Source: an optimization exercise on an open RTL-to-GDS flow (aim: small area, a short achievable clock period and few clock cycles per item). Production flows keep margins and buffers that such runs may drop.
RTL that was checked went through simulation tests only; none was proved equivalent to the original.
Some runs may be left out. An edit can pass the tests and still lose a function that they never use.
Only the layout flow was run in runs 2 to 11; the RTL was not checked for function there.

Run 1, the routed nets:
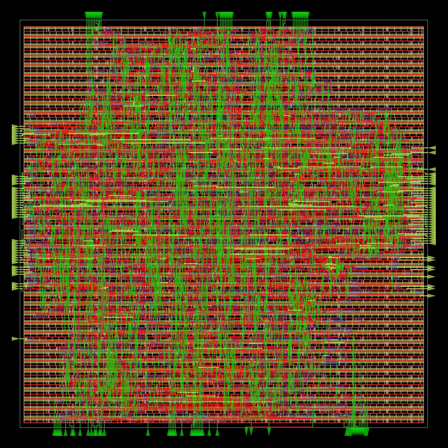
Run 1, gate-type map:
Scale bar: 50 um.
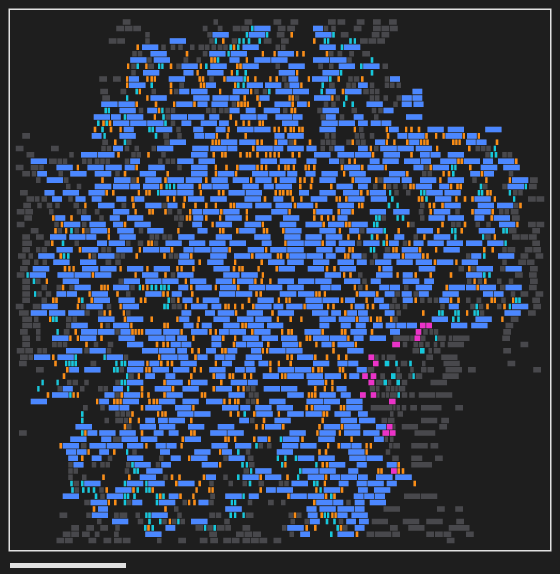
Run 1, clock wires, drivers and flops:
Scale bar: 50 um.
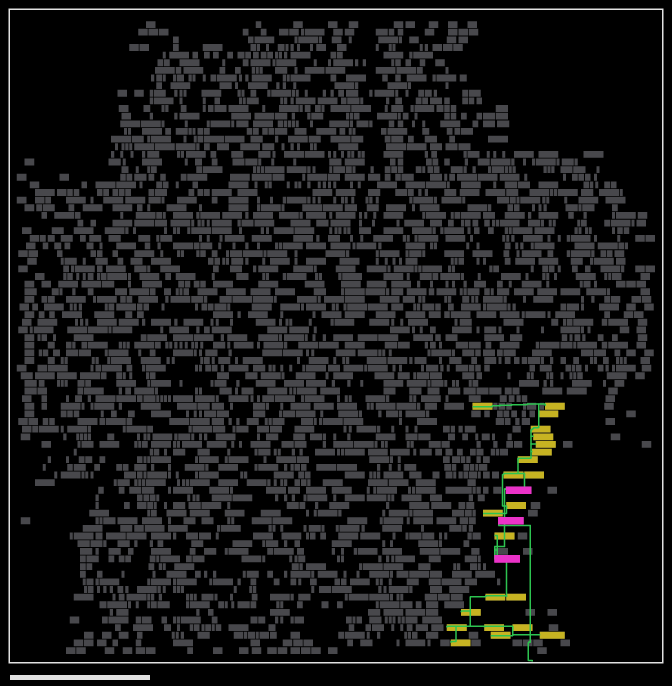
## flow/config.mk

```make
export PLATFORM = sky130hd
export DESIGN_NAME = Convolution_without_pipeline
export DESIGN_NICKNAME = Convolution_without_pipeline
export VERILOG_FILES = /design/flow/design.v
export SDC_FILE = /design/flow/constraint.sdc
export NUM_CORES = 4
export LEC_CHECK = 0
export CAP_MARGIN = 20
export CORE_MARGIN = 2
export CORE_UTILIZATION = 40
export SLEW_MARGIN = 20
```

## flow/constraint.sdc

```tcl
create_clock -name core_clock -period 10.0 [get_ports {clk}]
set_input_delay 2.0000 -clock core_clock [delete_from_list [all_inputs] [get_ports {clk}]]
set_output_delay 2.0000 -clock core_clock [all_outputs]
set_load 0.01 [all_outputs]
```

## flow/design.v

```verilog
module Convolution_without_pipeline(
    clk, rst_n, in_valid,
    In_IFM_1, In_IFM_2, In_IFM_3, In_IFM_4, In_IFM_5, In_IFM_6, In_IFM_7, In_IFM_8, In_IFM_9,
    In_Weight_1, In_Weight_2, In_Weight_3, In_Weight_4, In_Weight_5, In_Weight_6, In_Weight_7, In_Weight_8, In_Weight_9,
    out_valid, Out_OFM
    );
input clk, rst_n;
input in_valid;
input [7:0] In_IFM_1, In_IFM_2, In_IFM_3, In_IFM_4, In_IFM_5, In_IFM_6, In_IFM_7, In_IFM_8, In_IFM_9;
input [7:0] In_Weight_1, In_Weight_2, In_Weight_3, In_Weight_4, In_Weight_5, In_Weight_6, In_Weight_7, In_Weight_8, In_Weight_9;
output reg out_valid;
output reg [20:0] Out_OFM;
wire [20:0] dot = In_IFM_1*In_Weight_1 + In_IFM_2*In_Weight_2 + In_IFM_3*In_Weight_3
                + In_IFM_4*In_Weight_4 + In_IFM_5*In_Weight_5 + In_IFM_6*In_Weight_6
                + In_IFM_7*In_Weight_7 + In_IFM_8*In_Weight_8 + In_IFM_9*In_Weight_9;
always @(posedge clk or negedge rst_n)
    if (!rst_n) out_valid <= 1'b0;
    else        out_valid <= in_valid;
always @(posedge clk)
    Out_OFM <= dot;
endmodule
```

## flow/run.sh

```bash
#!/bin/bash
# synth_recipe.tcl (not shown) runs the flow's synth.tcl, then flattens the netlist and writes it again
# the make line also repeats each setting of config.mk as NAME=value (left out here)
make -C /OpenROAD-flow-scripts/flow DESIGN_CONFIG=/design/flow/config.mk WORK_HOME=/design/flow/orfs CLKGATE_MAP_FILE= SYNTH_SCRIPT=/design/flow/synth_recipe.tcl finish
```

==> summary.md, run 1 <==
| Metric | Value |
|---|---|
| Slew Limit Fails | `0` |
| Vias | `approximately 14000` |
| Worst-Margin Slew | `~390 ps` |
| Worst EP required | `roughly 10000 ps` |
| Period utilization | `0.9631` |
| Share of layout cells above drive strength 1 | `0.02285` |
| Data buffer area share | `0.08553` |
| Cell Count, Final, Fillers Out | `~3100` |
| Largest fanout on the critical path | `8` |
| Final hold violations | `0` |
| Nature of the critical path endpoint | `flop` |
| Most used DFF post-synth | `dfxtp_1` |
| Yosys warnings | `1` |
| Most frequent cells in the layout | `inv_1 (702), fa_1 (543), and2_1 (361)` |
| Worst slew margin | `0.7406` |
| Place WS | `-21.21 ps` |
| Final sequential cell count | `22` |
| # DRC | `0` |
| Compound-cell area share of the yosys netlist | `0.01464` |
| Sum of negative setup slack | `0 ps` |
| Synth-to-layout area growth | `14.22%` |
| Total Wirelength | `54890 um` |
| Slowest library cell on the worst path | `clkdlybuf4s50_1` |
| Total grt overflow | `0` |
| Most common library cells after synthesis | `inv_1 (702), fa_1 (543), and2_1 (361), ha_1 (258), nand2_1 (222)` |
| Core ar. | `0.05141 mm^2` |
| Inverter count | `approximately 700` |
| Die height | `232.3 um` |
| Largest net degree at the start of global routing | `13` |
| Minimum clock period | `roughly 9600 ps` |
| Crit Path Category | `in2reg` |
| Outcome | `no timing/DRC/antenna violations` |
| CP arrival | `~9800 ps` |
| Largest cell class | `multi-input combinational cells` |
| Register area share after synthesis | `0.02136` |
| Cells after DPL | `3083` |
| Biggest regs | `Out_OFM x21, out_valid x1` |
| Synthesized area | `~0.021 mm^2` |
| Hold Buf Count CTS | `0` |
| Share of the synthesized area in the top cell type | `0.5214` |
| CP most frequent cell | `fa_1` |
| Die X | `approximately 230 um` |
| RSZ-0062 raised after global routing | `false` |
| Comb_multi_in | `around 1500` |
| Drt first pass iters | `5` |
| Adder-Cell Fraction of Synth Area | `0.6762` |
| Clock-cell share of area | `0.003730` |
Testbench counts for the RTL of run 1, summed over its fixed seeds: cycles 3,208, items 3,200.
About 'the routed nets':
DR top layer: met4
wire length per cell: 17.78 um
metal2 WL: 27220 um
M1 WL: 24960 um
GRT Total Usage: 0.2144

About 'gate-type map':
magenta -> AND-OR and OR-AND gates  # cells 17, most used a21o_1
cyan -> NAND gates  # cells 227, most used nand2_1, where spread over the die
blue -> adder and majority cells  # cells 801, most used fa_1
orange -> inverters  # cells 702, most used inv_1
multi-input gate share of total cell area: 0.7456
commonest non-fill, non-tap cell in the layout: inv_1

About 'clock wires, drivers and flops':
magenta -> clock drivers  # count 3
green -> clock wires  # length 307 um
yellow -> flip-flops  # count 22
flops lie = bottom right
routed clock nets = 4

Run 1, a small window of the routed layout:
Scale bar: 10 um. Window x 101 to 131, y 148 to 178 um. Cells in gray, sequential cells in the stronger gray; small squares are vias.
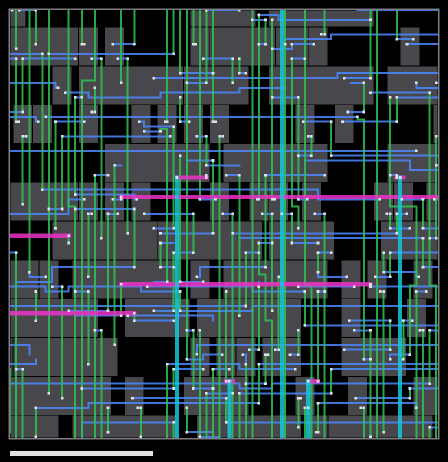

==> run 2: too many edits to list; what changed since run 1 <==
flow/design.v: 21 -> 1348 lines; modules unchanged: 0
  Convolution_without_pipeline: edited, 21 -> 1340 lines
  fa3: new, 4 lines
  ha2n: new, 4 lines
==> module fa3 as of run 2 <==
module fa3(input a, input b, input c, output s, output co);
assign s = a ^ b ^ c;
assign co = (a & b) | (a & c) | (b & c);
endmodule
==> module ha2n as of run 2 <==
module ha2n(input a, input b, output s, output co);
assign s = ~(a ^ b);
assign co = a | b;
endmodule
--- a/flow/config.mk
+++ b/flow/config.mk
@@ -9,3 +9,6 @@
 export CORE_MARGIN = 2
 export CORE_UTILIZATION = 40
+export SETUP_SLACK_MARGIN = 4.5
 export SLEW_MARGIN = 20
+export SYNTH_HIERARCHICAL = 1
+export SYNTH_MINIMUM_KEEP_SIZE = 0
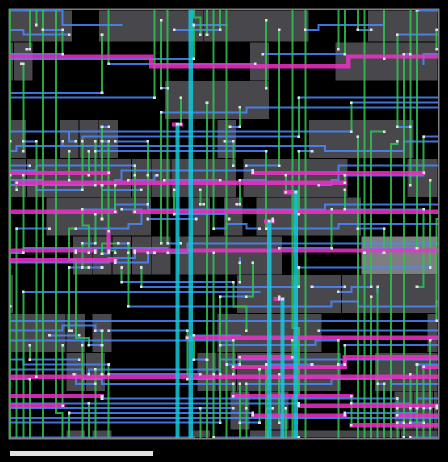
Run 2: a small window of the routed layout
Scale bar: 10 um. Window x 89 to 119, y 130 to 160 um. Cells in gray, sequential cells in the stronger gray; small squares are vias.
green -> metal 2
magenta -> metal 3
blue -> metal 1
cyan -> metal 4
sequential cells in the window = 1
cells with their middle in the window = 47
most frequent = nand2_1 (19), fa_1 (17), inv_1 (8)
netlist names of flops here include = r_s512 (1)

==> run 2 against run 1 <==
Effect of this change: flip-flop and latch count is 46 higher; still clean; synthesized cell count is 26% lower; hold slack worse by 110 ps; non-clock buffer count is 38 lower; highest routed layer unchanged; via count is 18% lower; largest cell class unchanged; final cell count is 29% lower; fmax is 73% higher; die area is 20% lower.
==> summary.md, run 2 <==
| Metric | Value |
|---|---|
| Minimum clock period | `5553 ps (was 9631 ps)` |
| GRT Total Usage | `0.2700 (was 0.2144)` |
| Largest cell class | `multi-input combinational cells (unchanged)` |
| Compound-cell area share of the yosys netlist | `0.01947 (was 0.01464)` |
| Worst hold margin | `1774 ps (was 1882 ps)` |
| Yosys warnings | `7 (was 1)` |
| Startpoint Class | `flop (was input pin)` |
| Slowest library cell on the worst path | `fa_1 (was clkdlybuf4s50_1)` |
| RSZ-0062 raised after global routing | `true (was false)` |
| Total Wirelength | `55070 um (was 54890 um)` |
| Commonest non-fill, non-tap cell in the layout | `nand2_1 (was inv_1)` |
| Placer Congestion | `0.9613 (was 0.9257)` |
| Share of layout cells above drive strength 1 | `0.1341 (was 0.02285)` |
| Layout net count | `2386 (was 3356)` |
| Vias | `11790 (was 14330)` |
| Crit. Startpoint | `r_s470$_DFF_P_ (was In_IFM_6[3])` |
| Sum of negative setup slack | `0 ps (unchanged)` |
| Storage cell area | `0.001370 mm^2 (was 445.4 um^2)` |
| # DRC | `0 (unchanged)` |
| Crit-path cells | `fa_2 -> fa_2 -> fa_1 -> inv_2 -> ha_4 -> a21o_1 -> a21o_1 -> a21oi_4 -> a21oi_4 -> or2_4 -> o211ai_1 -> buf_2 (was clkdlybuf4s50_1 -> nand2_1 -> fa_1 -> inv_1 -> fa_1 -> fa_1 -> inv_1 -> fa_1 -> inv_1 -> fa_1 -> fa_1 -> fa_1 -> inv_1 -> fa_1 -> inv_1 -> fa_1 -> fa_1 -> ha_1 -> and3_2 -> a221oi_4 -> nor2b_1 -> nand4_1 -> o21bai_2 -> a311o_1)` |
| Most common library cells after synthesis | `nand2_1 (584), fa_1 (540), clkbuf_1 (145), inv_1 (132), dfxtp_1 (67) (was inv_1 (702), fa_1 (543), and2_1 (361), ha_1 (258), nand2_1 (222))` |
| Ports | `169 (unchanged)` |
| Final setup violation count | `0 (unchanged)` |
| Antenna cells | `0 (was 1)` |
| Place WS | `3605 ps (was -21.21 ps)` |
| Most used DFF post-synth | `dfxtp_1 (unchanged)` |
| CP arrival | `3550 ps (was 9770 ps)` |
| Wire length per cell | `25.09 um (was 17.78 um)` |
| Final WS setup | `4447 ps (was 369.2 ps)` |
| Largest fanout on the critical path | `6 (was 8)` |
| Filler cells | `3947 (was 4990)` |
| Most frequent cells in the layout | `nand2_1 (583), fa_1 (525), inv_1 (130) (was inv_1 (702), fa_1 (543), and2_1 (361))` |
| # port buffers | `167 (was 168)` |
| Worst EP required | `8000 ps (was 10140 ps)` |
| Crit Path Category | `reg2out (was in2reg)` |
| Area leader, netlist | `fa_1 (unchanged)` |
| Drt first pass iters | `5 (unchanged)` |
| H-tree Lvls | `3 (was 1)` |
| Outcome | `no timing/DRC/antenna violations (unchanged)` |
| Comb_multi_in | `1271 (was 1465)` |
| M1 WL | `21340 um (was 24960 um)` |
| Multi-input gate share of total cell area | `0.7770 (was 0.7456)` |
| CTS tree | `yes (unchanged)` |
| Cell Count, Final, Fillers Out | `2195 (was 3088)` |
| Core ar. | `0.04083 mm^2 (was 0.05141 mm^2)` |
| Post-synthesis mux area share | `0 (was 0.0004801)` |
| EDFF count, synth | `0 (unchanged)` |
| Met1 Track Usage GR | `0.3547 (was 0.2994)` |
| Data buffer area share | `0.07075 (was 0.08553)` |
| Hold Buf Count CTS | `0 (unchanged)` |
| Slew Limit Fails | `0 (unchanged)` |
| DR top layer | `met4 (unchanged)` |
| Final sequential cell count | `68 (was 22)` |
| Die height | `207.6 um (was 232.3 um)` |
| Register area share after synthesis | `0.08239 (was 0.02136)` |
| Number of global-route vias before repair | `13260 (was 16450)` |
| Period utilization | `0.5553 (was 0.9631)` |
| Adder-Cell Fraction of Synth Area | `0.6828 (was 0.6762)` |
| Initial antenna violation count | `0 (was 1)` |
| Cells after DPL | `2170 (was 3083)` |
| Die ar. | `0.04310 mm^2 (was 0.05397 mm^2)` |
| Inverter count | `132 (was 702)` |
| Net Count, Synth | `2348 (was 3141)` |
| Number of max-cap violations | `0 (unchanged)` |
| Die X | `207.6 um (was 232.3 um)` |
| Share of the synthesized area in the top cell type | `0.6519 (was 0.5214)` |
| Yosys reg bits | `68 (was 22)` |
| Nature of the critical path endpoint | `output pin (was flop)` |
| Synth-to-layout area growth | `11.45% (was 14.22%)` |
| Multi-input gate area | `0.01436 mm^2 (was 0.01776 mm^2)` |
| CTS root buf | `clkbuf_16 (unchanged)` |
| Met2 usage | `0.4353 (was 0.3737)` |
| Met3 wire length | `4332 um (was 2027 um)` |
| XOR/XNOR Fraction of Synth Area | `0.006866 (was 0.005041)` |
| Antenna-violating nets left | `0 (unchanged)` |
| Post-CTS resize count | `474 (was 0)` |
| Synthesized area | `0.01658 mm^2 (was 0.02085 mm^2)` |
| Clk buf depth | `2 (unchanged)` |
| Largest net degree at the start of global routing | `15 (was 13)` |
| Routed vias/inst | `5.373 (was 4.639)` |
| Busiest grt layer | `met2 (unchanged)` |
| Post-CTS Repair Setup Buffers | `6 (was 0)` |
| Metal2 WL | `26120 um (was 27220 um)` |
| CP Depth | `12 (was 24)` |
| Clock buffer cells | `9 (was 4)` |
| Simple-gate share of the synthesized area | `0.1444 (was 0.1547)` |
| GR Util met3 | `0.04811 (was 0.01510)` |
| Clock-cell share of area | `0.01530 (was 0.003730)` |
| Combinational family with the most area after synthesis | `adder cells (unchanged)` |
| Avg Cell Area, Syn | `10.24 um^2 (was 9.508 um^2)` |
| Nonclk buf count | `176 (was 214)` |
| Syn Inst Count | `1620 (was 2193)` |
| Well Taps | `532 (was 680)` |
| Ys async rst share | `0.01471 (was 0.04545)` |
| Final hold violations | `0 (unchanged)` |
| Total grt overflow | `0 (unchanged)` |
| Std cell rows | `74 (was 83)` |
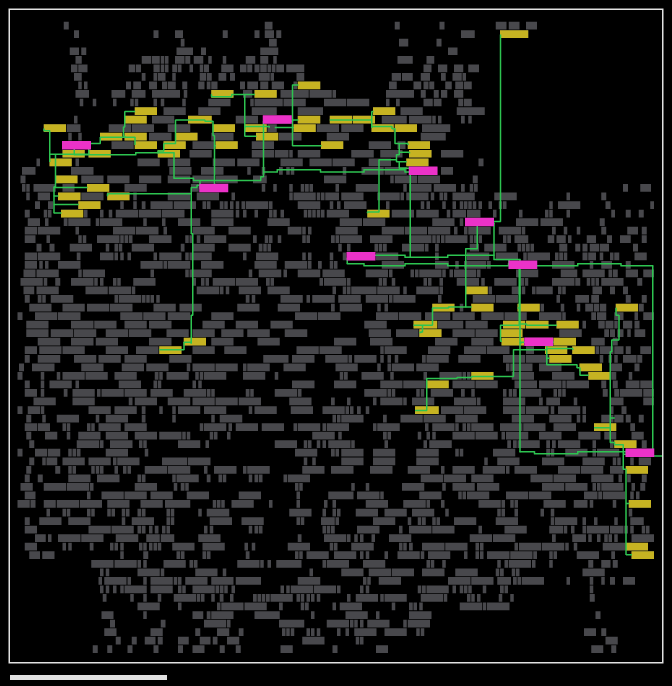
Run 2: clock wires, drivers and flops
Scale bar: 50 um.
yellow -> flip-flops  # count 68
green -> clock wires  # length 1300 um
magenta -> clock drivers  # count 9
routed clock nets = 10

Run 2, the routed nets:
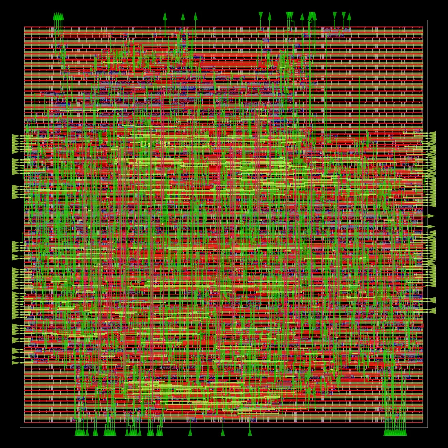

==> inputs of run 3 (changes only) <==
--- a/flow/design.v
+++ b/flow/design.v
@@ -1223,15 +1223,19 @@
 fa3 u_fa548 (.a(c530), .b(s503), .c(s531), .s(s548), .co(c548));
 fa3 u_fa512 (.a(c471), .b(c472), .c(s474), .s(s512), .co(c512));
 fa3 u_fa514 (.a(c474), .b(s477), .c(c475), .s(s514), .co(c514));
+fa3 u_fa516 (.a(c477), .b(s480), .c(c478), .s(s516), .co(c516));
 fa3 u_fa518 (.a(s483), .b(c480), .c(c481), .s(s518), .co(c518));
 fa3 u_fa525 (.a(c490), .b(s494), .c(c491), .s(s525), .co(c525));
+fa3 u_fa519 (.a(s484), .b(c482), .c(s485), .s(s519), .co(c519));
+fa3 u_fa521 (.a(c484), .b(c485), .c(s488), .s(s521), .co(c521));
 fa3 u_fa523 (.a(c487), .b(s491), .c(c488), .s(s523), .co(c523));
-reg r_s448, r_c467, r_s469, r_s470, r_c470, r_s472, r_s473, r_c473, r_s475, r_s476, r_c476, r_c477;
-reg r_s478, r_c478, r_s479, r_c479, r_s480, r_s481, r_s482, r_c482, r_s484, r_c484, r_s485, r_c485;
-reg r_s488, r_s495, r_c504, r_s505, r_c505, r_s506, r_c506, r_s507, r_c507, r_s508, r_c508, r_s510;
-reg r_c510, r_s512, r_c512, r_s514, r_c514, r_s518, r_c518, r_s520, r_c520, r_s522, r_c522, r_s523;
-reg r_c523, r_s524, r_s525, r_c525, r_c526, r_s527, r_c531, r_s532, r_c532, r_s543, r_c543, r_s545;
-reg r_c545, r_s546, r_c546, r_s547, r_c547, r_s548, r_c548;
+fa3 u_fa542 (.a(s524), .b(c522), .c(s525), .s(s542), .co(c542));
+reg r_s448, r_c467, r_s469, r_s470, r_c470, r_s472, r_s473, r_c473, r_s475, r_s476, r_c476, r_s478;
+reg r_s479, r_c479, r_s481, r_s482, r_s495, r_c504, r_s505, r_c505, r_s506, r_c506, r_s507, r_c507;
+reg r_s508, r_c508, r_s510, r_c510, r_s512, r_c512, r_s514, r_c514, r_s516, r_c516, r_s518, r_c518;
+reg r_s519, r_c519, r_s520, r_c520, r_s521, r_c521, r_s522, r_s523, r_c523, r_c525, r_c526, r_s527;
+reg r_c531, r_s532, r_c532, r_s542, r_c542, r_s543, r_c543, r_s545, r_c545, r_s546, r_c546, r_s547;
+reg r_c547, r_s548, r_c548;
 always @(posedge clk) begin
     r_s448 <= s448;
     r_c467 <= c467;
@@ -1244,20 +1248,11 @@
     r_s475 <= s475;
     r_s476 <= s476;
     r_c476 <= c476;
-    r_c477 <= c477;
     r_s478 <= s478;
-    r_c478 <= c478;
     r_s479 <= s479;
     r_c479 <= c479;
-    r_s480 <= s480;
     r_s481 <= s481;
     r_s482 <= s482;
-    r_c482 <= c482;
-    r_s484 <= s484;
-    r_c484 <= c484;
-    r_s485 <= s485;
-    r_c485 <= c485;
-    r_s488 <= s488;
     r_s495 <= s495;
     r_c504 <= c504;
     r_s505 <= s505;
@@ -1274,22 +1269,27 @@
     r_c512 <= c512;
     r_s514 <= s514;
     r_c514 <= c514;
+    r_s516 <= s516;
+    r_c516 <= c516;
     r_s518 <= s518;
     r_c518 <= c518;
+    r_s519 <= s519;
+    r_c519 <= c519;
     r_s520 <= s520;
     r_c520 <= c520;
+    r_s521 <= s521;
+    r_c521 <= c521;
     r_s522 <= s522;
-    r_c522 <= c522;
     r_s523 <= s523;
     r_c523 <= c523;
-    r_s524 <= s524;
-    r_s525 <= s525;
     r_c525 <= c525;
     r_c526 <= c526;
     r_s527 <= s527;
     r_c531 <= c531;
     r_s532 <= s532;
     r_c532 <= c532;
+    r_s542 <= s542;
+    r_c542 <= c542;
     r_s543 <= s543;
     r_c543 <= c543;
     r_s545 <= s545;
@@ -1308,31 +1308,27 @@
 fa3 u_fa549 (.a(r_c531), .b(r_s532), .c(r_s505), .s(s549), .co(c549));
 fa3 u_fa534 (.a(r_c506), .b(r_s508), .c(r_c507), .s(s534), .co(c534));
 fa3 u_fa513 (.a(r_s475), .b(r_c473), .c(r_s476), .s(s513), .co(c513));
-fa3 u_fa516 (.a(r_c477), .b(r_s480), .c(r_c478), .s(s516), .co(c516));
 fa3 u_fa515 (.a(r_s478), .b(r_c476), .c(r_s479), .s(s515), .co(c515));
 fa3 u_fa517 (.a(r_s481), .b(r_c479), .c(r_s482), .s(s517), .co(c517));
-fa3 u_fa519 (.a(r_s484), .b(r_c482), .c(r_s485), .s(s519), .co(c519));
-fa3 u_fa521 (.a(r_c484), .b(r_c485), .c(r_s488), .s(s521), .co(c521));
 fa3 u_fa550 (.a(r_c532), .b(r_s507), .c(s533), .s(s550), .co(c550));
 ha2n u_ha561 (.a(r_c526), .b(r_c543), .s(s561), .co(c561));
 fa3 u_fa535 (.a(r_c508), .b(r_s510), .c(c509), .s(s535), .co(c535));
 fa3 u_fa536 (.a(r_c510), .b(r_s512), .c(c511), .s(s536), .co(c536));
 fa3 u_fa551 (.a(c533), .b(s509), .c(s534), .s(s551), .co(c551));
 fa3 u_fa537 (.a(r_c512), .b(r_s514), .c(c513), .s(s537), .co(c537));
-fa3 u_fa542 (.a(r_s524), .b(r_c522), .c(r_s525), .s(s542), .co(c542));
-fa3 u_fa538 (.a(r_c514), .b(s516), .c(c515), .s(s538), .co(c538));
-fa3 u_fa539 (.a(c516), .b(r_s518), .c(c517), .s(s539), .co(c539));
-fa3 u_fa540 (.a(r_s520), .b(r_c518), .c(c519), .s(s540), .co(c540));
+fa3 u_fa538 (.a(r_c514), .b(r_s516), .c(c515), .s(s538), .co(c538));
+fa3 u_fa539 (.a(r_c516), .b(r_s518), .c(c517), .s(s539), .co(c539));
+fa3 u_fa540 (.a(r_s520), .b(r_c518), .c(r_c519), .s(s540), .co(c540));
 fa3 u_fa541 (.a(r_s522), .b(r_c520), .c(r_s523), .s(s541), .co(c541));
 fa3 u_fa552 (.a(c534), .b(s511), .c(s535), .s(s552), .co(c552));
 fa3 u_fa553 (.a(s513), .b(c535), .c(s536), .s(s553), .co(c553));
 fa3 u_fa554 (.a(s515), .b(c536), .c(s537), .s(s554), .co(c554));
-fa3 u_fa560 (.a(r_s543), .b(r_c525), .c(c542), .s(s560), .co(c560));
+fa3 u_fa560 (.a(r_s543), .b(r_c525), .c(r_c542), .s(s560), .co(c560));
 fa3 u_fa555 (.a(s517), .b(c537), .c(s538), .s(s555), .co(c555));
-fa3 u_fa556 (.a(s519), .b(c538), .c(s539), .s(s556), .co(c556));
-fa3 u_fa557 (.a(s521), .b(c539), .c(s540), .s(s557), .co(c557));
-fa3 u_fa558 (.a(c521), .b(s541), .c(c540), .s(s558), .co(c558));
-fa3 u_fa559 (.a(r_c523), .b(s542), .c(c541), .s(s559), .co(c559));
+fa3 u_fa556 (.a(r_s519), .b(c538), .c(s539), .s(s556), .co(c556));
+fa3 u_fa557 (.a(r_s521), .b(c539), .c(s540), .s(s557), .co(c557));
+fa3 u_fa558 (.a(r_c521), .b(s541), .c(c540), .s(s558), .co(c558));
+fa3 u_fa559 (.a(r_c523), .b(r_s542), .c(c541), .s(s559), .co(c559));
 wire [19:0] row_a_n = {1'b1, c561, s561, s560, s559, c557, c556, c555, c554, c553, c552, c551, c550, c549, r_c548, r_c547, r_c546, r_c545, c544, r_s448};
 wire [19:0] row_b_n = {1'b1, 1'b1, c560, c559, c558, s558, s557, s556, s555, s554, s553, s552, s551, s550, s549, r_s548, r_s547, r_s546, r_s545, s544};
 wire [19:0] sum = ~row_a_n + ~row_b_n;
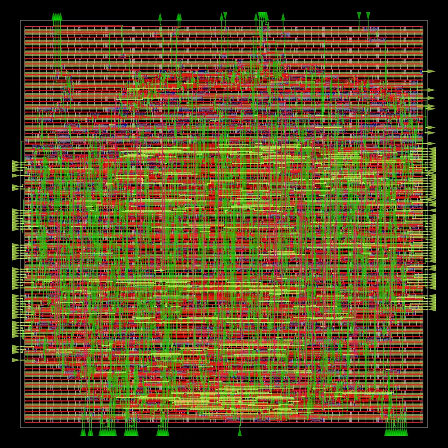
Run 3: the routed nets
wire length per cell: 25.66 um
M1 WL: 22020 um
GRT Total Usage: 0.2767
metal2 WL: 26630 um

==> run 3 against run 2 <==
Effect of this change: synthesized cell count is 0.25% lower; global-route usage is 0.68 points higher; critical endpoint unchanged; fmax is 0.15% lower; critical path type unchanged; setup slack worse by 8.4 ps; still clean on timing, DRC and antenna; core utilization is 0.18 points lower; routed wire length is 2.3% higher; first-iteration DRC count is 2.5% lower; sequential share of layout area is 0.40 points lower.
==> summary.md, run 3 <==
| Metric | Value |
|---|---|
| Outcome | `no timing/DRC/antenna violations (unchanged)` |
| EDFF count, synth | `0 (unchanged)` |
| Clock-cell share of area | `0.01751 (was 0.01530)` |
| GR Util met3 | `0.04973 (was 0.04811)` |
| Share of the synthesized area in the top cell type | `0.6550 (was 0.6519)` |
| Syn Inst Count | `1616 (was 1620)` |
| CTS root buf | `clkbuf_16 (unchanged)` |
| Drt first pass iters | `5 (unchanged)` |
| Adder-Cell Fraction of Synth Area | `0.6861 (was 0.6828)` |
| Largest net degree at the start of global routing | `12 (was 15)` |
| Final WS setup | `4439 ps (was 4447 ps)` |
| Met2 usage | `0.4406 (was 0.4353)` |
| Area leader, netlist | `fa_1 (unchanged)` |
| Place WS | `3477 ps (was 3605 ps)` |
| Met1 Track Usage GR | `0.3719 (was 0.3547)` |
| Share of layout cells above drive strength 1 | `0.1660 (was 0.1341)` |
| Total grt overflow | `0 (unchanged)` |
| Layout net count | `2386 (unchanged)` |
| Crit. Startpoint | `r_s473$_DFF_P_ (was r_s470$_DFF_P_)` |
| Period utilization | `0.5561 (was 0.5553)` |
| Number of max-cap violations | `0 (unchanged)` |
| Filler cells | `3982 (was 3947)` |
| Number of global-route vias before repair | `13390 (was 13260)` |
| Crit-path cells | `fa_2 -> fa_1 -> fa_1 -> inv_2 -> ha_4 -> a21o_1 -> a21o_1 -> a21oi_4 -> a21oi_2 -> or2_4 -> o211ai_1 -> buf_2 (was fa_2 -> fa_2 -> fa_1 -> inv_2 -> ha_4 -> a21o_1 -> a21o_1 -> a21oi_4 -> a21oi_4 -> or2_4 -> o211ai_1 -> buf_2)` |
| Post-CTS resize count | `586 (was 474)` |
| Hold Buf Count CTS | `0 (unchanged)` |
| Synth-to-layout area growth | `11.30% (was 11.45%)` |
| Worst EP required | `8000 ps (about the same)` |
| Ys async rst share | `0.01563 (was 0.01471)` |
| Crit Path Category | `reg2out (unchanged)` |
| Antenna-violating nets left | `0 (unchanged)` |
| Simple-gate share of the synthesized area | `0.1451 (was 0.1444)` |
| DR top layer | `met4 (unchanged)` |
| Sum of negative setup slack | `0 ps (unchanged)` |
| Placer Congestion | `0.9559 (was 0.9613)` |
| Die X | `207.1 um (was 207.6 um)` |
| Final sequential cell count | `64 (was 68)` |
| Initial antenna violation count | `0 (unchanged)` |
| Cells after DPL | `2166 (was 2170)` |
| Slew Limit Fails | `0 (unchanged)` |
| Minimum clock period | `5561 ps (was 5553 ps)` |
| XOR/XNOR Fraction of Synth Area | `0.006899 (was 0.006866)` |
| Commonest non-fill, non-tap cell in the layout | `nand2_1 (unchanged)` |
| Startpoint Class | `flop (unchanged)` |
| CP Depth | `12 (unchanged)` |
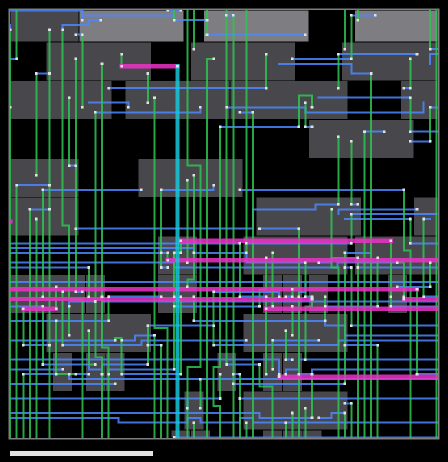
Run 3: a small window of the routed layout
Scale bar: 10 um. Window x 89 to 119, y 130 to 160 um. Cells in gray, sequential cells in the stronger gray; small squares are vias.
cyan -> metal 4
magenta -> metal 3
blue -> metal 1
green -> metal 2
most frequent = fa_1 (17), nand2_1 (16), dfxtp_1 (3)
cells with their middle in the window = 37
sequential cells in the window = 3

Run 3, gate-type map:
Scale bar: 50 um.
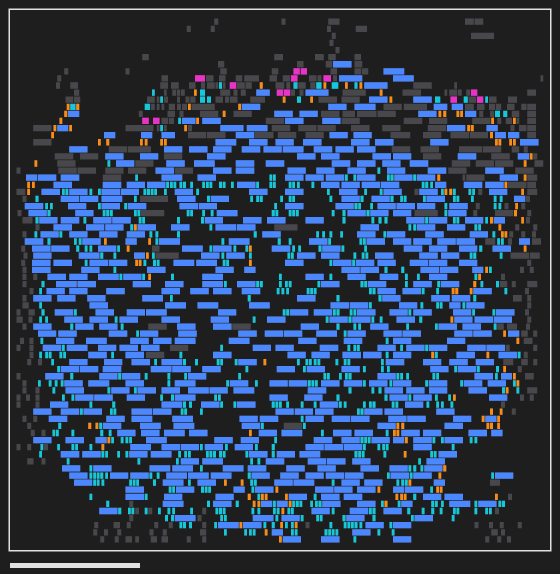

## Run 4: large edit since run 3, in outline
flow/design.v: 1344 -> 1570 lines; modules unchanged: 1
  Convolution_without_pipeline: edited, 1336 -> 1542 lines
  xnor2m: new, 3 lines
  xor2m: new, 3 lines
  or2m: new, 3 lines
  nor2m: new, 3 lines
  nand2m: new, 3 lines
  invm: new, 3 lines
  a21oim: new, 3 lines
  o21aim: new, 3 lines
  removed: ha2n
==> module a21oim as of run 4 <==
module a21oim(input a, input b, input c, output y);
assign y = ~(a | (b & c));
endmodule
==> module nand2m as of run 4 <==
module nand2m(input a, input b, output y);
assign y = ~(a & b);
endmodule
==> module xor2m as of run 4 <==
module xor2m(input a, input b, output y);
assign y = a ^ b;
endmodule
==> module xnor2m as of run 4 <==
module xnor2m(input a, input b, output y);
assign y = ~(a ^ b);
endmodule
==> module nor2m as of run 4 <==
module nor2m(input a, input b, output y);
assign y = ~(a | b);
endmodule
==> module or2m as of run 4 <==
module or2m(input a, input b, output y);
assign y = a | b;
endmodule
==> module invm as of run 4 <==
module invm(input a, output y);
assign y = ~a;
endmodule
==> module o21aim as of run 4 <==
module o21aim(input a, input b, input c, output y);
assign y = ~(a & (b | c));
endmodule
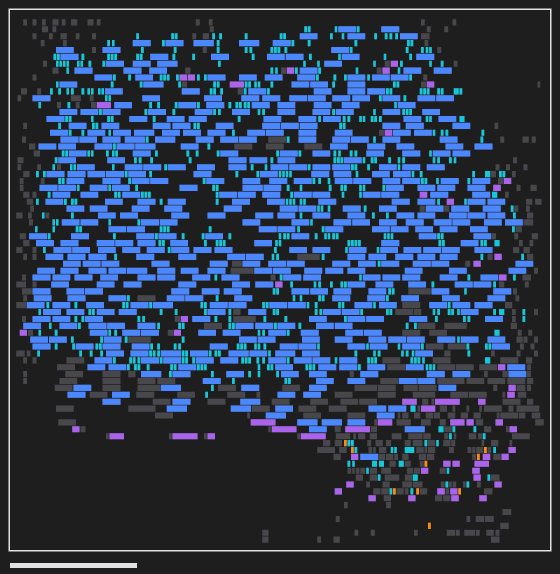
Run 4: gate-type map
Scale bar: 50 um.
blue -> adder and majority cells  # cells 539, most used fa_1
cyan -> NAND gates  # cells 605, most used nand2_1
orange -> inverters  # cells 9, most used inv_1, where bottom right
purple -> XOR/XNOR gates  # cells 59, most used xnor2_1

==> run 4 against run 3 <==
Effect of this change: synthesized cell count down 3.1%; still clean; routed wire length grew 0.22%; final area shrank 0.40%; via count is 2.0% lower.
==> summary.md, run 4 <==
| Metric | Value |
|---|---|
| GRT Total Usage | `0.2613 (was 0.2767)` |
| Antenna-violating nets left | `0 (unchanged)` |
| Largest cell class | `multi-input combinational cells (unchanged)` |
| Synth-to-layout area growth | `4.742% (was 11.30%)` |
| Synthesized area | `0.01747 mm^2 (was 0.01650 mm^2)` |
| Met3 wire length | `5536 um (was 4616 um)` |
| Final sequential cell count | `66 (was 64)` |
| Total grt overflow | `0 (unchanged)` |
| Comb_multi_in | `1326 (was 1271)` |
| Clock-cell share of area | `0.01806 (was 0.01751)` |
| Crit-path cells | `fa_2 -> fa_1 -> fa_2 -> nor2_1 -> a21oi_2 -> o21ai_1 -> a21oi_2 -> o21ai_1 -> a21oi_2 -> xnor2_2 -> dlygate4sd2_1 (was fa_2 -> fa_1 -> fa_1 -> inv_2 -> ha_4 -> a21o_1 -> a21o_1 -> a21oi_4 -> a21oi_2 -> or2_4 -> o211ai_1 -> buf_2)` |
| Hold Buf Count CTS | `0 (unchanged)` |
| EDFF count, synth | `0 (unchanged)` |
| Cells after DPL | `2153 (was 2166)` |
| Final setup violation count | `0 (unchanged)` |
| Ys async rst share | `0.01515 (was 0.01563)` |
| Worst EP required | `8000 ps (about the same)` |
| Routed vias/inst | `5.313 (was 5.395)` |
| Data buffer area share | `0.06353 (was 0.06206)` |
| Outcome | `no timing/DRC/antenna violations (unchanged)` |
| Initial antenna violation count | `0 (unchanged)` |
| Inverter count | `9 (was 132)` |
| Storage cell area | `0.001326 mm^2 (was 0.001289 mm^2)` |
| Well Taps | `585 (was 532)` |
| Register area share after synthesis | `0.07593 (was 0.07794)` |
| Clk buf depth | `2 (unchanged)` |
| Antenna cells | `0 (unchanged)` |
| Placer Congestion | `0.9573 (was 0.9559)` |
| CP Depth | `11 (was 12)` |
| Core ar. | `0.04308 mm^2 (was 0.04074 mm^2)` |
| Largest net degree at the start of global routing | `15 (was 12)` |
| CP most frequent cell | `a21oi_2` |
| Startpoint Class | `flop (unchanged)` |
| Std cell rows | `76 (was 74)` |
| Nature of the critical path endpoint | `output pin (unchanged)` |
| Final WS setup | `4442 ps (was 4439 ps)` |
| CP arrival | `3560 ps (about the same)` |
| Post-CTS resize count | `585 (was 586)` |
| CTS root buf | `clkbuf_16 (unchanged)` |
| Avg Cell Area, Syn | `11.15 um^2 (was 10.21 um^2)` |
| Worst slew margin | `0.5217` |
| Adder-Cell Fraction of Synth Area | `0.6178 (was 0.6861)` |
| Largest fanout on the critical path | `2 (was 5)` |
| Worst hold margin | `1786 ps (was 1784 ps)` |
| CTS tree | `yes (unchanged)` |
| Wire length per cell | `25.85 um (was 25.66 um)` |
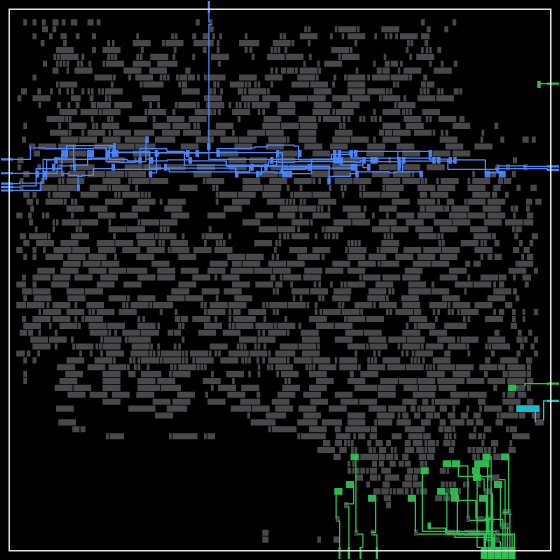
Run 4: wires at chosen ports, followed through buffers
cyan -> out_valid  # bits 1, direction output, edge right, end cells 1, buffers 1, wire 15.6 um
blue -> In_IFM_4  # bits 8, direction input, edge 5 left, 2 right, 1 top, end cells 64, buffers 8, wire 1320 um
green -> Out_OFM  # bits 21, direction output, edge 19 bottom, 2 right, end cells 21, buffers 20, wire 699 um

Run 4, clock wires, drivers and flops:
Scale bar: 50 um.
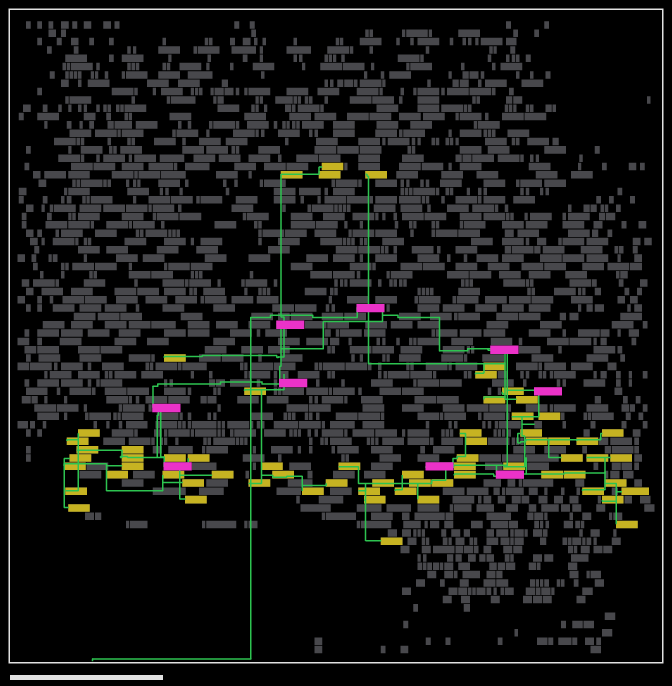

==> inputs of run 5 (changes only) <==
--- a/flow/config.mk
+++ b/flow/config.mk
@@ -8,7 +8,7 @@
 export CAP_MARGIN = 20
 export CORE_MARGIN = 2
 export CORE_UTILIZATION = 40
-export SETUP_SLACK_MARGIN = 4.5
+export SETUP_SLACK_MARGIN = 4.7
 export SLEW_MARGIN = 20
 export SYNTH_HIERARCHICAL = 1
 export SYNTH_MINIMUM_KEEP_SIZE = 0
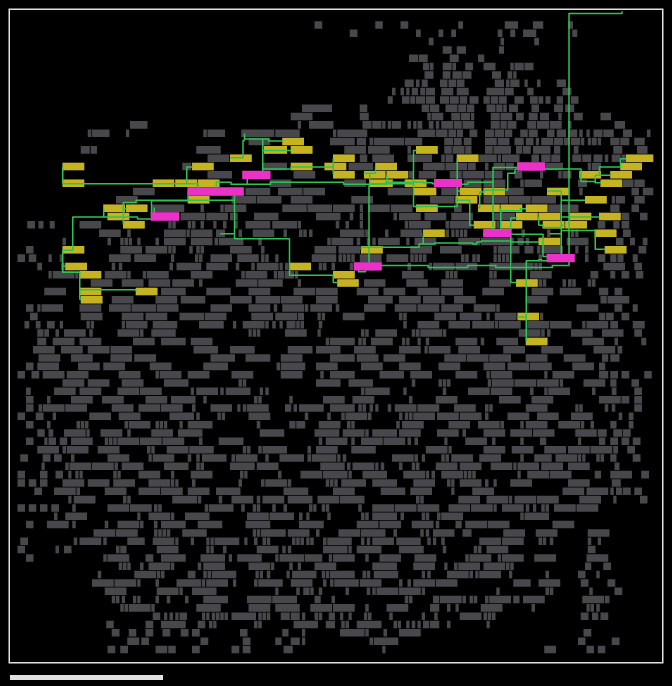
Run 5: clock wires, drivers and flops
Scale bar: 50 um.
magenta -> clock drivers  # count 9
yellow -> flip-flops  # count 66
green -> clock wires  # length 1150 um
routed clock nets = 10

==> run 5 against run 4 <==
Effect of this change: final cell count is 0.96% higher; hold slack better by 21 ps; final area is 4.1% higher; critical path type unchanged; still clean; die area stayed put; synthesized area stayed put; routed wire length is 0.53% lower; clock-buffer cell count is 1 higher.
==> summary.md, run 5 <==
| Metric | Value |
|---|---|
| Worst hold margin | `1807 ps (was 1786 ps)` |
| Outcome | `no timing/DRC/antenna violations (unchanged)` |
| Period utilization | `0.5373 (was 0.5558)` |
| Simple-gate share of the synthesized area | `0.1471 (unchanged)` |
| # DRC | `0 (unchanged)` |
| Drt first pass iters | `5 (unchanged)` |
| Sum of negative setup slack | `0 ps (unchanged)` |
| Crit Path Category | `reg2out (unchanged)` |
| Total Wirelength | `56150 um (was 56450 um)` |
| Wire length per cell | `25.46 um (was 25.85 um)` |
| Hold Buf Count CTS | `0 (unchanged)` |
| Post-CTS resize count | `898 (was 585)` |
| Number of global-route vias before repair | `13120 (was 12920)` |
| DR top layer | `met4 (unchanged)` |
| Worst slew margin | `0.6154 (was 0.5217)` |
| Share of layout cells above drive strength 1 | `0.2759 (was 0.1814)` |
| Minimum clock period | `5373 ps (was 5558 ps)` |
| Vias | `11570 (was 11600)` |
| Combinational family with the most area after synthesis | `adder cells (unchanged)` |
| Die ar. | `0.04535 mm^2 (unchanged)` |
| Crit. Startpoint | `r_s495$_DFF_P_ (was r_s503$_DFF_P_)` |
| Total grt overflow | `0 (unchanged)` |
| Startpoint Class | `flop (unchanged)` |
| Cells after DPL | `2153 (unchanged)` |
| Yosys reg bits | `66 (unchanged)` |
| Number of max-cap violations | `0 (unchanged)` |
| Met3 wire length | `4263 um (was 5536 um)` |
| Synthesized area | `0.01747 mm^2 (unchanged)` |
| Yosys warnings | `7 (unchanged)` |
| Slew Limit Fails | `0 (unchanged)` |
| GR Util met3 | `0.03956 (was 0.04912)` |
| Initial antenna violation count | `0 (unchanged)` |
| XOR/XNOR Fraction of Synth Area | `0.02958 (unchanged)` |
| Most used DFF post-synth | `dfxtp_1 (unchanged)` |
| Antenna-violating nets left | `0 (unchanged)` |
| GRT Total Usage | `0.2654 (was 0.2613)` |
| Ports | `169 (unchanged)` |
| Compound-cell area share of the yosys netlist | `0.02557 (unchanged)` |
| Final WS setup | `4627 ps (was 4442 ps)` |
| Slowest library cell on the worst path | `fa_1 (unchanged)` |
| Largest fanout on the critical path | `3 (was 2)` |
| Register area share after synthesis | `0.07593 (unchanged)` |
| CP arrival | `3370 ps (was 3560 ps)` |
| Share of the synthesized area in the top cell type | `0.6178 (unchanged)` |
| Comb_multi_in | `1326 (unchanged)` |
| CTS root buf | `clkbuf_16 (unchanged)` |
| Final sequential cell count | `66 (unchanged)` |
| Nonclk buf count | `203 (was 182)` |
| Area leader, netlist | `fa_1 (unchanged)` |
| Busiest grt layer | `met2 (unchanged)` |
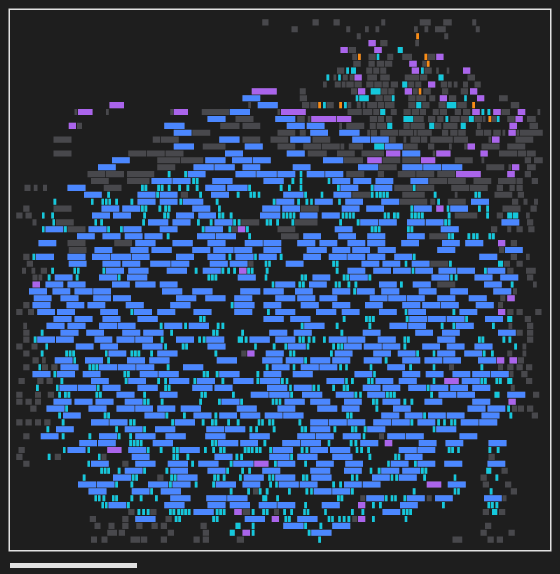
Run 5: gate-type map
Scale bar: 50 um.
orange -> inverters  # cells 9, most used inv_1, where top right
cyan -> NAND gates  # cells 605, most used nand2_1
blue -> adder and majority cells  # cells 539, most used fa_1
purple -> XOR/XNOR gates  # cells 59, most used xnor2_1
multi-input gate share of total cell area: 0.7930
commonest non-fill, non-tap cell in the layout: nand2_1
Cell Count, Final, Fillers Out: 2205

Run 5, a small window of the routed layout:
Scale bar: 10 um. Window x 91 to 121, y 134 to 164 um. Cells in gray, sequential cells in the stronger gray; small squares are vias.
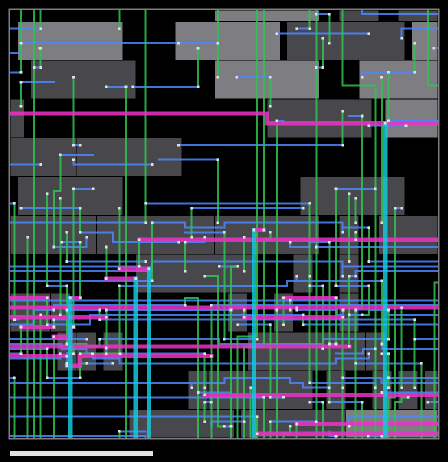

==> inputs of run 6 (changes only) <==
--- a/flow/config.mk
+++ b/flow/config.mk
@@ -8,7 +8,9 @@
 export CAP_MARGIN = 20
 export CORE_MARGIN = 2
 export CORE_UTILIZATION = 40
-export SETUP_SLACK_MARGIN = 4.7
+export CTS_BUF_LIST = sky130_fd_sc_hd__clkbuf_4 sky130_fd_sc_hd__clkbuf_8
+export CTS_CLUSTER_SIZE = 40
+export SETUP_SLACK_MARGIN = 4.5
 export SLEW_MARGIN = 20
 export SYNTH_HIERARCHICAL = 1
 export SYNTH_MINIMUM_KEEP_SIZE = 0
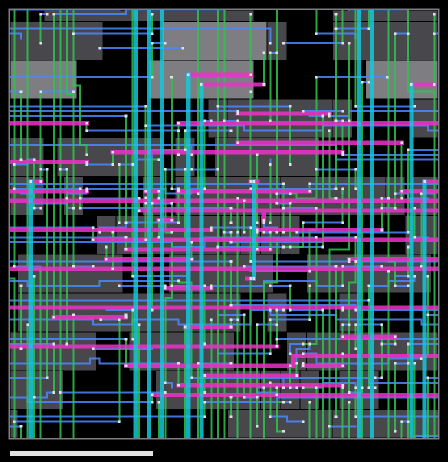
Run 6: a small window of the routed layout
Scale bar: 10 um. Window x 91 to 121, y 134 to 164 um. Cells in gray, sequential cells in the stronger gray; small squares are vias.
blue -> metal 1
magenta -> metal 3
cyan -> metal 4
green -> metal 2
sequential cells in the window = 4
cells with their middle in the window = 45
most frequent = nand2_1 (21), fa_1 (19), dfxtp_1 (4)

==> run 6 against run 5 <==
Effect of this change: still clean; hold slack worse by 53 ps; clock-buffer cell count down 1; synthesized area is the same; flip-flop and latch count did not move; final area decreased by 3.9%; fmax is 1.3% lower; final cell count shrank 0.68%; first-iteration DRC count up 10%; highest routed layer unchanged.
==> summary.md, run 6 <==
| Metric | Value |
|---|---|
| Outcome | `no timing/DRC/antenna violations (unchanged)` |
| Clock-cell share of area | `0.01251 (was 0.01807)` |
| Register area share after synthesis | `0.07593 (unchanged)` |
| Met2 usage | `0.4082 (was 0.4210)` |
| Post-synthesis mux area share | `0 (unchanged)` |
| Total grt overflow | `0 (unchanged)` |
| Placer Congestion | `0.9573 (was 0.9279)` |
| Crit. Startpoint | `r_s504$_DFF_P_ (was r_s495$_DFF_P_)` |
| Avg Cell Area, Syn | `11.15 um^2 (unchanged)` |
| GRT Total Usage | `0.2607 (was 0.2654)` |
| XOR/XNOR Fraction of Synth Area | `0.02958 (unchanged)` |
| Worst-Margin Slew | `736.5 ps (was 574.8 ps)` |
| Commonest non-fill, non-tap cell in the layout | `nand2_1 (unchanged)` |
| Largest cell class | `multi-input combinational cells (unchanged)` |
| Syn Inst Count | `1566 (unchanged)` |
| H-tree Lvls | `3 (unchanged)` |
| Final sequential cell count | `66 (unchanged)` |
| Vias | `11610 (was 11570)` |
| Layout net count | `2286 (was 2301)` |
| Synthesized area | `0.01747 mm^2 (unchanged)` |
| Metal2 WL | `26300 um (was 26510 um)` |
| Slew Limit Fails | `0 (unchanged)` |
| Routed vias/inst | `5.303 (was 5.247)` |
| Most frequent cells in the layout | `nand2_1 (589), fa_1 (516), buf_2 (108) (was nand2_1 (578), fa_1 (412), fa_2 (127))` |
| Antenna-violating nets left | `0 (unchanged)` |
| Number of global-route vias before repair | `12940 (was 13120)` |
| Multi-input gate area | `0.01473 mm^2 (was 0.01510 mm^2)` |
| Area leader, netlist | `fa_1 (unchanged)` |
| Data buffer area share | `0.06816 (was 0.07891)` |
| RSZ-0062 raised after global routing | `true (unchanged)` |
| Slowest library cell on the worst path | `fa_1 (unchanged)` |
| Largest fanout on the critical path | `2 (was 3)` |
| Sum of negative setup slack | `0 ps (unchanged)` |
| Wire length per cell | `25.75 um (was 25.46 um)` |
| Combinational family with the most area after synthesis | `adder cells (unchanged)` |
| Core ar. | `0.04308 mm^2 (unchanged)` |
| Cells after DPL | `2153 (unchanged)` |
| Number of max-cap violations | `0 (unchanged)` |
| Cell Count, Final, Fillers Out | `2190 (was 2205)` |
| Share of layout cells above drive strength 1 | `0.1919 (was 0.2759)` |
| Crit Path Category | `reg2out (unchanged)` |
| Adder-Cell Fraction of Synth Area | `0.6178 (unchanged)` |
| Well Taps | `585 (unchanged)` |
| Filler cells | `4197 (was 4120)` |
| Yosys warnings | `7 (unchanged)` |
| Hold Buf Count CTS | `0 (unchanged)` |
| Final WS setup | `4554 ps (was 4627 ps)` |
| Multi-input gate share of total cell area | `0.8046 (was 0.7930)` |
| Simple-gate share of the synthesized area | `0.1471 (unchanged)` |
| Comb_multi_in | `1326 (unchanged)` |
| Minimum clock period | `5446 ps (was 5373 ps)` |
| Busiest grt layer | `met2 (unchanged)` |
| CP Depth | `11 (was 12)` |
| M1 WL | `22390 um (was 22670 um)` |
| Most common library cells after synthesis | `nand2_1 (597), fa_1 (539), buf_6 (144), dfxtp_1 (65), nor2_1 (36) (unchanged)` |
| Place WS | `3515 ps (was 3654 ps)` |
| Nature of the critical path endpoint | `output pin (unchanged)` |
| Antenna cells | `0 (unchanged)` |
| Final hold violations | `0 (unchanged)` |
| Total Wirelength | `56390 um (was 56150 um)` |
| Die ar. | `0.04535 mm^2 (unchanged)` |
| EDFF count, synth | `0 (unchanged)` |
| Post-CTS Repair Setup Buffers | `13 (was 29)` |
| Met3 wire length | `5374 um (was 4263 um)` |
| CTS root buf | `clkbuf_8 (was clkbuf_16)` |
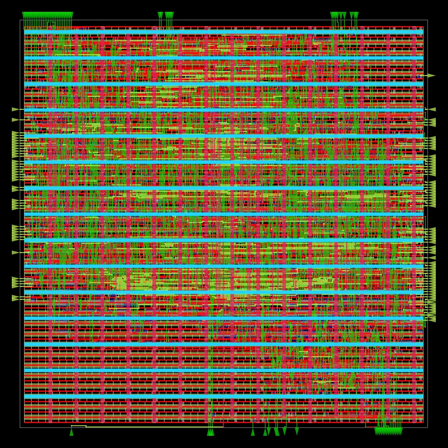
Run 6: full-chip view from the flow's report step
std cell rows: 76
Die X: 213.0 um
cell area after layout: 0.01830 mm^2

Run 6, the routed nets:
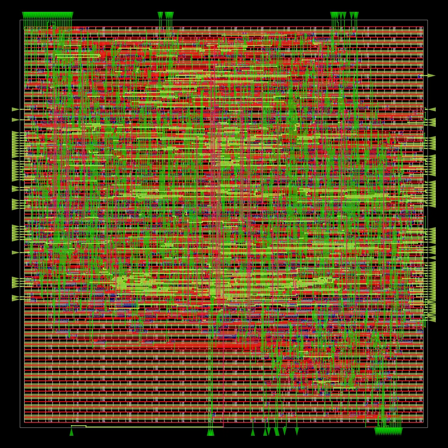

==> inputs of run 7 (changes only) <==
==> flow/flow/run.sh (new file) <==
#!/bin/bash
# Own flow: the standard flow (standard.sh) with its synthesis unchanged.
# The layout steps only differ in two ways:
#  * the delay cells (clkdlybuf4s*, dlygate*, dlymetal*) are not used, so the
#    port buffers and the resizer use ordinary buffers instead;
#  * buffer_ports uses buf_2 for the port buffers.
set -euo pipefail
bash standard.sh synth > synth.log 2>&1
PLATFORM_DONT_USE="sky130_fd_sc_hd__probe_p_8 sky130_fd_sc_hd__probec_p_8 sky130_fd_sc_hd__lpflow_bleeder_1 sky130_fd_sc_hd__lpflow_clkbufkapwr_1 sky130_fd_sc_hd__lpflow_clkbufkapwr_16 sky130_fd_sc_hd__lpflow_clkbufkapwr_2 sky130_fd_sc_hd__lpflow_clkbufkapwr_4 sky130_fd_sc_hd__lpflow_clkbufkapwr_8 sky130_fd_sc_hd__lpflow_clkinvkapwr_1 sky130_fd_sc_hd__lpflow_clkinvkapwr_16 sky130_fd_sc_hd__lpflow_clkinvkapwr_2 sky130_fd_sc_hd__lpflow_clkinvkapwr_4 sky130_fd_sc_hd__lpflow_clkinvkapwr_8 sky130_fd_sc_hd__lpflow_decapkapwr_12 sky130_fd_sc_hd__lpflow_decapkapwr_3 sky130_fd_sc_hd__lpflow_decapkapwr_4 sky130_fd_sc_hd__lpflow_decapkapwr_6 sky130_fd_sc_hd__lpflow_decapkapwr_8 sky130_fd_sc_hd__lpflow_inputiso0n_1 sky130_fd_sc_hd__lpflow_inputiso0p_1 sky130_fd_sc_hd__lpflow_inputiso1n_1 sky130_fd_sc_hd__lpflow_inputiso1p_1 sky130_fd_sc_hd__lpflow_inputisolatch_1 sky130_fd_sc_hd__lpflow_isobufsrc_1 sky130_fd_sc_hd__lpflow_isobufsrc_16 sky130_fd_sc_hd__lpflow_isobufsrc_2 sky130_fd_sc_hd__lpflow_isobufsrc_4 sky130_fd_sc_hd__lpflow_isobufsrc_8 sky130_fd_sc_hd__lpflow_isobufsrckapwr_16 sky130_fd_sc_hd__lpflow_lsbuf_lh_hl_isowell_tap_1 sky130_fd_sc_hd__lpflow_lsbuf_lh_hl_isowell_tap_2 sky130_fd_sc_hd__lpflow_lsbuf_lh_hl_isowell_tap_4 sky130_fd_sc_hd__lpflow_lsbuf_lh_isowell_4 sky130_fd_sc_hd__lpflow_lsbuf_lh_isowell_tap_1 sky130_fd_sc_hd__lpflow_lsbuf_lh_isowell_tap_2 sky130_fd_sc_hd__lpflow_lsbuf_lh_isowell_tap_4"
DELAY_CELLS="sky130_fd_sc_hd__clkdlybuf4s15_1 sky130_fd_sc_hd__clkdlybuf4s15_2 sky130_fd_sc_hd__clkdlybuf4s18_1 sky130_fd_sc_hd__clkdlybuf4s18_2 sky130_fd_sc_hd__clkdlybuf4s25_1 sky130_fd_sc_hd__clkdlybuf4s25_2 sky130_fd_sc_hd__clkdlybuf4s50_1 sky130_fd_sc_hd__clkdlybuf4s50_2 sky130_fd_sc_hd__dlygate4sd1_1 sky130_fd_sc_hd__dlygate4sd2_1 sky130_fd_sc_hd__dlygate4sd3_1 sky130_fd_sc_hd__dlymetal6s2s_1 sky130_fd_sc_hd__dlymetal6s4s_1 sky130_fd_sc_hd__dlymetal6s6s_1"
bash standard.sh "DONT_USE_CELLS=$PLATFORM_DONT_USE $DELAY_CELLS" \
  "BUFFER_PORTS_ARGS=-buffer_cell sky130_fd_sc_hd__buf_2" finish > layout.log 2>&1
==> flow/standard.sh (new file) <==
#!/bin/bash
# synth_recipe.tcl (not shown) runs the flow's synth.tcl, then flattens the netlist and writes it again
# the make line also repeats each setting of config.mk as NAME=value (left out here)
make -C /OpenROAD-flow-scripts/flow DESIGN_CONFIG=/design/flow/config.mk WORK_HOME=/design/flow/orfs CLKGATE_MAP_FILE= SYNTH_SCRIPT=/design/flow/synth_recipe.tcl "${@:-finish}"
--- a/flow/config.mk
+++ b/flow/config.mk
@@ -8,8 +8,6 @@
 export CAP_MARGIN = 20
 export CORE_MARGIN = 2
 export CORE_UTILIZATION = 40
-export CTS_BUF_LIST = sky130_fd_sc_hd__clkbuf_4 sky130_fd_sc_hd__clkbuf_8
-export CTS_CLUSTER_SIZE = 40
 export SETUP_SLACK_MARGIN = 4.5
 export SLEW_MARGIN = 20
 export SYNTH_HIERARCHICAL = 1
removed: flow/run.sh
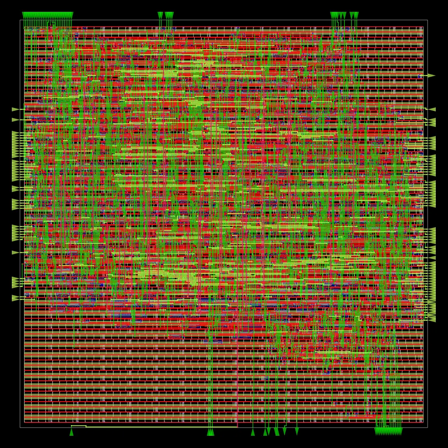
Run 7: the routed nets
wire length per cell: 25.47 um
Total Wirelength: 55550 um

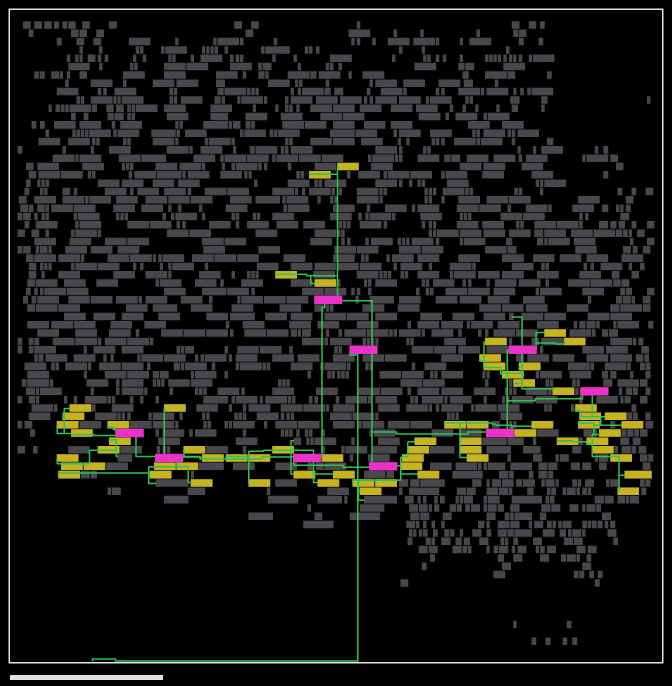
Run 7: clock wires, drivers and flops
Scale bar: 50 um.
green -> clock wires  # length 1120 um
yellow -> flip-flops  # count 66
magenta -> clock drivers  # count 9
routed clock nets = 10

==> run 7 against run 6 <==
Effect of this change: largest cell class unchanged; highest routed layer unchanged; hold slack worse by 340 ps; critical path type is now in2reg; synthesized cell count stayed put; flip-flop and latch count stayed put; sequential share of layout area hardly changed; fmax is 0.15% lower; routed wire length is 1.5% lower; clock-buffer cell count is 1 higher.
==> summary.md, run 7 <==
| Metric | Value |
|---|---|
| Yosys reg bits | `66 (unchanged)` |
| XOR/XNOR Fraction of Synth Area | `0.02958 (unchanged)` |
| Largest net degree at the start of global routing | `13 (was 15)` |
| Hold Buf Count CTS | `0 (unchanged)` |
| GRT Total Usage | `0.2593 (was 0.2607)` |
| EDFF count, synth | `0 (unchanged)` |
| CTS tree | `yes (unchanged)` |
| Routed vias/inst | `5.342 (was 5.303)` |
| Synth-to-layout area growth | `3.997% (was 4.785%)` |
| Data buffer area share | `0.05993 (was 0.06816)` |
| CP most frequent cell | `fa_1 (was a21oi_2)` |
| Met2 usage | `0.4011 (was 0.4082)` |
| Share of layout cells above drive strength 1 | `0.1823 (was 0.1919)` |
| Placer Congestion | `0.9655 (was 0.9573)` |
| Combinational family with the most area after synthesis | `adder cells (unchanged)` |
| CTS root buf | `clkbuf_16 (was clkbuf_8)` |
| Cell Count, Final, Fillers Out | `2181 (was 2190)` |
| Storage cell area | `0.001326 mm^2 (was 0.001334 mm^2)` |
| Period utilization | `0.5454 (was 0.5446)` |
| Post-CTS Repair Setup Buffers | `2 (was 13)` |
| Filler cells | `4141 (was 4197)` |
| Vias | `11650 (was 11610)` |
| Nature of the critical path endpoint | `flop (was output pin)` |
| Final sequential cell count | `66 (unchanged)` |
| Final WS setup | `4546 ps (was 4554 ps)` |
| Syn Inst Count | `1566 (unchanged)` |
| Outcome | `no timing/DRC/antenna violations (unchanged)` |
| Place WS | `4080 ps (was 3515 ps)` |
| CP Depth | `9 (was 11)` |
| Nonclk buf count | `179 (was 188)` |
| Commonest non-fill, non-tap cell in the layout | `nand2_1 (unchanged)` |
| Well Taps | `585 (unchanged)` |
| Sum of negative setup slack | `0 ps (unchanged)` |
| Compound-cell area share of the yosys netlist | `0.02557 (unchanged)` |
| Avg Cell Area, Syn | `11.15 um^2 (unchanged)` |
| Most frequent cells in the layout | `nand2_1 (589), fa_1 (517), buf_2 (96) (was nand2_1 (589), fa_1 (516), buf_2 (108))` |
| Comb_multi_in | `1326 (unchanged)` |
| Post-CTS resize count | `21 (was 526)` |
| Met1 Track Usage GR | `0.3640 (was 0.3626)` |
| Worst hold margin | `1414 ps (was 1754 ps)` |
| Core ar. | `0.04308 mm^2 (unchanged)` |
| Final setup violation count | `0 (unchanged)` |
| Crit-path cells | `buf_2 -> nand2_1 -> fa_1 -> fa_1 -> fa_1 -> fa_1 -> fa_1 -> fa_1 -> fa_1 (was fa_2 -> fa_1 -> fa_2 -> nor2_1 -> a21oi_2 -> o21ai_1 -> a21oi_2 -> o21ai_1 -> a21oi_2 -> xnor2_2 -> buf_2)` |
| Multi-input gate share of total cell area | `0.8069 (was 0.8046)` |
| Final hold violations | `0 (unchanged)` |
| Simple-gate share of the synthesized area | `0.1471 (unchanged)` |
| Cell area after layout | `0.01816 mm^2 (was 0.01830 mm^2)` |
| Largest cell class | `multi-input combinational cells (unchanged)` |
| # DRC | `0 (unchanged)` |
| Clock buffer cells | `10 (was 9)` |
| Met3 wire length | `4937 um (was 5374 um)` |
| Startpoint Class | `input pin (was flop)` |
| Worst EP required | `10210 ps (was 8000 ps)` |
| Adder-Cell Fraction of Synth Area | `0.6178 (unchanged)` |
| Layout net count | `2277 (was 2286)` |
| Number of global-route vias before repair | `12920 (was 12940)` |
| Net Count, Synth | `2252 (unchanged)` |
| CP arrival | `5660 ps (was 3450 ps)` |
| Clk buf depth | `2 (unchanged)` |
| Ys async rst share | `0.01515 (unchanged)` |
| Die X | `213.0 um (unchanged)` |
| Worst-Margin Slew | `701.9 ps (was 736.5 ps)` |
| Yosys warnings | `7 (unchanged)` |
| Ranking of synthesized cells by area | `fa_1 (62%), nand2_1 (13%), buf_6 (9.3%) (unchanged)` |
| Slowest library cell on the worst path | `fa_1 (unchanged)` |
| Most common library cells after synthesis | `nand2_1 (597), fa_1 (539), buf_6 (144), dfxtp_1 (65), nor2_1 (36) (unchanged)` |
| Worst slew margin | `0.5305 (was 0.5073)` |
| # port buffers | `167 (unchanged)` |
| Busiest grt layer | `met2 (unchanged)` |
| Slew Limit Fails | `0 (unchanged)` |
| Ports | `169 (unchanged)` |
| Total grt overflow | `0 (unchanged)` |
| Post-synthesis mux area share | `0 (unchanged)` |
| Share of the synthesized area in the top cell type | `0.6178 (unchanged)` |
| Final core occ | `0.4217 (was 0.4249)` |
| Metal2 WL | `25570 um (was 26300 um)` |
| Clock-cell share of area | `0.01805 (was 0.01251)` |
| Die height | `213.0 um (unchanged)` |
| Most used DFF post-synth | `dfxtp_1 (unchanged)` |
| Synthesized area | `0.01747 mm^2 (unchanged)` |
| GR Util met3 | `0.04780 (was 0.04839)` |
| Register area share after synthesis | `0.07593 (unchanged)` |
| Antenna-violating nets left | `0 (unchanged)` |
| WP buf/inv | `1 (unchanged)` |
| H-tree Lvls | `3 (unchanged)` |
| Area leader, netlist | `fa_1 (unchanged)` |
| Largest fanout on the critical path | `8 (was 2)` |
| Number of max-cap violations | `0 (unchanged)` |
| Die ar. | `0.04535 mm^2 (unchanged)` |
| Antenna cells | `0 (unchanged)` |
| Multi-input gate area | `0.01466 mm^2 (was 0.01473 mm^2)` |
| Minimum clock period | `5454 ps (was 5446 ps)` |
| Std cell rows | `76 (unchanged)` |
| M1 WL | `22720 um (was 22390 um)` |
| RSZ-0062 raised after global routing | `true (unchanged)` |
| Drt first pass iters | `5 (unchanged)` |
Run 7, full-chip view from the flow's report step:
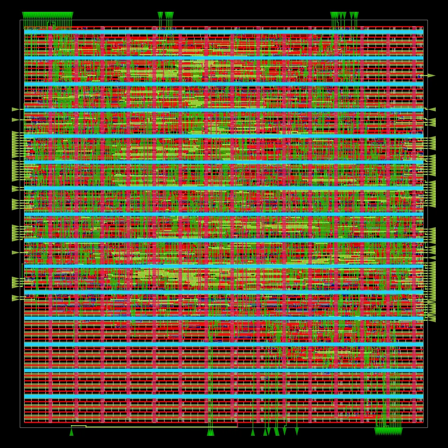

==> run 8: too many edits to list; what changed since run 7 <==
flow/design.v: 1570 -> 1512 lines; modules unchanged: 9
  Convolution_without_pipeline: edited, 1542 -> 1484 lines
--- a/flow/config.mk
+++ b/flow/config.mk
@@ -9,5 +9,5 @@
 export CORE_MARGIN = 2
 export CORE_UTILIZATION = 40
-export SETUP_SLACK_MARGIN = 4.5
+export SETUP_SLACK_MARGIN = 4.4
 export SLEW_MARGIN = 20
 export SYNTH_HIERARCHICAL = 1
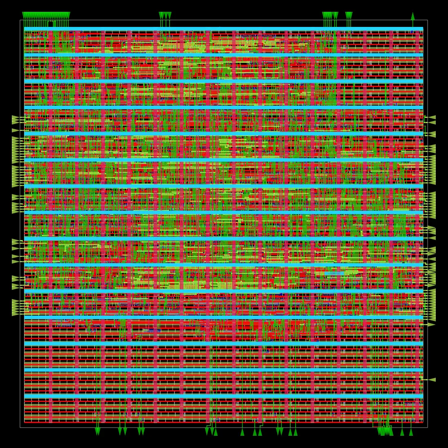
Run 8: full-chip view from the flow's report step
cell area after layout: 0.01741 mm^2
Cell Count, Final, Fillers Out: 2075
die height: 211.2 um

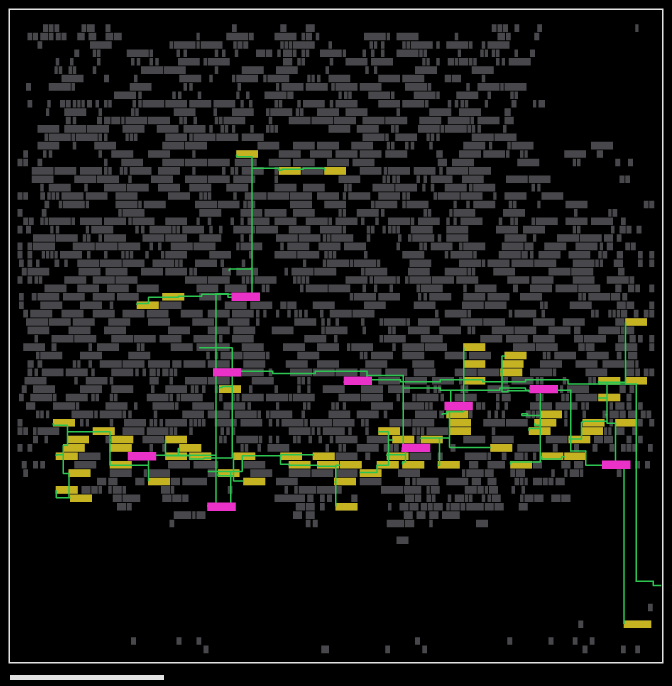
Run 8: clock wires, drivers and flops
Scale bar: 50 um.
yellow -> flip-flops  # count 65
green -> clock wires  # length 1210 um
magenta -> clock drivers  # count 9
routed clock nets = 10

==> run 8 against run 7 <==
Effect of this change: still clean on timing, DRC and antenna; non-clock buffer count shrank 6; via count down 3.3%; die area fell by 1.6%; flip-flop and latch count down 1; clock-buffer cell count down 1; routed wire length shrank 3.0%; final cell count is 4.9% lower; global-route usage is 0.66 points lower; first-iteration DRC count grew 4.5%; fmax shrank 0.85%.
==> summary.md, run 8 <==
| Metric | Value |
|---|---|
| Outcome | `no timing/DRC/antenna violations (unchanged)` |
| Adder-Cell Fraction of Synth Area | `0.6281 (was 0.6178)` |
| Busiest grt layer | `met2 (unchanged)` |
| Share of layout cells above drive strength 1 | `0.1608 (was 0.1823)` |
| Most used DFF post-synth | `dfxtp_1 (unchanged)` |
| Combinational family with the most area after synthesis | `adder cells (unchanged)` |
| Area leader, netlist | `fa_1 (unchanged)` |
| Place WS | `4120 ps (was 4080 ps)` |
| Post-CTS Repair Setup Buffers | `0 (was 2)` |
| Final WS setup | `4499 ps (was 4546 ps)` |
| Most common library cells after synthesis | `nand2_1 (581), fa_1 (539), buf_6 (144), dfxtp_1 (64), xnor2_1 (34) (was nand2_1 (597), fa_1 (539), buf_6 (144), dfxtp_1 (65), nor2_1 (36))` |
| Number of global-route vias before repair | `12470 (was 12920)` |
| CP arrival | `5740 ps (was 5660 ps)` |
| GRT Total Usage | `0.2527 (was 0.2593)` |
| Multi-input gate area | `0.01422 mm^2 (was 0.01466 mm^2)` |
| Hold Buf Count CTS | `0 (unchanged)` |
| Nature of the critical path endpoint | `flop (unchanged)` |
| # port buffers | `167 (unchanged)` |
| Crit Path Category | `in2reg (unchanged)` |
| Simple-gate share of the synthesized area | `0.1441 (was 0.1471)` |
| Sum of negative setup slack | `0 ps (unchanged)` |
| EDFF count, synth | `0 (unchanged)` |
| Well Taps | `539 (was 585)` |
| # DRC | `0 (unchanged)` |
| Clock buffer cells | `9 (was 10)` |
| RSZ-0062 raised after global routing | `true (unchanged)` |
| Final hold violations | `0 (unchanged)` |
| Die X | `211.2 um (was 213.0 um)` |
| Clock-cell share of area | `0.01696 (was 0.01805)` |
| Drt first pass iters | `5 (unchanged)` |
| Compound-cell area share of the yosys netlist | `0.01653 (was 0.02557)` |
| CP most frequent cell | `fa_1 (unchanged)` |
| Cells after DPL | `2053 (was 2153)` |
| Worst hold margin | `1407 ps (was 1414 ps)` |
| Total Wirelength | `53880 um (was 55550 um)` |
| Std cell rows | `75 (was 76)` |
| H-tree Lvls | `3 (unchanged)` |
| Final sequential cell count | `65 (was 66)` |
| Most frequent cells in the layout | `nand2_1 (577), fa_1 (536), buf_2 (163) (was nand2_1 (589), fa_1 (517), buf_2 (96))` |
| Share of the synthesized area in the top cell type | `0.6281 (was 0.6178)` |
| Startpoint Class | `input pin (unchanged)` |
| Data buffer area share | `0.05095 (was 0.05993)` |
| Met1 Track Usage GR | `0.3491 (was 0.3640)` |
| GR Util met3 | `0.04445 (was 0.04780)` |
| Crit-path cells | `buf_2 -> nand2_1 -> fa_1 -> or2_1 -> fa_1 -> fa_1 -> fa_1 -> fa_1 -> fa_1 -> fa_1 (was buf_2 -> nand2_1 -> fa_1 -> fa_1 -> fa_1 -> fa_1 -> fa_1 -> fa_1 -> fa_1)` |
| CTS tree | `yes (unchanged)` |
| Layout net count | `2217 (was 2277)` |
| DR top layer | `met5 (was met4)` |
| Largest net degree at the start of global routing | `13 (unchanged)` |
| Post-synthesis mux area share | `0 (unchanged)` |
| XOR/XNOR Fraction of Synth Area | `0.03008 (was 0.02958)` |
| Storage cell area | `0.001306 mm^2 (was 0.001326 mm^2)` |
| WP buf/inv | `1 (unchanged)` |
Run 8, wires at chosen ports, followed through buffers:
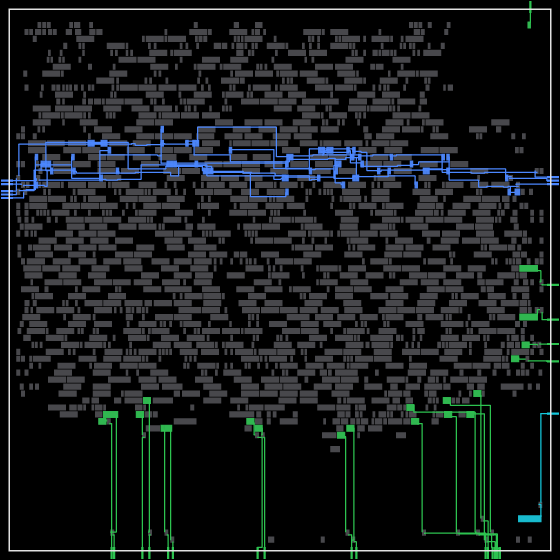

==> inputs of run 9 (changes only) <==
--- a/flow/config.mk
+++ b/flow/config.mk
@@ -8,7 +8,7 @@
 export CAP_MARGIN = 20
 export CORE_MARGIN = 2
 export CORE_UTILIZATION = 40
-export SETUP_SLACK_MARGIN = 4.4
+export SETUP_SLACK_MARGIN = 4.6
 export SLEW_MARGIN = 20
 export SYNTH_HIERARCHICAL = 1
 export SYNTH_MINIMUM_KEEP_SIZE = 0
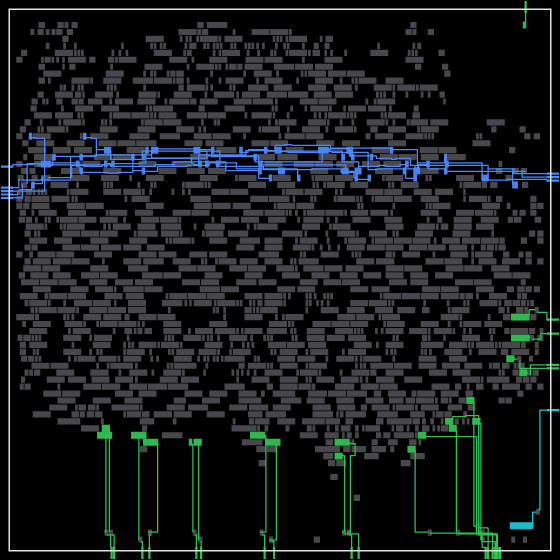
Run 9: wires at chosen ports, followed through buffers
cyan -> out_valid  # bits 1, direction output, edge right, end cells 1, buffers 1, wire 48.8 um
blue -> In_IFM_4  # bits 8, direction input, edge 5 left, 3 right, end cells 64, buffers 8, wire 1290 um
green -> Out_OFM  # bits 21, direction output, edge 16 bottom, 4 right, 1 top, end cells 21, buffers 20, wire 885 um
# port buffers: 167
Ports: 169

==> run 9 against run 8 <==
Effect of this change: global-route usage is 0.45 points higher; clock-buffer cell count increased by 5; synthesized cell count unchanged; synthesized area did not move; via count grew 0.37%; flip-flop and latch count unchanged; final area up 3.5%; critical endpoint is now Out_OFM[17]; largest cell class unchanged.
==> summary.md, run 9 <==
| Metric | Value |
|---|---|
| Adder-Cell Fraction of Synth Area | `0.6281 (unchanged)` |
| Minimum clock period | `5442 ps (was 5501 ps)` |
| Slowest library cell on the worst path | `fa_1 (unchanged)` |
| Sum of negative setup slack | `0 ps (unchanged)` |
| Comb_multi_in | `1276 (unchanged)` |
| CP Depth | `11 (was 10)` |
| Worst EP required | `8000 ps (was 10240 ps)` |
| Final WS setup | `4558 ps (was 4499 ps)` |
| Die height | `211.2 um (unchanged)` |
| Yosys warnings | `7 (unchanged)` |
| # DRC | `0 (unchanged)` |
| Outcome | `no timing/DRC/antenna violations (unchanged)` |
| Clk buf depth | `2 (unchanged)` |
| Cells after DPL | `2053 (unchanged)` |
| Hold Buf Count CTS | `0 (unchanged)` |
| Final setup violation count | `0 (unchanged)` |
| Inverter count | `6 (unchanged)` |
| Most used DFF post-synth | `dfxtp_1 (unchanged)` |
| Core ar. | `0.04213 mm^2 (unchanged)` |
| Filler cells | `4033 (was 4068)` |
| Clock-cell share of area | `0.01673 (was 0.01696)` |
| Final sequential cell count | `65 (unchanged)` |
| Cell Count, Final, Fillers Out | `2081 (was 2075)` |
| Register area share after synthesis | `0.07604 (unchanged)` |
| Largest cell class | `multi-input combinational cells (unchanged)` |
| Syn Inst Count | `1512 (unchanged)` |
| Share of the synthesized area in the top cell type | `0.6281 (unchanged)` |
| Synthesized area | `0.01718 mm^2 (unchanged)` |
| RSZ-0062 raised after global routing | `true (unchanged)` |
| Post-CTS resize count | `83 (was 11)` |
| Most frequent cells in the layout | `nand2_1 (575), fa_1 (480), clkbuf_4 (80) (was nand2_1 (577), fa_1 (536), buf_2 (163))` |
| Well Taps | `539 (unchanged)` |
| Std cell rows | `75 (unchanged)` |
| DR top layer | `met4 (was met5)` |
| Clock buffer cells | `14 (was 9)` |
| Place WS | `4070 ps (was 4120 ps)` |
| Number of max-cap violations | `0 (unchanged)` |
| Yosys reg bits | `65 (unchanged)` |
| Layout net count | `2223 (was 2217)` |
| Placer Congestion | `0.9532 (was 0.9644)` |
| Worst hold margin | `1414 ps (was 1407 ps)` |
| Crit. Startpoint | `r_s504$_DFF_P_ (was In_Weight_1[6])` |
| Antenna-violating nets left | `0 (unchanged)` |
| WP buf/inv | `1 (unchanged)` |
| Nature of the critical path endpoint | `output pin (was flop)` |
| Met3 wire length | `4874 um (was 5095 um)` |
| Post-CTS Repair Setup Buffers | `8 (was 0)` |
| Area leader, netlist | `fa_1 (unchanged)` |
| XOR/XNOR Fraction of Synth Area | `0.03008 (unchanged)` |
| Nonclk buf count | `179 (was 173)` |
| Wire length per cell | `26.02 um (was 25.97 um)` |
| Largest net degree at the start of global routing | `12 (was 13)` |
| Net Count, Synth | `2198 (unchanged)` |
| Most common library cells after synthesis | `nand2_1 (581), fa_1 (539), buf_6 (144), dfxtp_1 (64), xnor2_1 (34) (unchanged)` |
| Antenna cells | `0 (unchanged)` |
| Compound-cell area share of the yosys netlist | `0.01653 (unchanged)` |
| Number of global-route vias before repair | `12850 (was 12470)` |
| Vias | `11310 (was 11270)` |
| Largest fanout on the critical path | `3 (was 8)` |
| Slew Limit Fails | `0 (unchanged)` |
| Startpoint Class | `flop (was input pin)` |
| M1 WL | `21030 um (was 21050 um)` |
| Die ar. | `0.04462 mm^2 (unchanged)` |
| Initial antenna violation count | `0 (was 1)` |
| Final hold violations | `0 (unchanged)` |
| Crit Path Category | `reg2out (was in2reg)` |
| Busiest grt layer | `met2 (unchanged)` |
| Metal2 WL | `25450 um (was 25650 um)` |
| Total grt overflow | `0 (unchanged)` |
| Multi-input gate share of total cell area | `0.8063 (was 0.8170)` |
| Period utilization | `0.5442 (was 0.5501)` |
| Simple-gate share of the synthesized area | `0.1441 (unchanged)` |
| Commonest non-fill, non-tap cell in the layout | `nand2_1 (unchanged)` |
| Data buffer area share | `0.06554 (was 0.05095)` |
| CP arrival | `3440 ps (was 5740 ps)` |
| Share of layout cells above drive strength 1 | `0.2088 (was 0.1608)` |
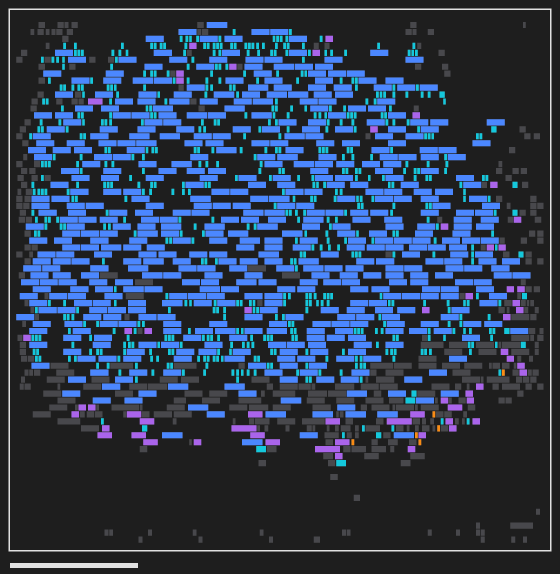
Run 9: gate-type map
Scale bar: 50 um.
cyan -> NAND gates  # cells 589, most used nand2_1
orange -> inverters  # cells 6, most used inv_1, where bottom right
blue -> adder and majority cells  # cells 539, most used fa_1
purple -> XOR/XNOR gates  # cells 59, most used xnor2_1, where spread over the die

Run 9, the routed nets:
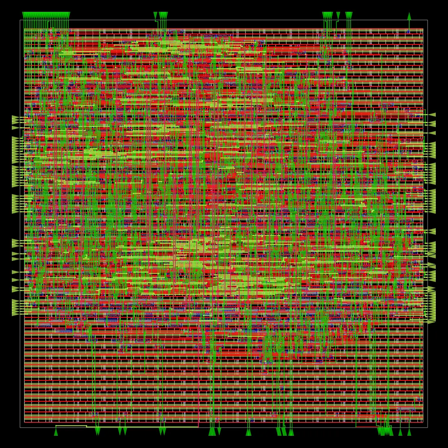

--- run 10: outline of the changes from run 9 ---
flow/design.v: 1512 -> 1481 lines; modules unchanged: 9
  Convolution_without_pipeline: edited, 1484 -> 1450 lines
  maj3m: new, 3 lines
==> module maj3m as of run 10 <==
module maj3m(input a, input b, input c, output y);
assign y = (a & b) | (a & c) | (b & c);
endmodule
--- a/flow/config.mk
+++ b/flow/config.mk
@@ -9,5 +9,6 @@
 export CORE_MARGIN = 2
 export CORE_UTILIZATION = 40
-export SETUP_SLACK_MARGIN = 4.6
+export GPL_ROUTABILITY_DRIVEN = 0
+export SETUP_SLACK_MARGIN = 4.4
 export SLEW_MARGIN = 20
 export SYNTH_HIERARCHICAL = 1
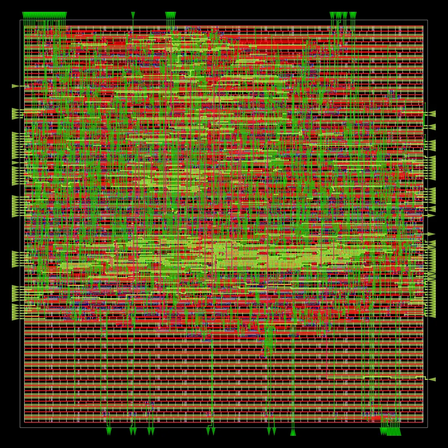
Run 10: the routed nets
M1 WL: 20730 um
metal2 WL: 24900 um

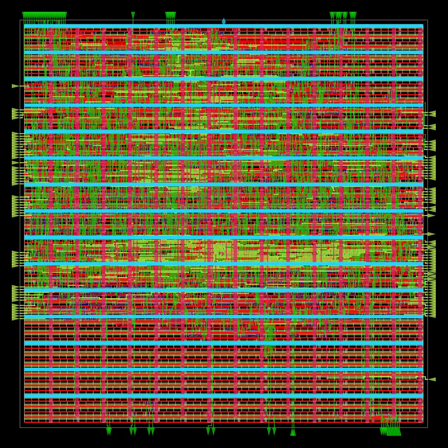
Run 10: full-chip view from the flow's report step
Cell Count, Final, Fillers Out: 2042
Total Wirelength: 52410 um
die height: 209.8 um
Die X: 209.8 um
final core occ: 0.4117

==> run 10 against run 9 <==
Effect of this change: critical path type is now in2reg; critical path depth down 2; still clean on timing, DRC and antenna; fmax is 1.8% lower.
==> summary.md, run 10 <==
| Metric | Value |
|---|---|
| Outcome | `no timing/DRC/antenna violations (unchanged)` |
| GR Util met3 | `0.06030 (was 0.04550)` |
| GRT Total Usage | `0.2488 (was 0.2572)` |
| Most frequent cells in the layout | `nand2_1 (576), fa_1 (536), buf_2 (165) (was nand2_1 (575), fa_1 (480), clkbuf_4 (80))` |
| Wire length per cell | `25.66 um (was 26.02 um)` |
| Multi-input gate share of total cell area | `0.8159 (was 0.8063)` |
| Final sequential cell count | `64 (was 65)` |
| Vias | `11250 (was 11310)` |
| EDFF count, synth | `0 (unchanged)` |
| Period utilization | `0.5539 (was 0.5442)` |
| # DRC | `0 (unchanged)` |
| Worst EP required | `10230 ps (was 8000 ps)` |
| Sum of negative setup slack | `0 ps (unchanged)` |
| Met3 wire length | `5259 um (was 4874 um)` |
| Crit. Startpoint | `In_IFM_8[4] (was r_s504$_DFF_P_)` |
| Worst hold margin | `1396 ps (was 1414 ps)` |
| Routed vias/inst | `5.509 (was 5.435)` |
| Largest net degree at the start of global routing | `12 (unchanged)` |
| Largest fanout on the critical path | `8 (was 3)` |
| Minimum clock period | `5539 ps (was 5442 ps)` |
| Syn Inst Count | `1480 (was 1512)` |
| Net Count, Synth | `2167 (was 2198)` |
| Ys async rst share | `0.01563 (was 0.01538)` |
| Compound-cell area share of the yosys netlist | `0.01625 (was 0.01653)` |
| Post-synthesis mux area share | `0 (unchanged)` |
| Clock-cell share of area | `0.01866 (was 0.01673)` |
| Cell area after layout | `0.01723 mm^2 (was 0.01802 mm^2)` |
| Cells after DPL | `2022 (was 2053)` |
| Slew Limit Fails | `0 (unchanged)` |
| Commonest non-fill, non-tap cell in the layout | `nand2_1 (unchanged)` |
| Antenna-violating nets left | `0 (unchanged)` |
| Data buffer area share | `0.05011 (was 0.06554)` |
| Startpoint Class | `input pin (was flop)` |
| Ports | `169 (unchanged)` |
| Adder-Cell Fraction of Synth Area | `0.6382 (was 0.6281)` |
| CP arrival | `5770 ps (was 3440 ps)` |
| Simple-gate share of the synthesized area | `0.1408 (was 0.1441)` |
| WP buf/inv | `1 (unchanged)` |
| Post-CTS resize count | `19 (was 83)` |
| Total grt overflow | `0 (unchanged)` |
| Busiest grt layer | `met2 (unchanged)` |
| Place WS | `4107 ps (was 4070 ps)` |
| Met2 usage | `0.3971 (was 0.4043)` |
| Final setup violation count | `0 (unchanged)` |
| Inverter count | `6 (unchanged)` |
| # port buffers | `167 (unchanged)` |
| CTS root buf | `clkbuf_16 (unchanged)` |
| Worst-Margin Slew | `between 500 and 600 ps` |
| CP Depth | `9 (was 11)` |
| Number of global-route vias before repair | `12450 (was 12850)` |
| Drt first pass iters | `5 (unchanged)` |
| Well Taps | `539 (unchanged)` |
| Most used DFF post-synth | `dfxtp_1 (unchanged)` |
| Post-CTS Repair Setup Buffers | `0 (was 8)` |
| XOR/XNOR Fraction of Synth Area | `0.02223 (was 0.03008)` |
| Nonclk buf count | `171 (was 179)` |
| Ranking of synthesized cells by area | `fa_1 (64%), nand2_1 (13%), buf_6 (9.6%) (was fa_1 (63%), nand2_1 (13%), buf_6 (9.4%))` |
| Final WS setup | `4461 ps (was 4558 ps)` |
| Die ar. | `0.04401 mm^2 (was 0.04462 mm^2)` |
| Final hold violations | `0 (unchanged)` |
| Register area share after synthesis | `0.07593 (was 0.07604)` |
| Storage cell area | `0.001287 mm^2 (was 0.001311 mm^2)` |
| Number of max-cap violations | `0 (unchanged)` |
| Core ar. | `0.04185 mm^2 (was 0.04213 mm^2)` |
| Share of layout cells above drive strength 1 | `0.1658 (was 0.2088)` |
| Met1 Track Usage GR | `0.3441 (was 0.3521)` |
| Yosys warnings | `7 (unchanged)` |
Run 10, wires at chosen ports, followed through buffers:
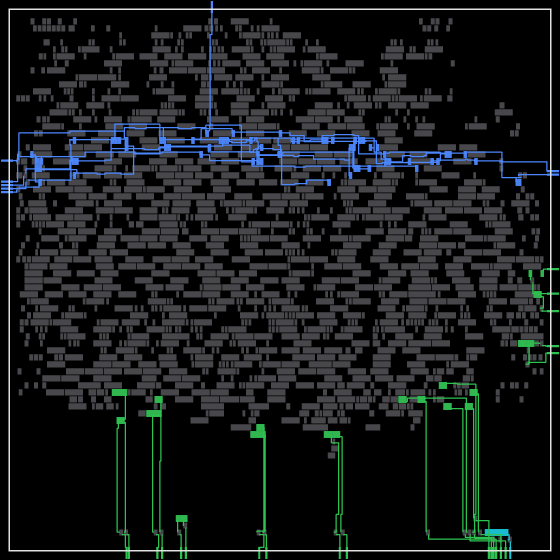

==> inputs of run 11 (changes only) <==
--- a/flow/config.mk
+++ b/flow/config.mk
@@ -9,7 +9,7 @@
 export CORE_MARGIN = 2
 export CORE_UTILIZATION = 40
 export GPL_ROUTABILITY_DRIVEN = 0
-export SETUP_SLACK_MARGIN = 4.4
+export SETUP_SLACK_MARGIN = 4.6
 export SLEW_MARGIN = 20
 export SYNTH_HIERARCHICAL = 1
 export SYNTH_MINIMUM_KEEP_SIZE = 0
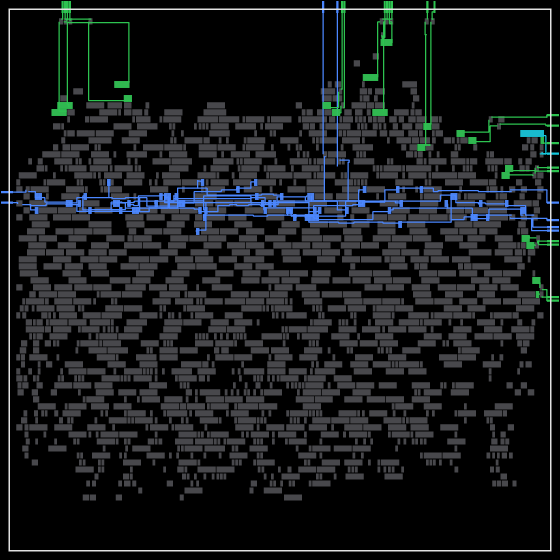
Run 11: wires at chosen ports, followed through buffers
blue -> In_IFM_4  # bits 8, direction input, edge 4 right, 2 top, 2 left, end cells 64, buffers 8, wire 1360 um
cyan -> out_valid  # bits 1, direction output, edge right, end cells 1, buffers 1, wire 13.4 um
green -> Out_OFM  # bits 21, direction output, edge 12 top, 9 right, end cells 21, buffers 20, wire 601 um

==> run 11 against run 10 <==
Effect of this change: still clean on timing, DRC and antenna; fmax up 1.3%; clock-buffer cell count down 1; via count down 0.51%; final cell count up 0.93%; setup slack better by 70 ps; hold slack better by 11 ps; critical path depth up 4; sequential share of layout area down 0.21 points; highest routed layer unchanged.
==> summary.md, run 11 <==
| Metric | Value |
|---|---|
| Ports | `169 (unchanged)` |
| EDFF count, synth | `0 (unchanged)` |
| Metal2 WL | `25280 um (was 24900 um)` |
| Synthesized area | `0.01694 mm^2 (unchanged)` |
| Routed vias/inst | `5.430 (was 5.509)` |
| Synth-to-layout area growth | `4.838% (was 1.714%)` |
| Largest fanout on the critical path | `2 (was 8)` |
| Ranking of synthesized cells by area | `fa_1 (64%), nand2_1 (13%), buf_6 (9.6%) (unchanged)` |
| Nonclk buf count | `189 (was 171)` |
| Busiest grt layer | `met2 (unchanged)` |
| Crit. Startpoint | `r_c475$_DFF_P_ (was In_IFM_8[4])` |
| Compound-cell area share of the yosys netlist | `0.01625 (unchanged)` |
| Combinational family with the most area after synthesis | `adder cells (unchanged)` |
| Met3 wire length | `5212 um (was 5259 um)` |
| Hold Buf Count CTS | `0 (unchanged)` |
| Initial antenna violation count | `2 (was 1)` |
| Die height | `209.8 um (unchanged)` |
| Number of max-cap violations | `0 (unchanged)` |
| Die ar. | `0.04401 mm^2 (unchanged)` |
| Final setup violation count | `0 (unchanged)` |
| GRT Total Usage | `0.2573 (was 0.2488)` |
| XOR/XNOR Fraction of Synth Area | `0.02223 (unchanged)` |
| Final core occ | `0.4243 (was 0.4117)` |
| Cell area after layout | `0.01776 mm^2 (was 0.01723 mm^2)` |
| Nature of the critical path endpoint | `output pin (was flop)` |
| Clock-cell share of area | `0.01677 (was 0.01866)` |
| Simple-gate share of the synthesized area | `0.1408 (unchanged)` |
| H-tree Lvls | `3 (unchanged)` |
| Total Wirelength | `53070 um (was 52410 um)` |
| Clock buffer cells | `9 (was 10)` |
| CTS root buf | `clkbuf_16 (unchanged)` |
| Worst hold margin | `1407 ps (was 1396 ps)` |
| Register area share after synthesis | `0.07593 (unchanged)` |
| Filler cells | `4012 (was 4048)` |
| Place WS | `4132 ps (was 4107 ps)` |
| Post-synthesis mux area share | `0 (unchanged)` |
| # port buffers | `167 (unchanged)` |
| CTS tree | `yes (unchanged)` |
| Met1 Track Usage GR | `0.3378 (was 0.3441)` |
| Crit Path Category | `reg2out (was in2reg)` |
| Multi-input gate share of total cell area | `0.8052 (was 0.8159)` |
| Largest cell class | `multi-input combinational cells (unchanged)` |
| Clk buf depth | `2 (unchanged)` |
| Share of layout cells above drive strength 1 | `0.2138 (was 0.1658)` |
| Multi-input gate area | `0.01430 mm^2 (was 0.01406 mm^2)` |
| Storage cell area | `0.001290 mm^2 (was 0.001287 mm^2)` |
| GR Util met3 | `0.05836 (was 0.06030)` |
| Cells after DPL | `2022 (unchanged)` |
| Number of global-route vias before repair | `12600 (was 12450)` |
| Most common library cells after synthesis | `nand2_1 (581), fa_1 (540), buf_6 (144), dfxtp_1 (63), nor2_1 (26) (unchanged)` |
| Wire length per cell | `25.75 um (was 25.66 um)` |
| Most frequent cells in the layout | `nand2_1 (573), fa_1 (486), buf_2 (89) (was nand2_1 (576), fa_1 (536), buf_2 (165))` |
| Commonest non-fill, non-tap cell in the layout | `nand2_1 (unchanged)` |
| Well Taps | `539 (unchanged)` |
| Layout net count | `2202 (was 2184)` |
| Period utilization | `0.5468 (was 0.5539)` |
| Drt first pass iters | `6 (was 5)` |
| Cell Count, Final, Fillers Out | `2061 (was 2042)` |
| Final hold violations | `0 (unchanged)` |
| Total grt overflow | `0 (unchanged)` |
| Most used DFF post-synth | `dfxtp_1 (unchanged)` |
| DR top layer | `met4 (unchanged)` |
| Worst EP required | `8000 ps (was 10230 ps)` |
| CP arrival | `3470 ps (was 5770 ps)` |
| Largest net degree at the start of global routing | `13 (was 12)` |
| Slew Limit Fails | `0 (unchanged)` |
| Antenna cells | `2 (was 1)` |
| Net Count, Synth | `2167 (unchanged)` |
| Antenna-violating nets left | `0 (unchanged)` |
| Outcome | `no timing/DRC/antenna violations (unchanged)` |
| M1 WL | `20030 um (was 20730 um)` |
| Std cell rows | `75 (unchanged)` |
| Vias | `11190 (was 11250)` |
| CP Depth | `13 (was 9)` |
| Final WS setup | `4532 ps (was 4461 ps)` |
| Ys async rst share | `0.01563 (unchanged)` |
| Sum of negative setup slack | `0 ps (unchanged)` |
| Post-CTS Repair Setup Buffers | `15 (was 0)` |
| Die X | `209.8 um (unchanged)` |
| Final sequential cell count | `64 (unchanged)` |
| Data buffer area share | `0.06588 (was 0.05011)` |
| Core ar. | `0.04185 mm^2 (unchanged)` |
| # DRC | `0 (unchanged)` |
| Comb_multi_in | `1245 (unchanged)` |
| Crit-path cells | `fa_2 -> fa_1 -> fa_2 -> xor2_4 -> buf_6 -> a21oi_4 -> o21ai_2 -> clkbuf_2 -> a21oi_2 -> o21ai_2 -> a21oi_2 -> xor2_1 -> buf_2 (was buf_2 -> nand2_1 -> fa_1 -> fa_1 -> fa_1 -> fa_1 -> fa_1 -> fa_1 -> fa_1)` |
| WP buf/inv | `3 (was 1)` |
| Minimum clock period | `5468 ps (was 5539 ps)` |
| Inverter count | `6 (unchanged)` |
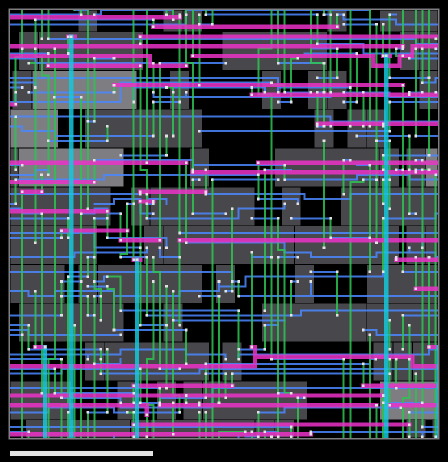
Run 11: a small window of the routed layout
Scale bar: 10 um. Window x 90 to 120, y 132 to 162 um. Cells in gray, sequential cells in the stronger gray; small squares are vias.
green -> metal 2
cyan -> metal 4
blue -> metal 1
magenta -> metal 3
cells with their middle in the window = 57
most frequent = nand2_1 (34), fa_1 (18), dfxtp_1 (3)
sequential cells in the window = 3

-- static timing again, ports no longer ideal --
The results above use ideal ports. As a check the final layouts listed here were re-extracted and re-timed, cells and wires unchanged.
Step 1 (the two cells are an assumption about what drives the block):
set clk [get_ports {clk}]
set_driving_cell -lib_cell sky130_fd_sc_hd__clkbuf_16 $clk
set_driving_cell -lib_cell sky130_fd_sc_hd__buf_2 [delete_from_list [all_inputs] $clk]
Step 2 adds t to the input delays and takes it off the output delays; t is the mean of the earliest and latest rising clock arrival at the registers after step 1. Input paths then give back, and output paths get back, about the clock's delay inside the block.
a / b / c = no drivers / after step 1 / after step 2; a / b = the first two.
| run | shift t [ns] | setup WS [ns] | worst slew at a driven data input, ns |
|---|---|---|---|
| run 1 | 0.281 | 0.369 / 0.365 / 0.084 | 0.06 |
| run 2 | 0.411 | 4.447 / 4.395 / 4.172 | 0.05 |
| run 3 | 0.400 | 4.439 / 4.393 / 4.113 | 0.05 |
| run 4 | 0.405 | 4.442 / 4.390 / 4.188 | 0.06 |
| run 5 | 0.390 | 4.627 / 4.572 / 4.359 | 0.07 |
| run 6 | 0.421 | 4.554 / 4.510 / 4.160 | 0.06 |
| run 7 | 0.393 | 4.546 / 4.530 / 4.172 | 0.07 |
| run 8 | 0.401 | 4.499 / 4.484 / 4.118 | 0.08 |
| run 9 | 0.380 | 4.558 / 4.519 / 4.252 | 0.08 |
| run 10 | 0.399 | 4.461 / 4.418 / 4.075 | 0.06 |
| run 11 | 0.401 | 4.532 / 4.485 / 4.275 | 0.07 |
After both steps every run listed still meets setup and hold. For run 6, which loses most, drivers alone change the setup slack by -0.044 ns; drivers and shift together by -0.394 ns.
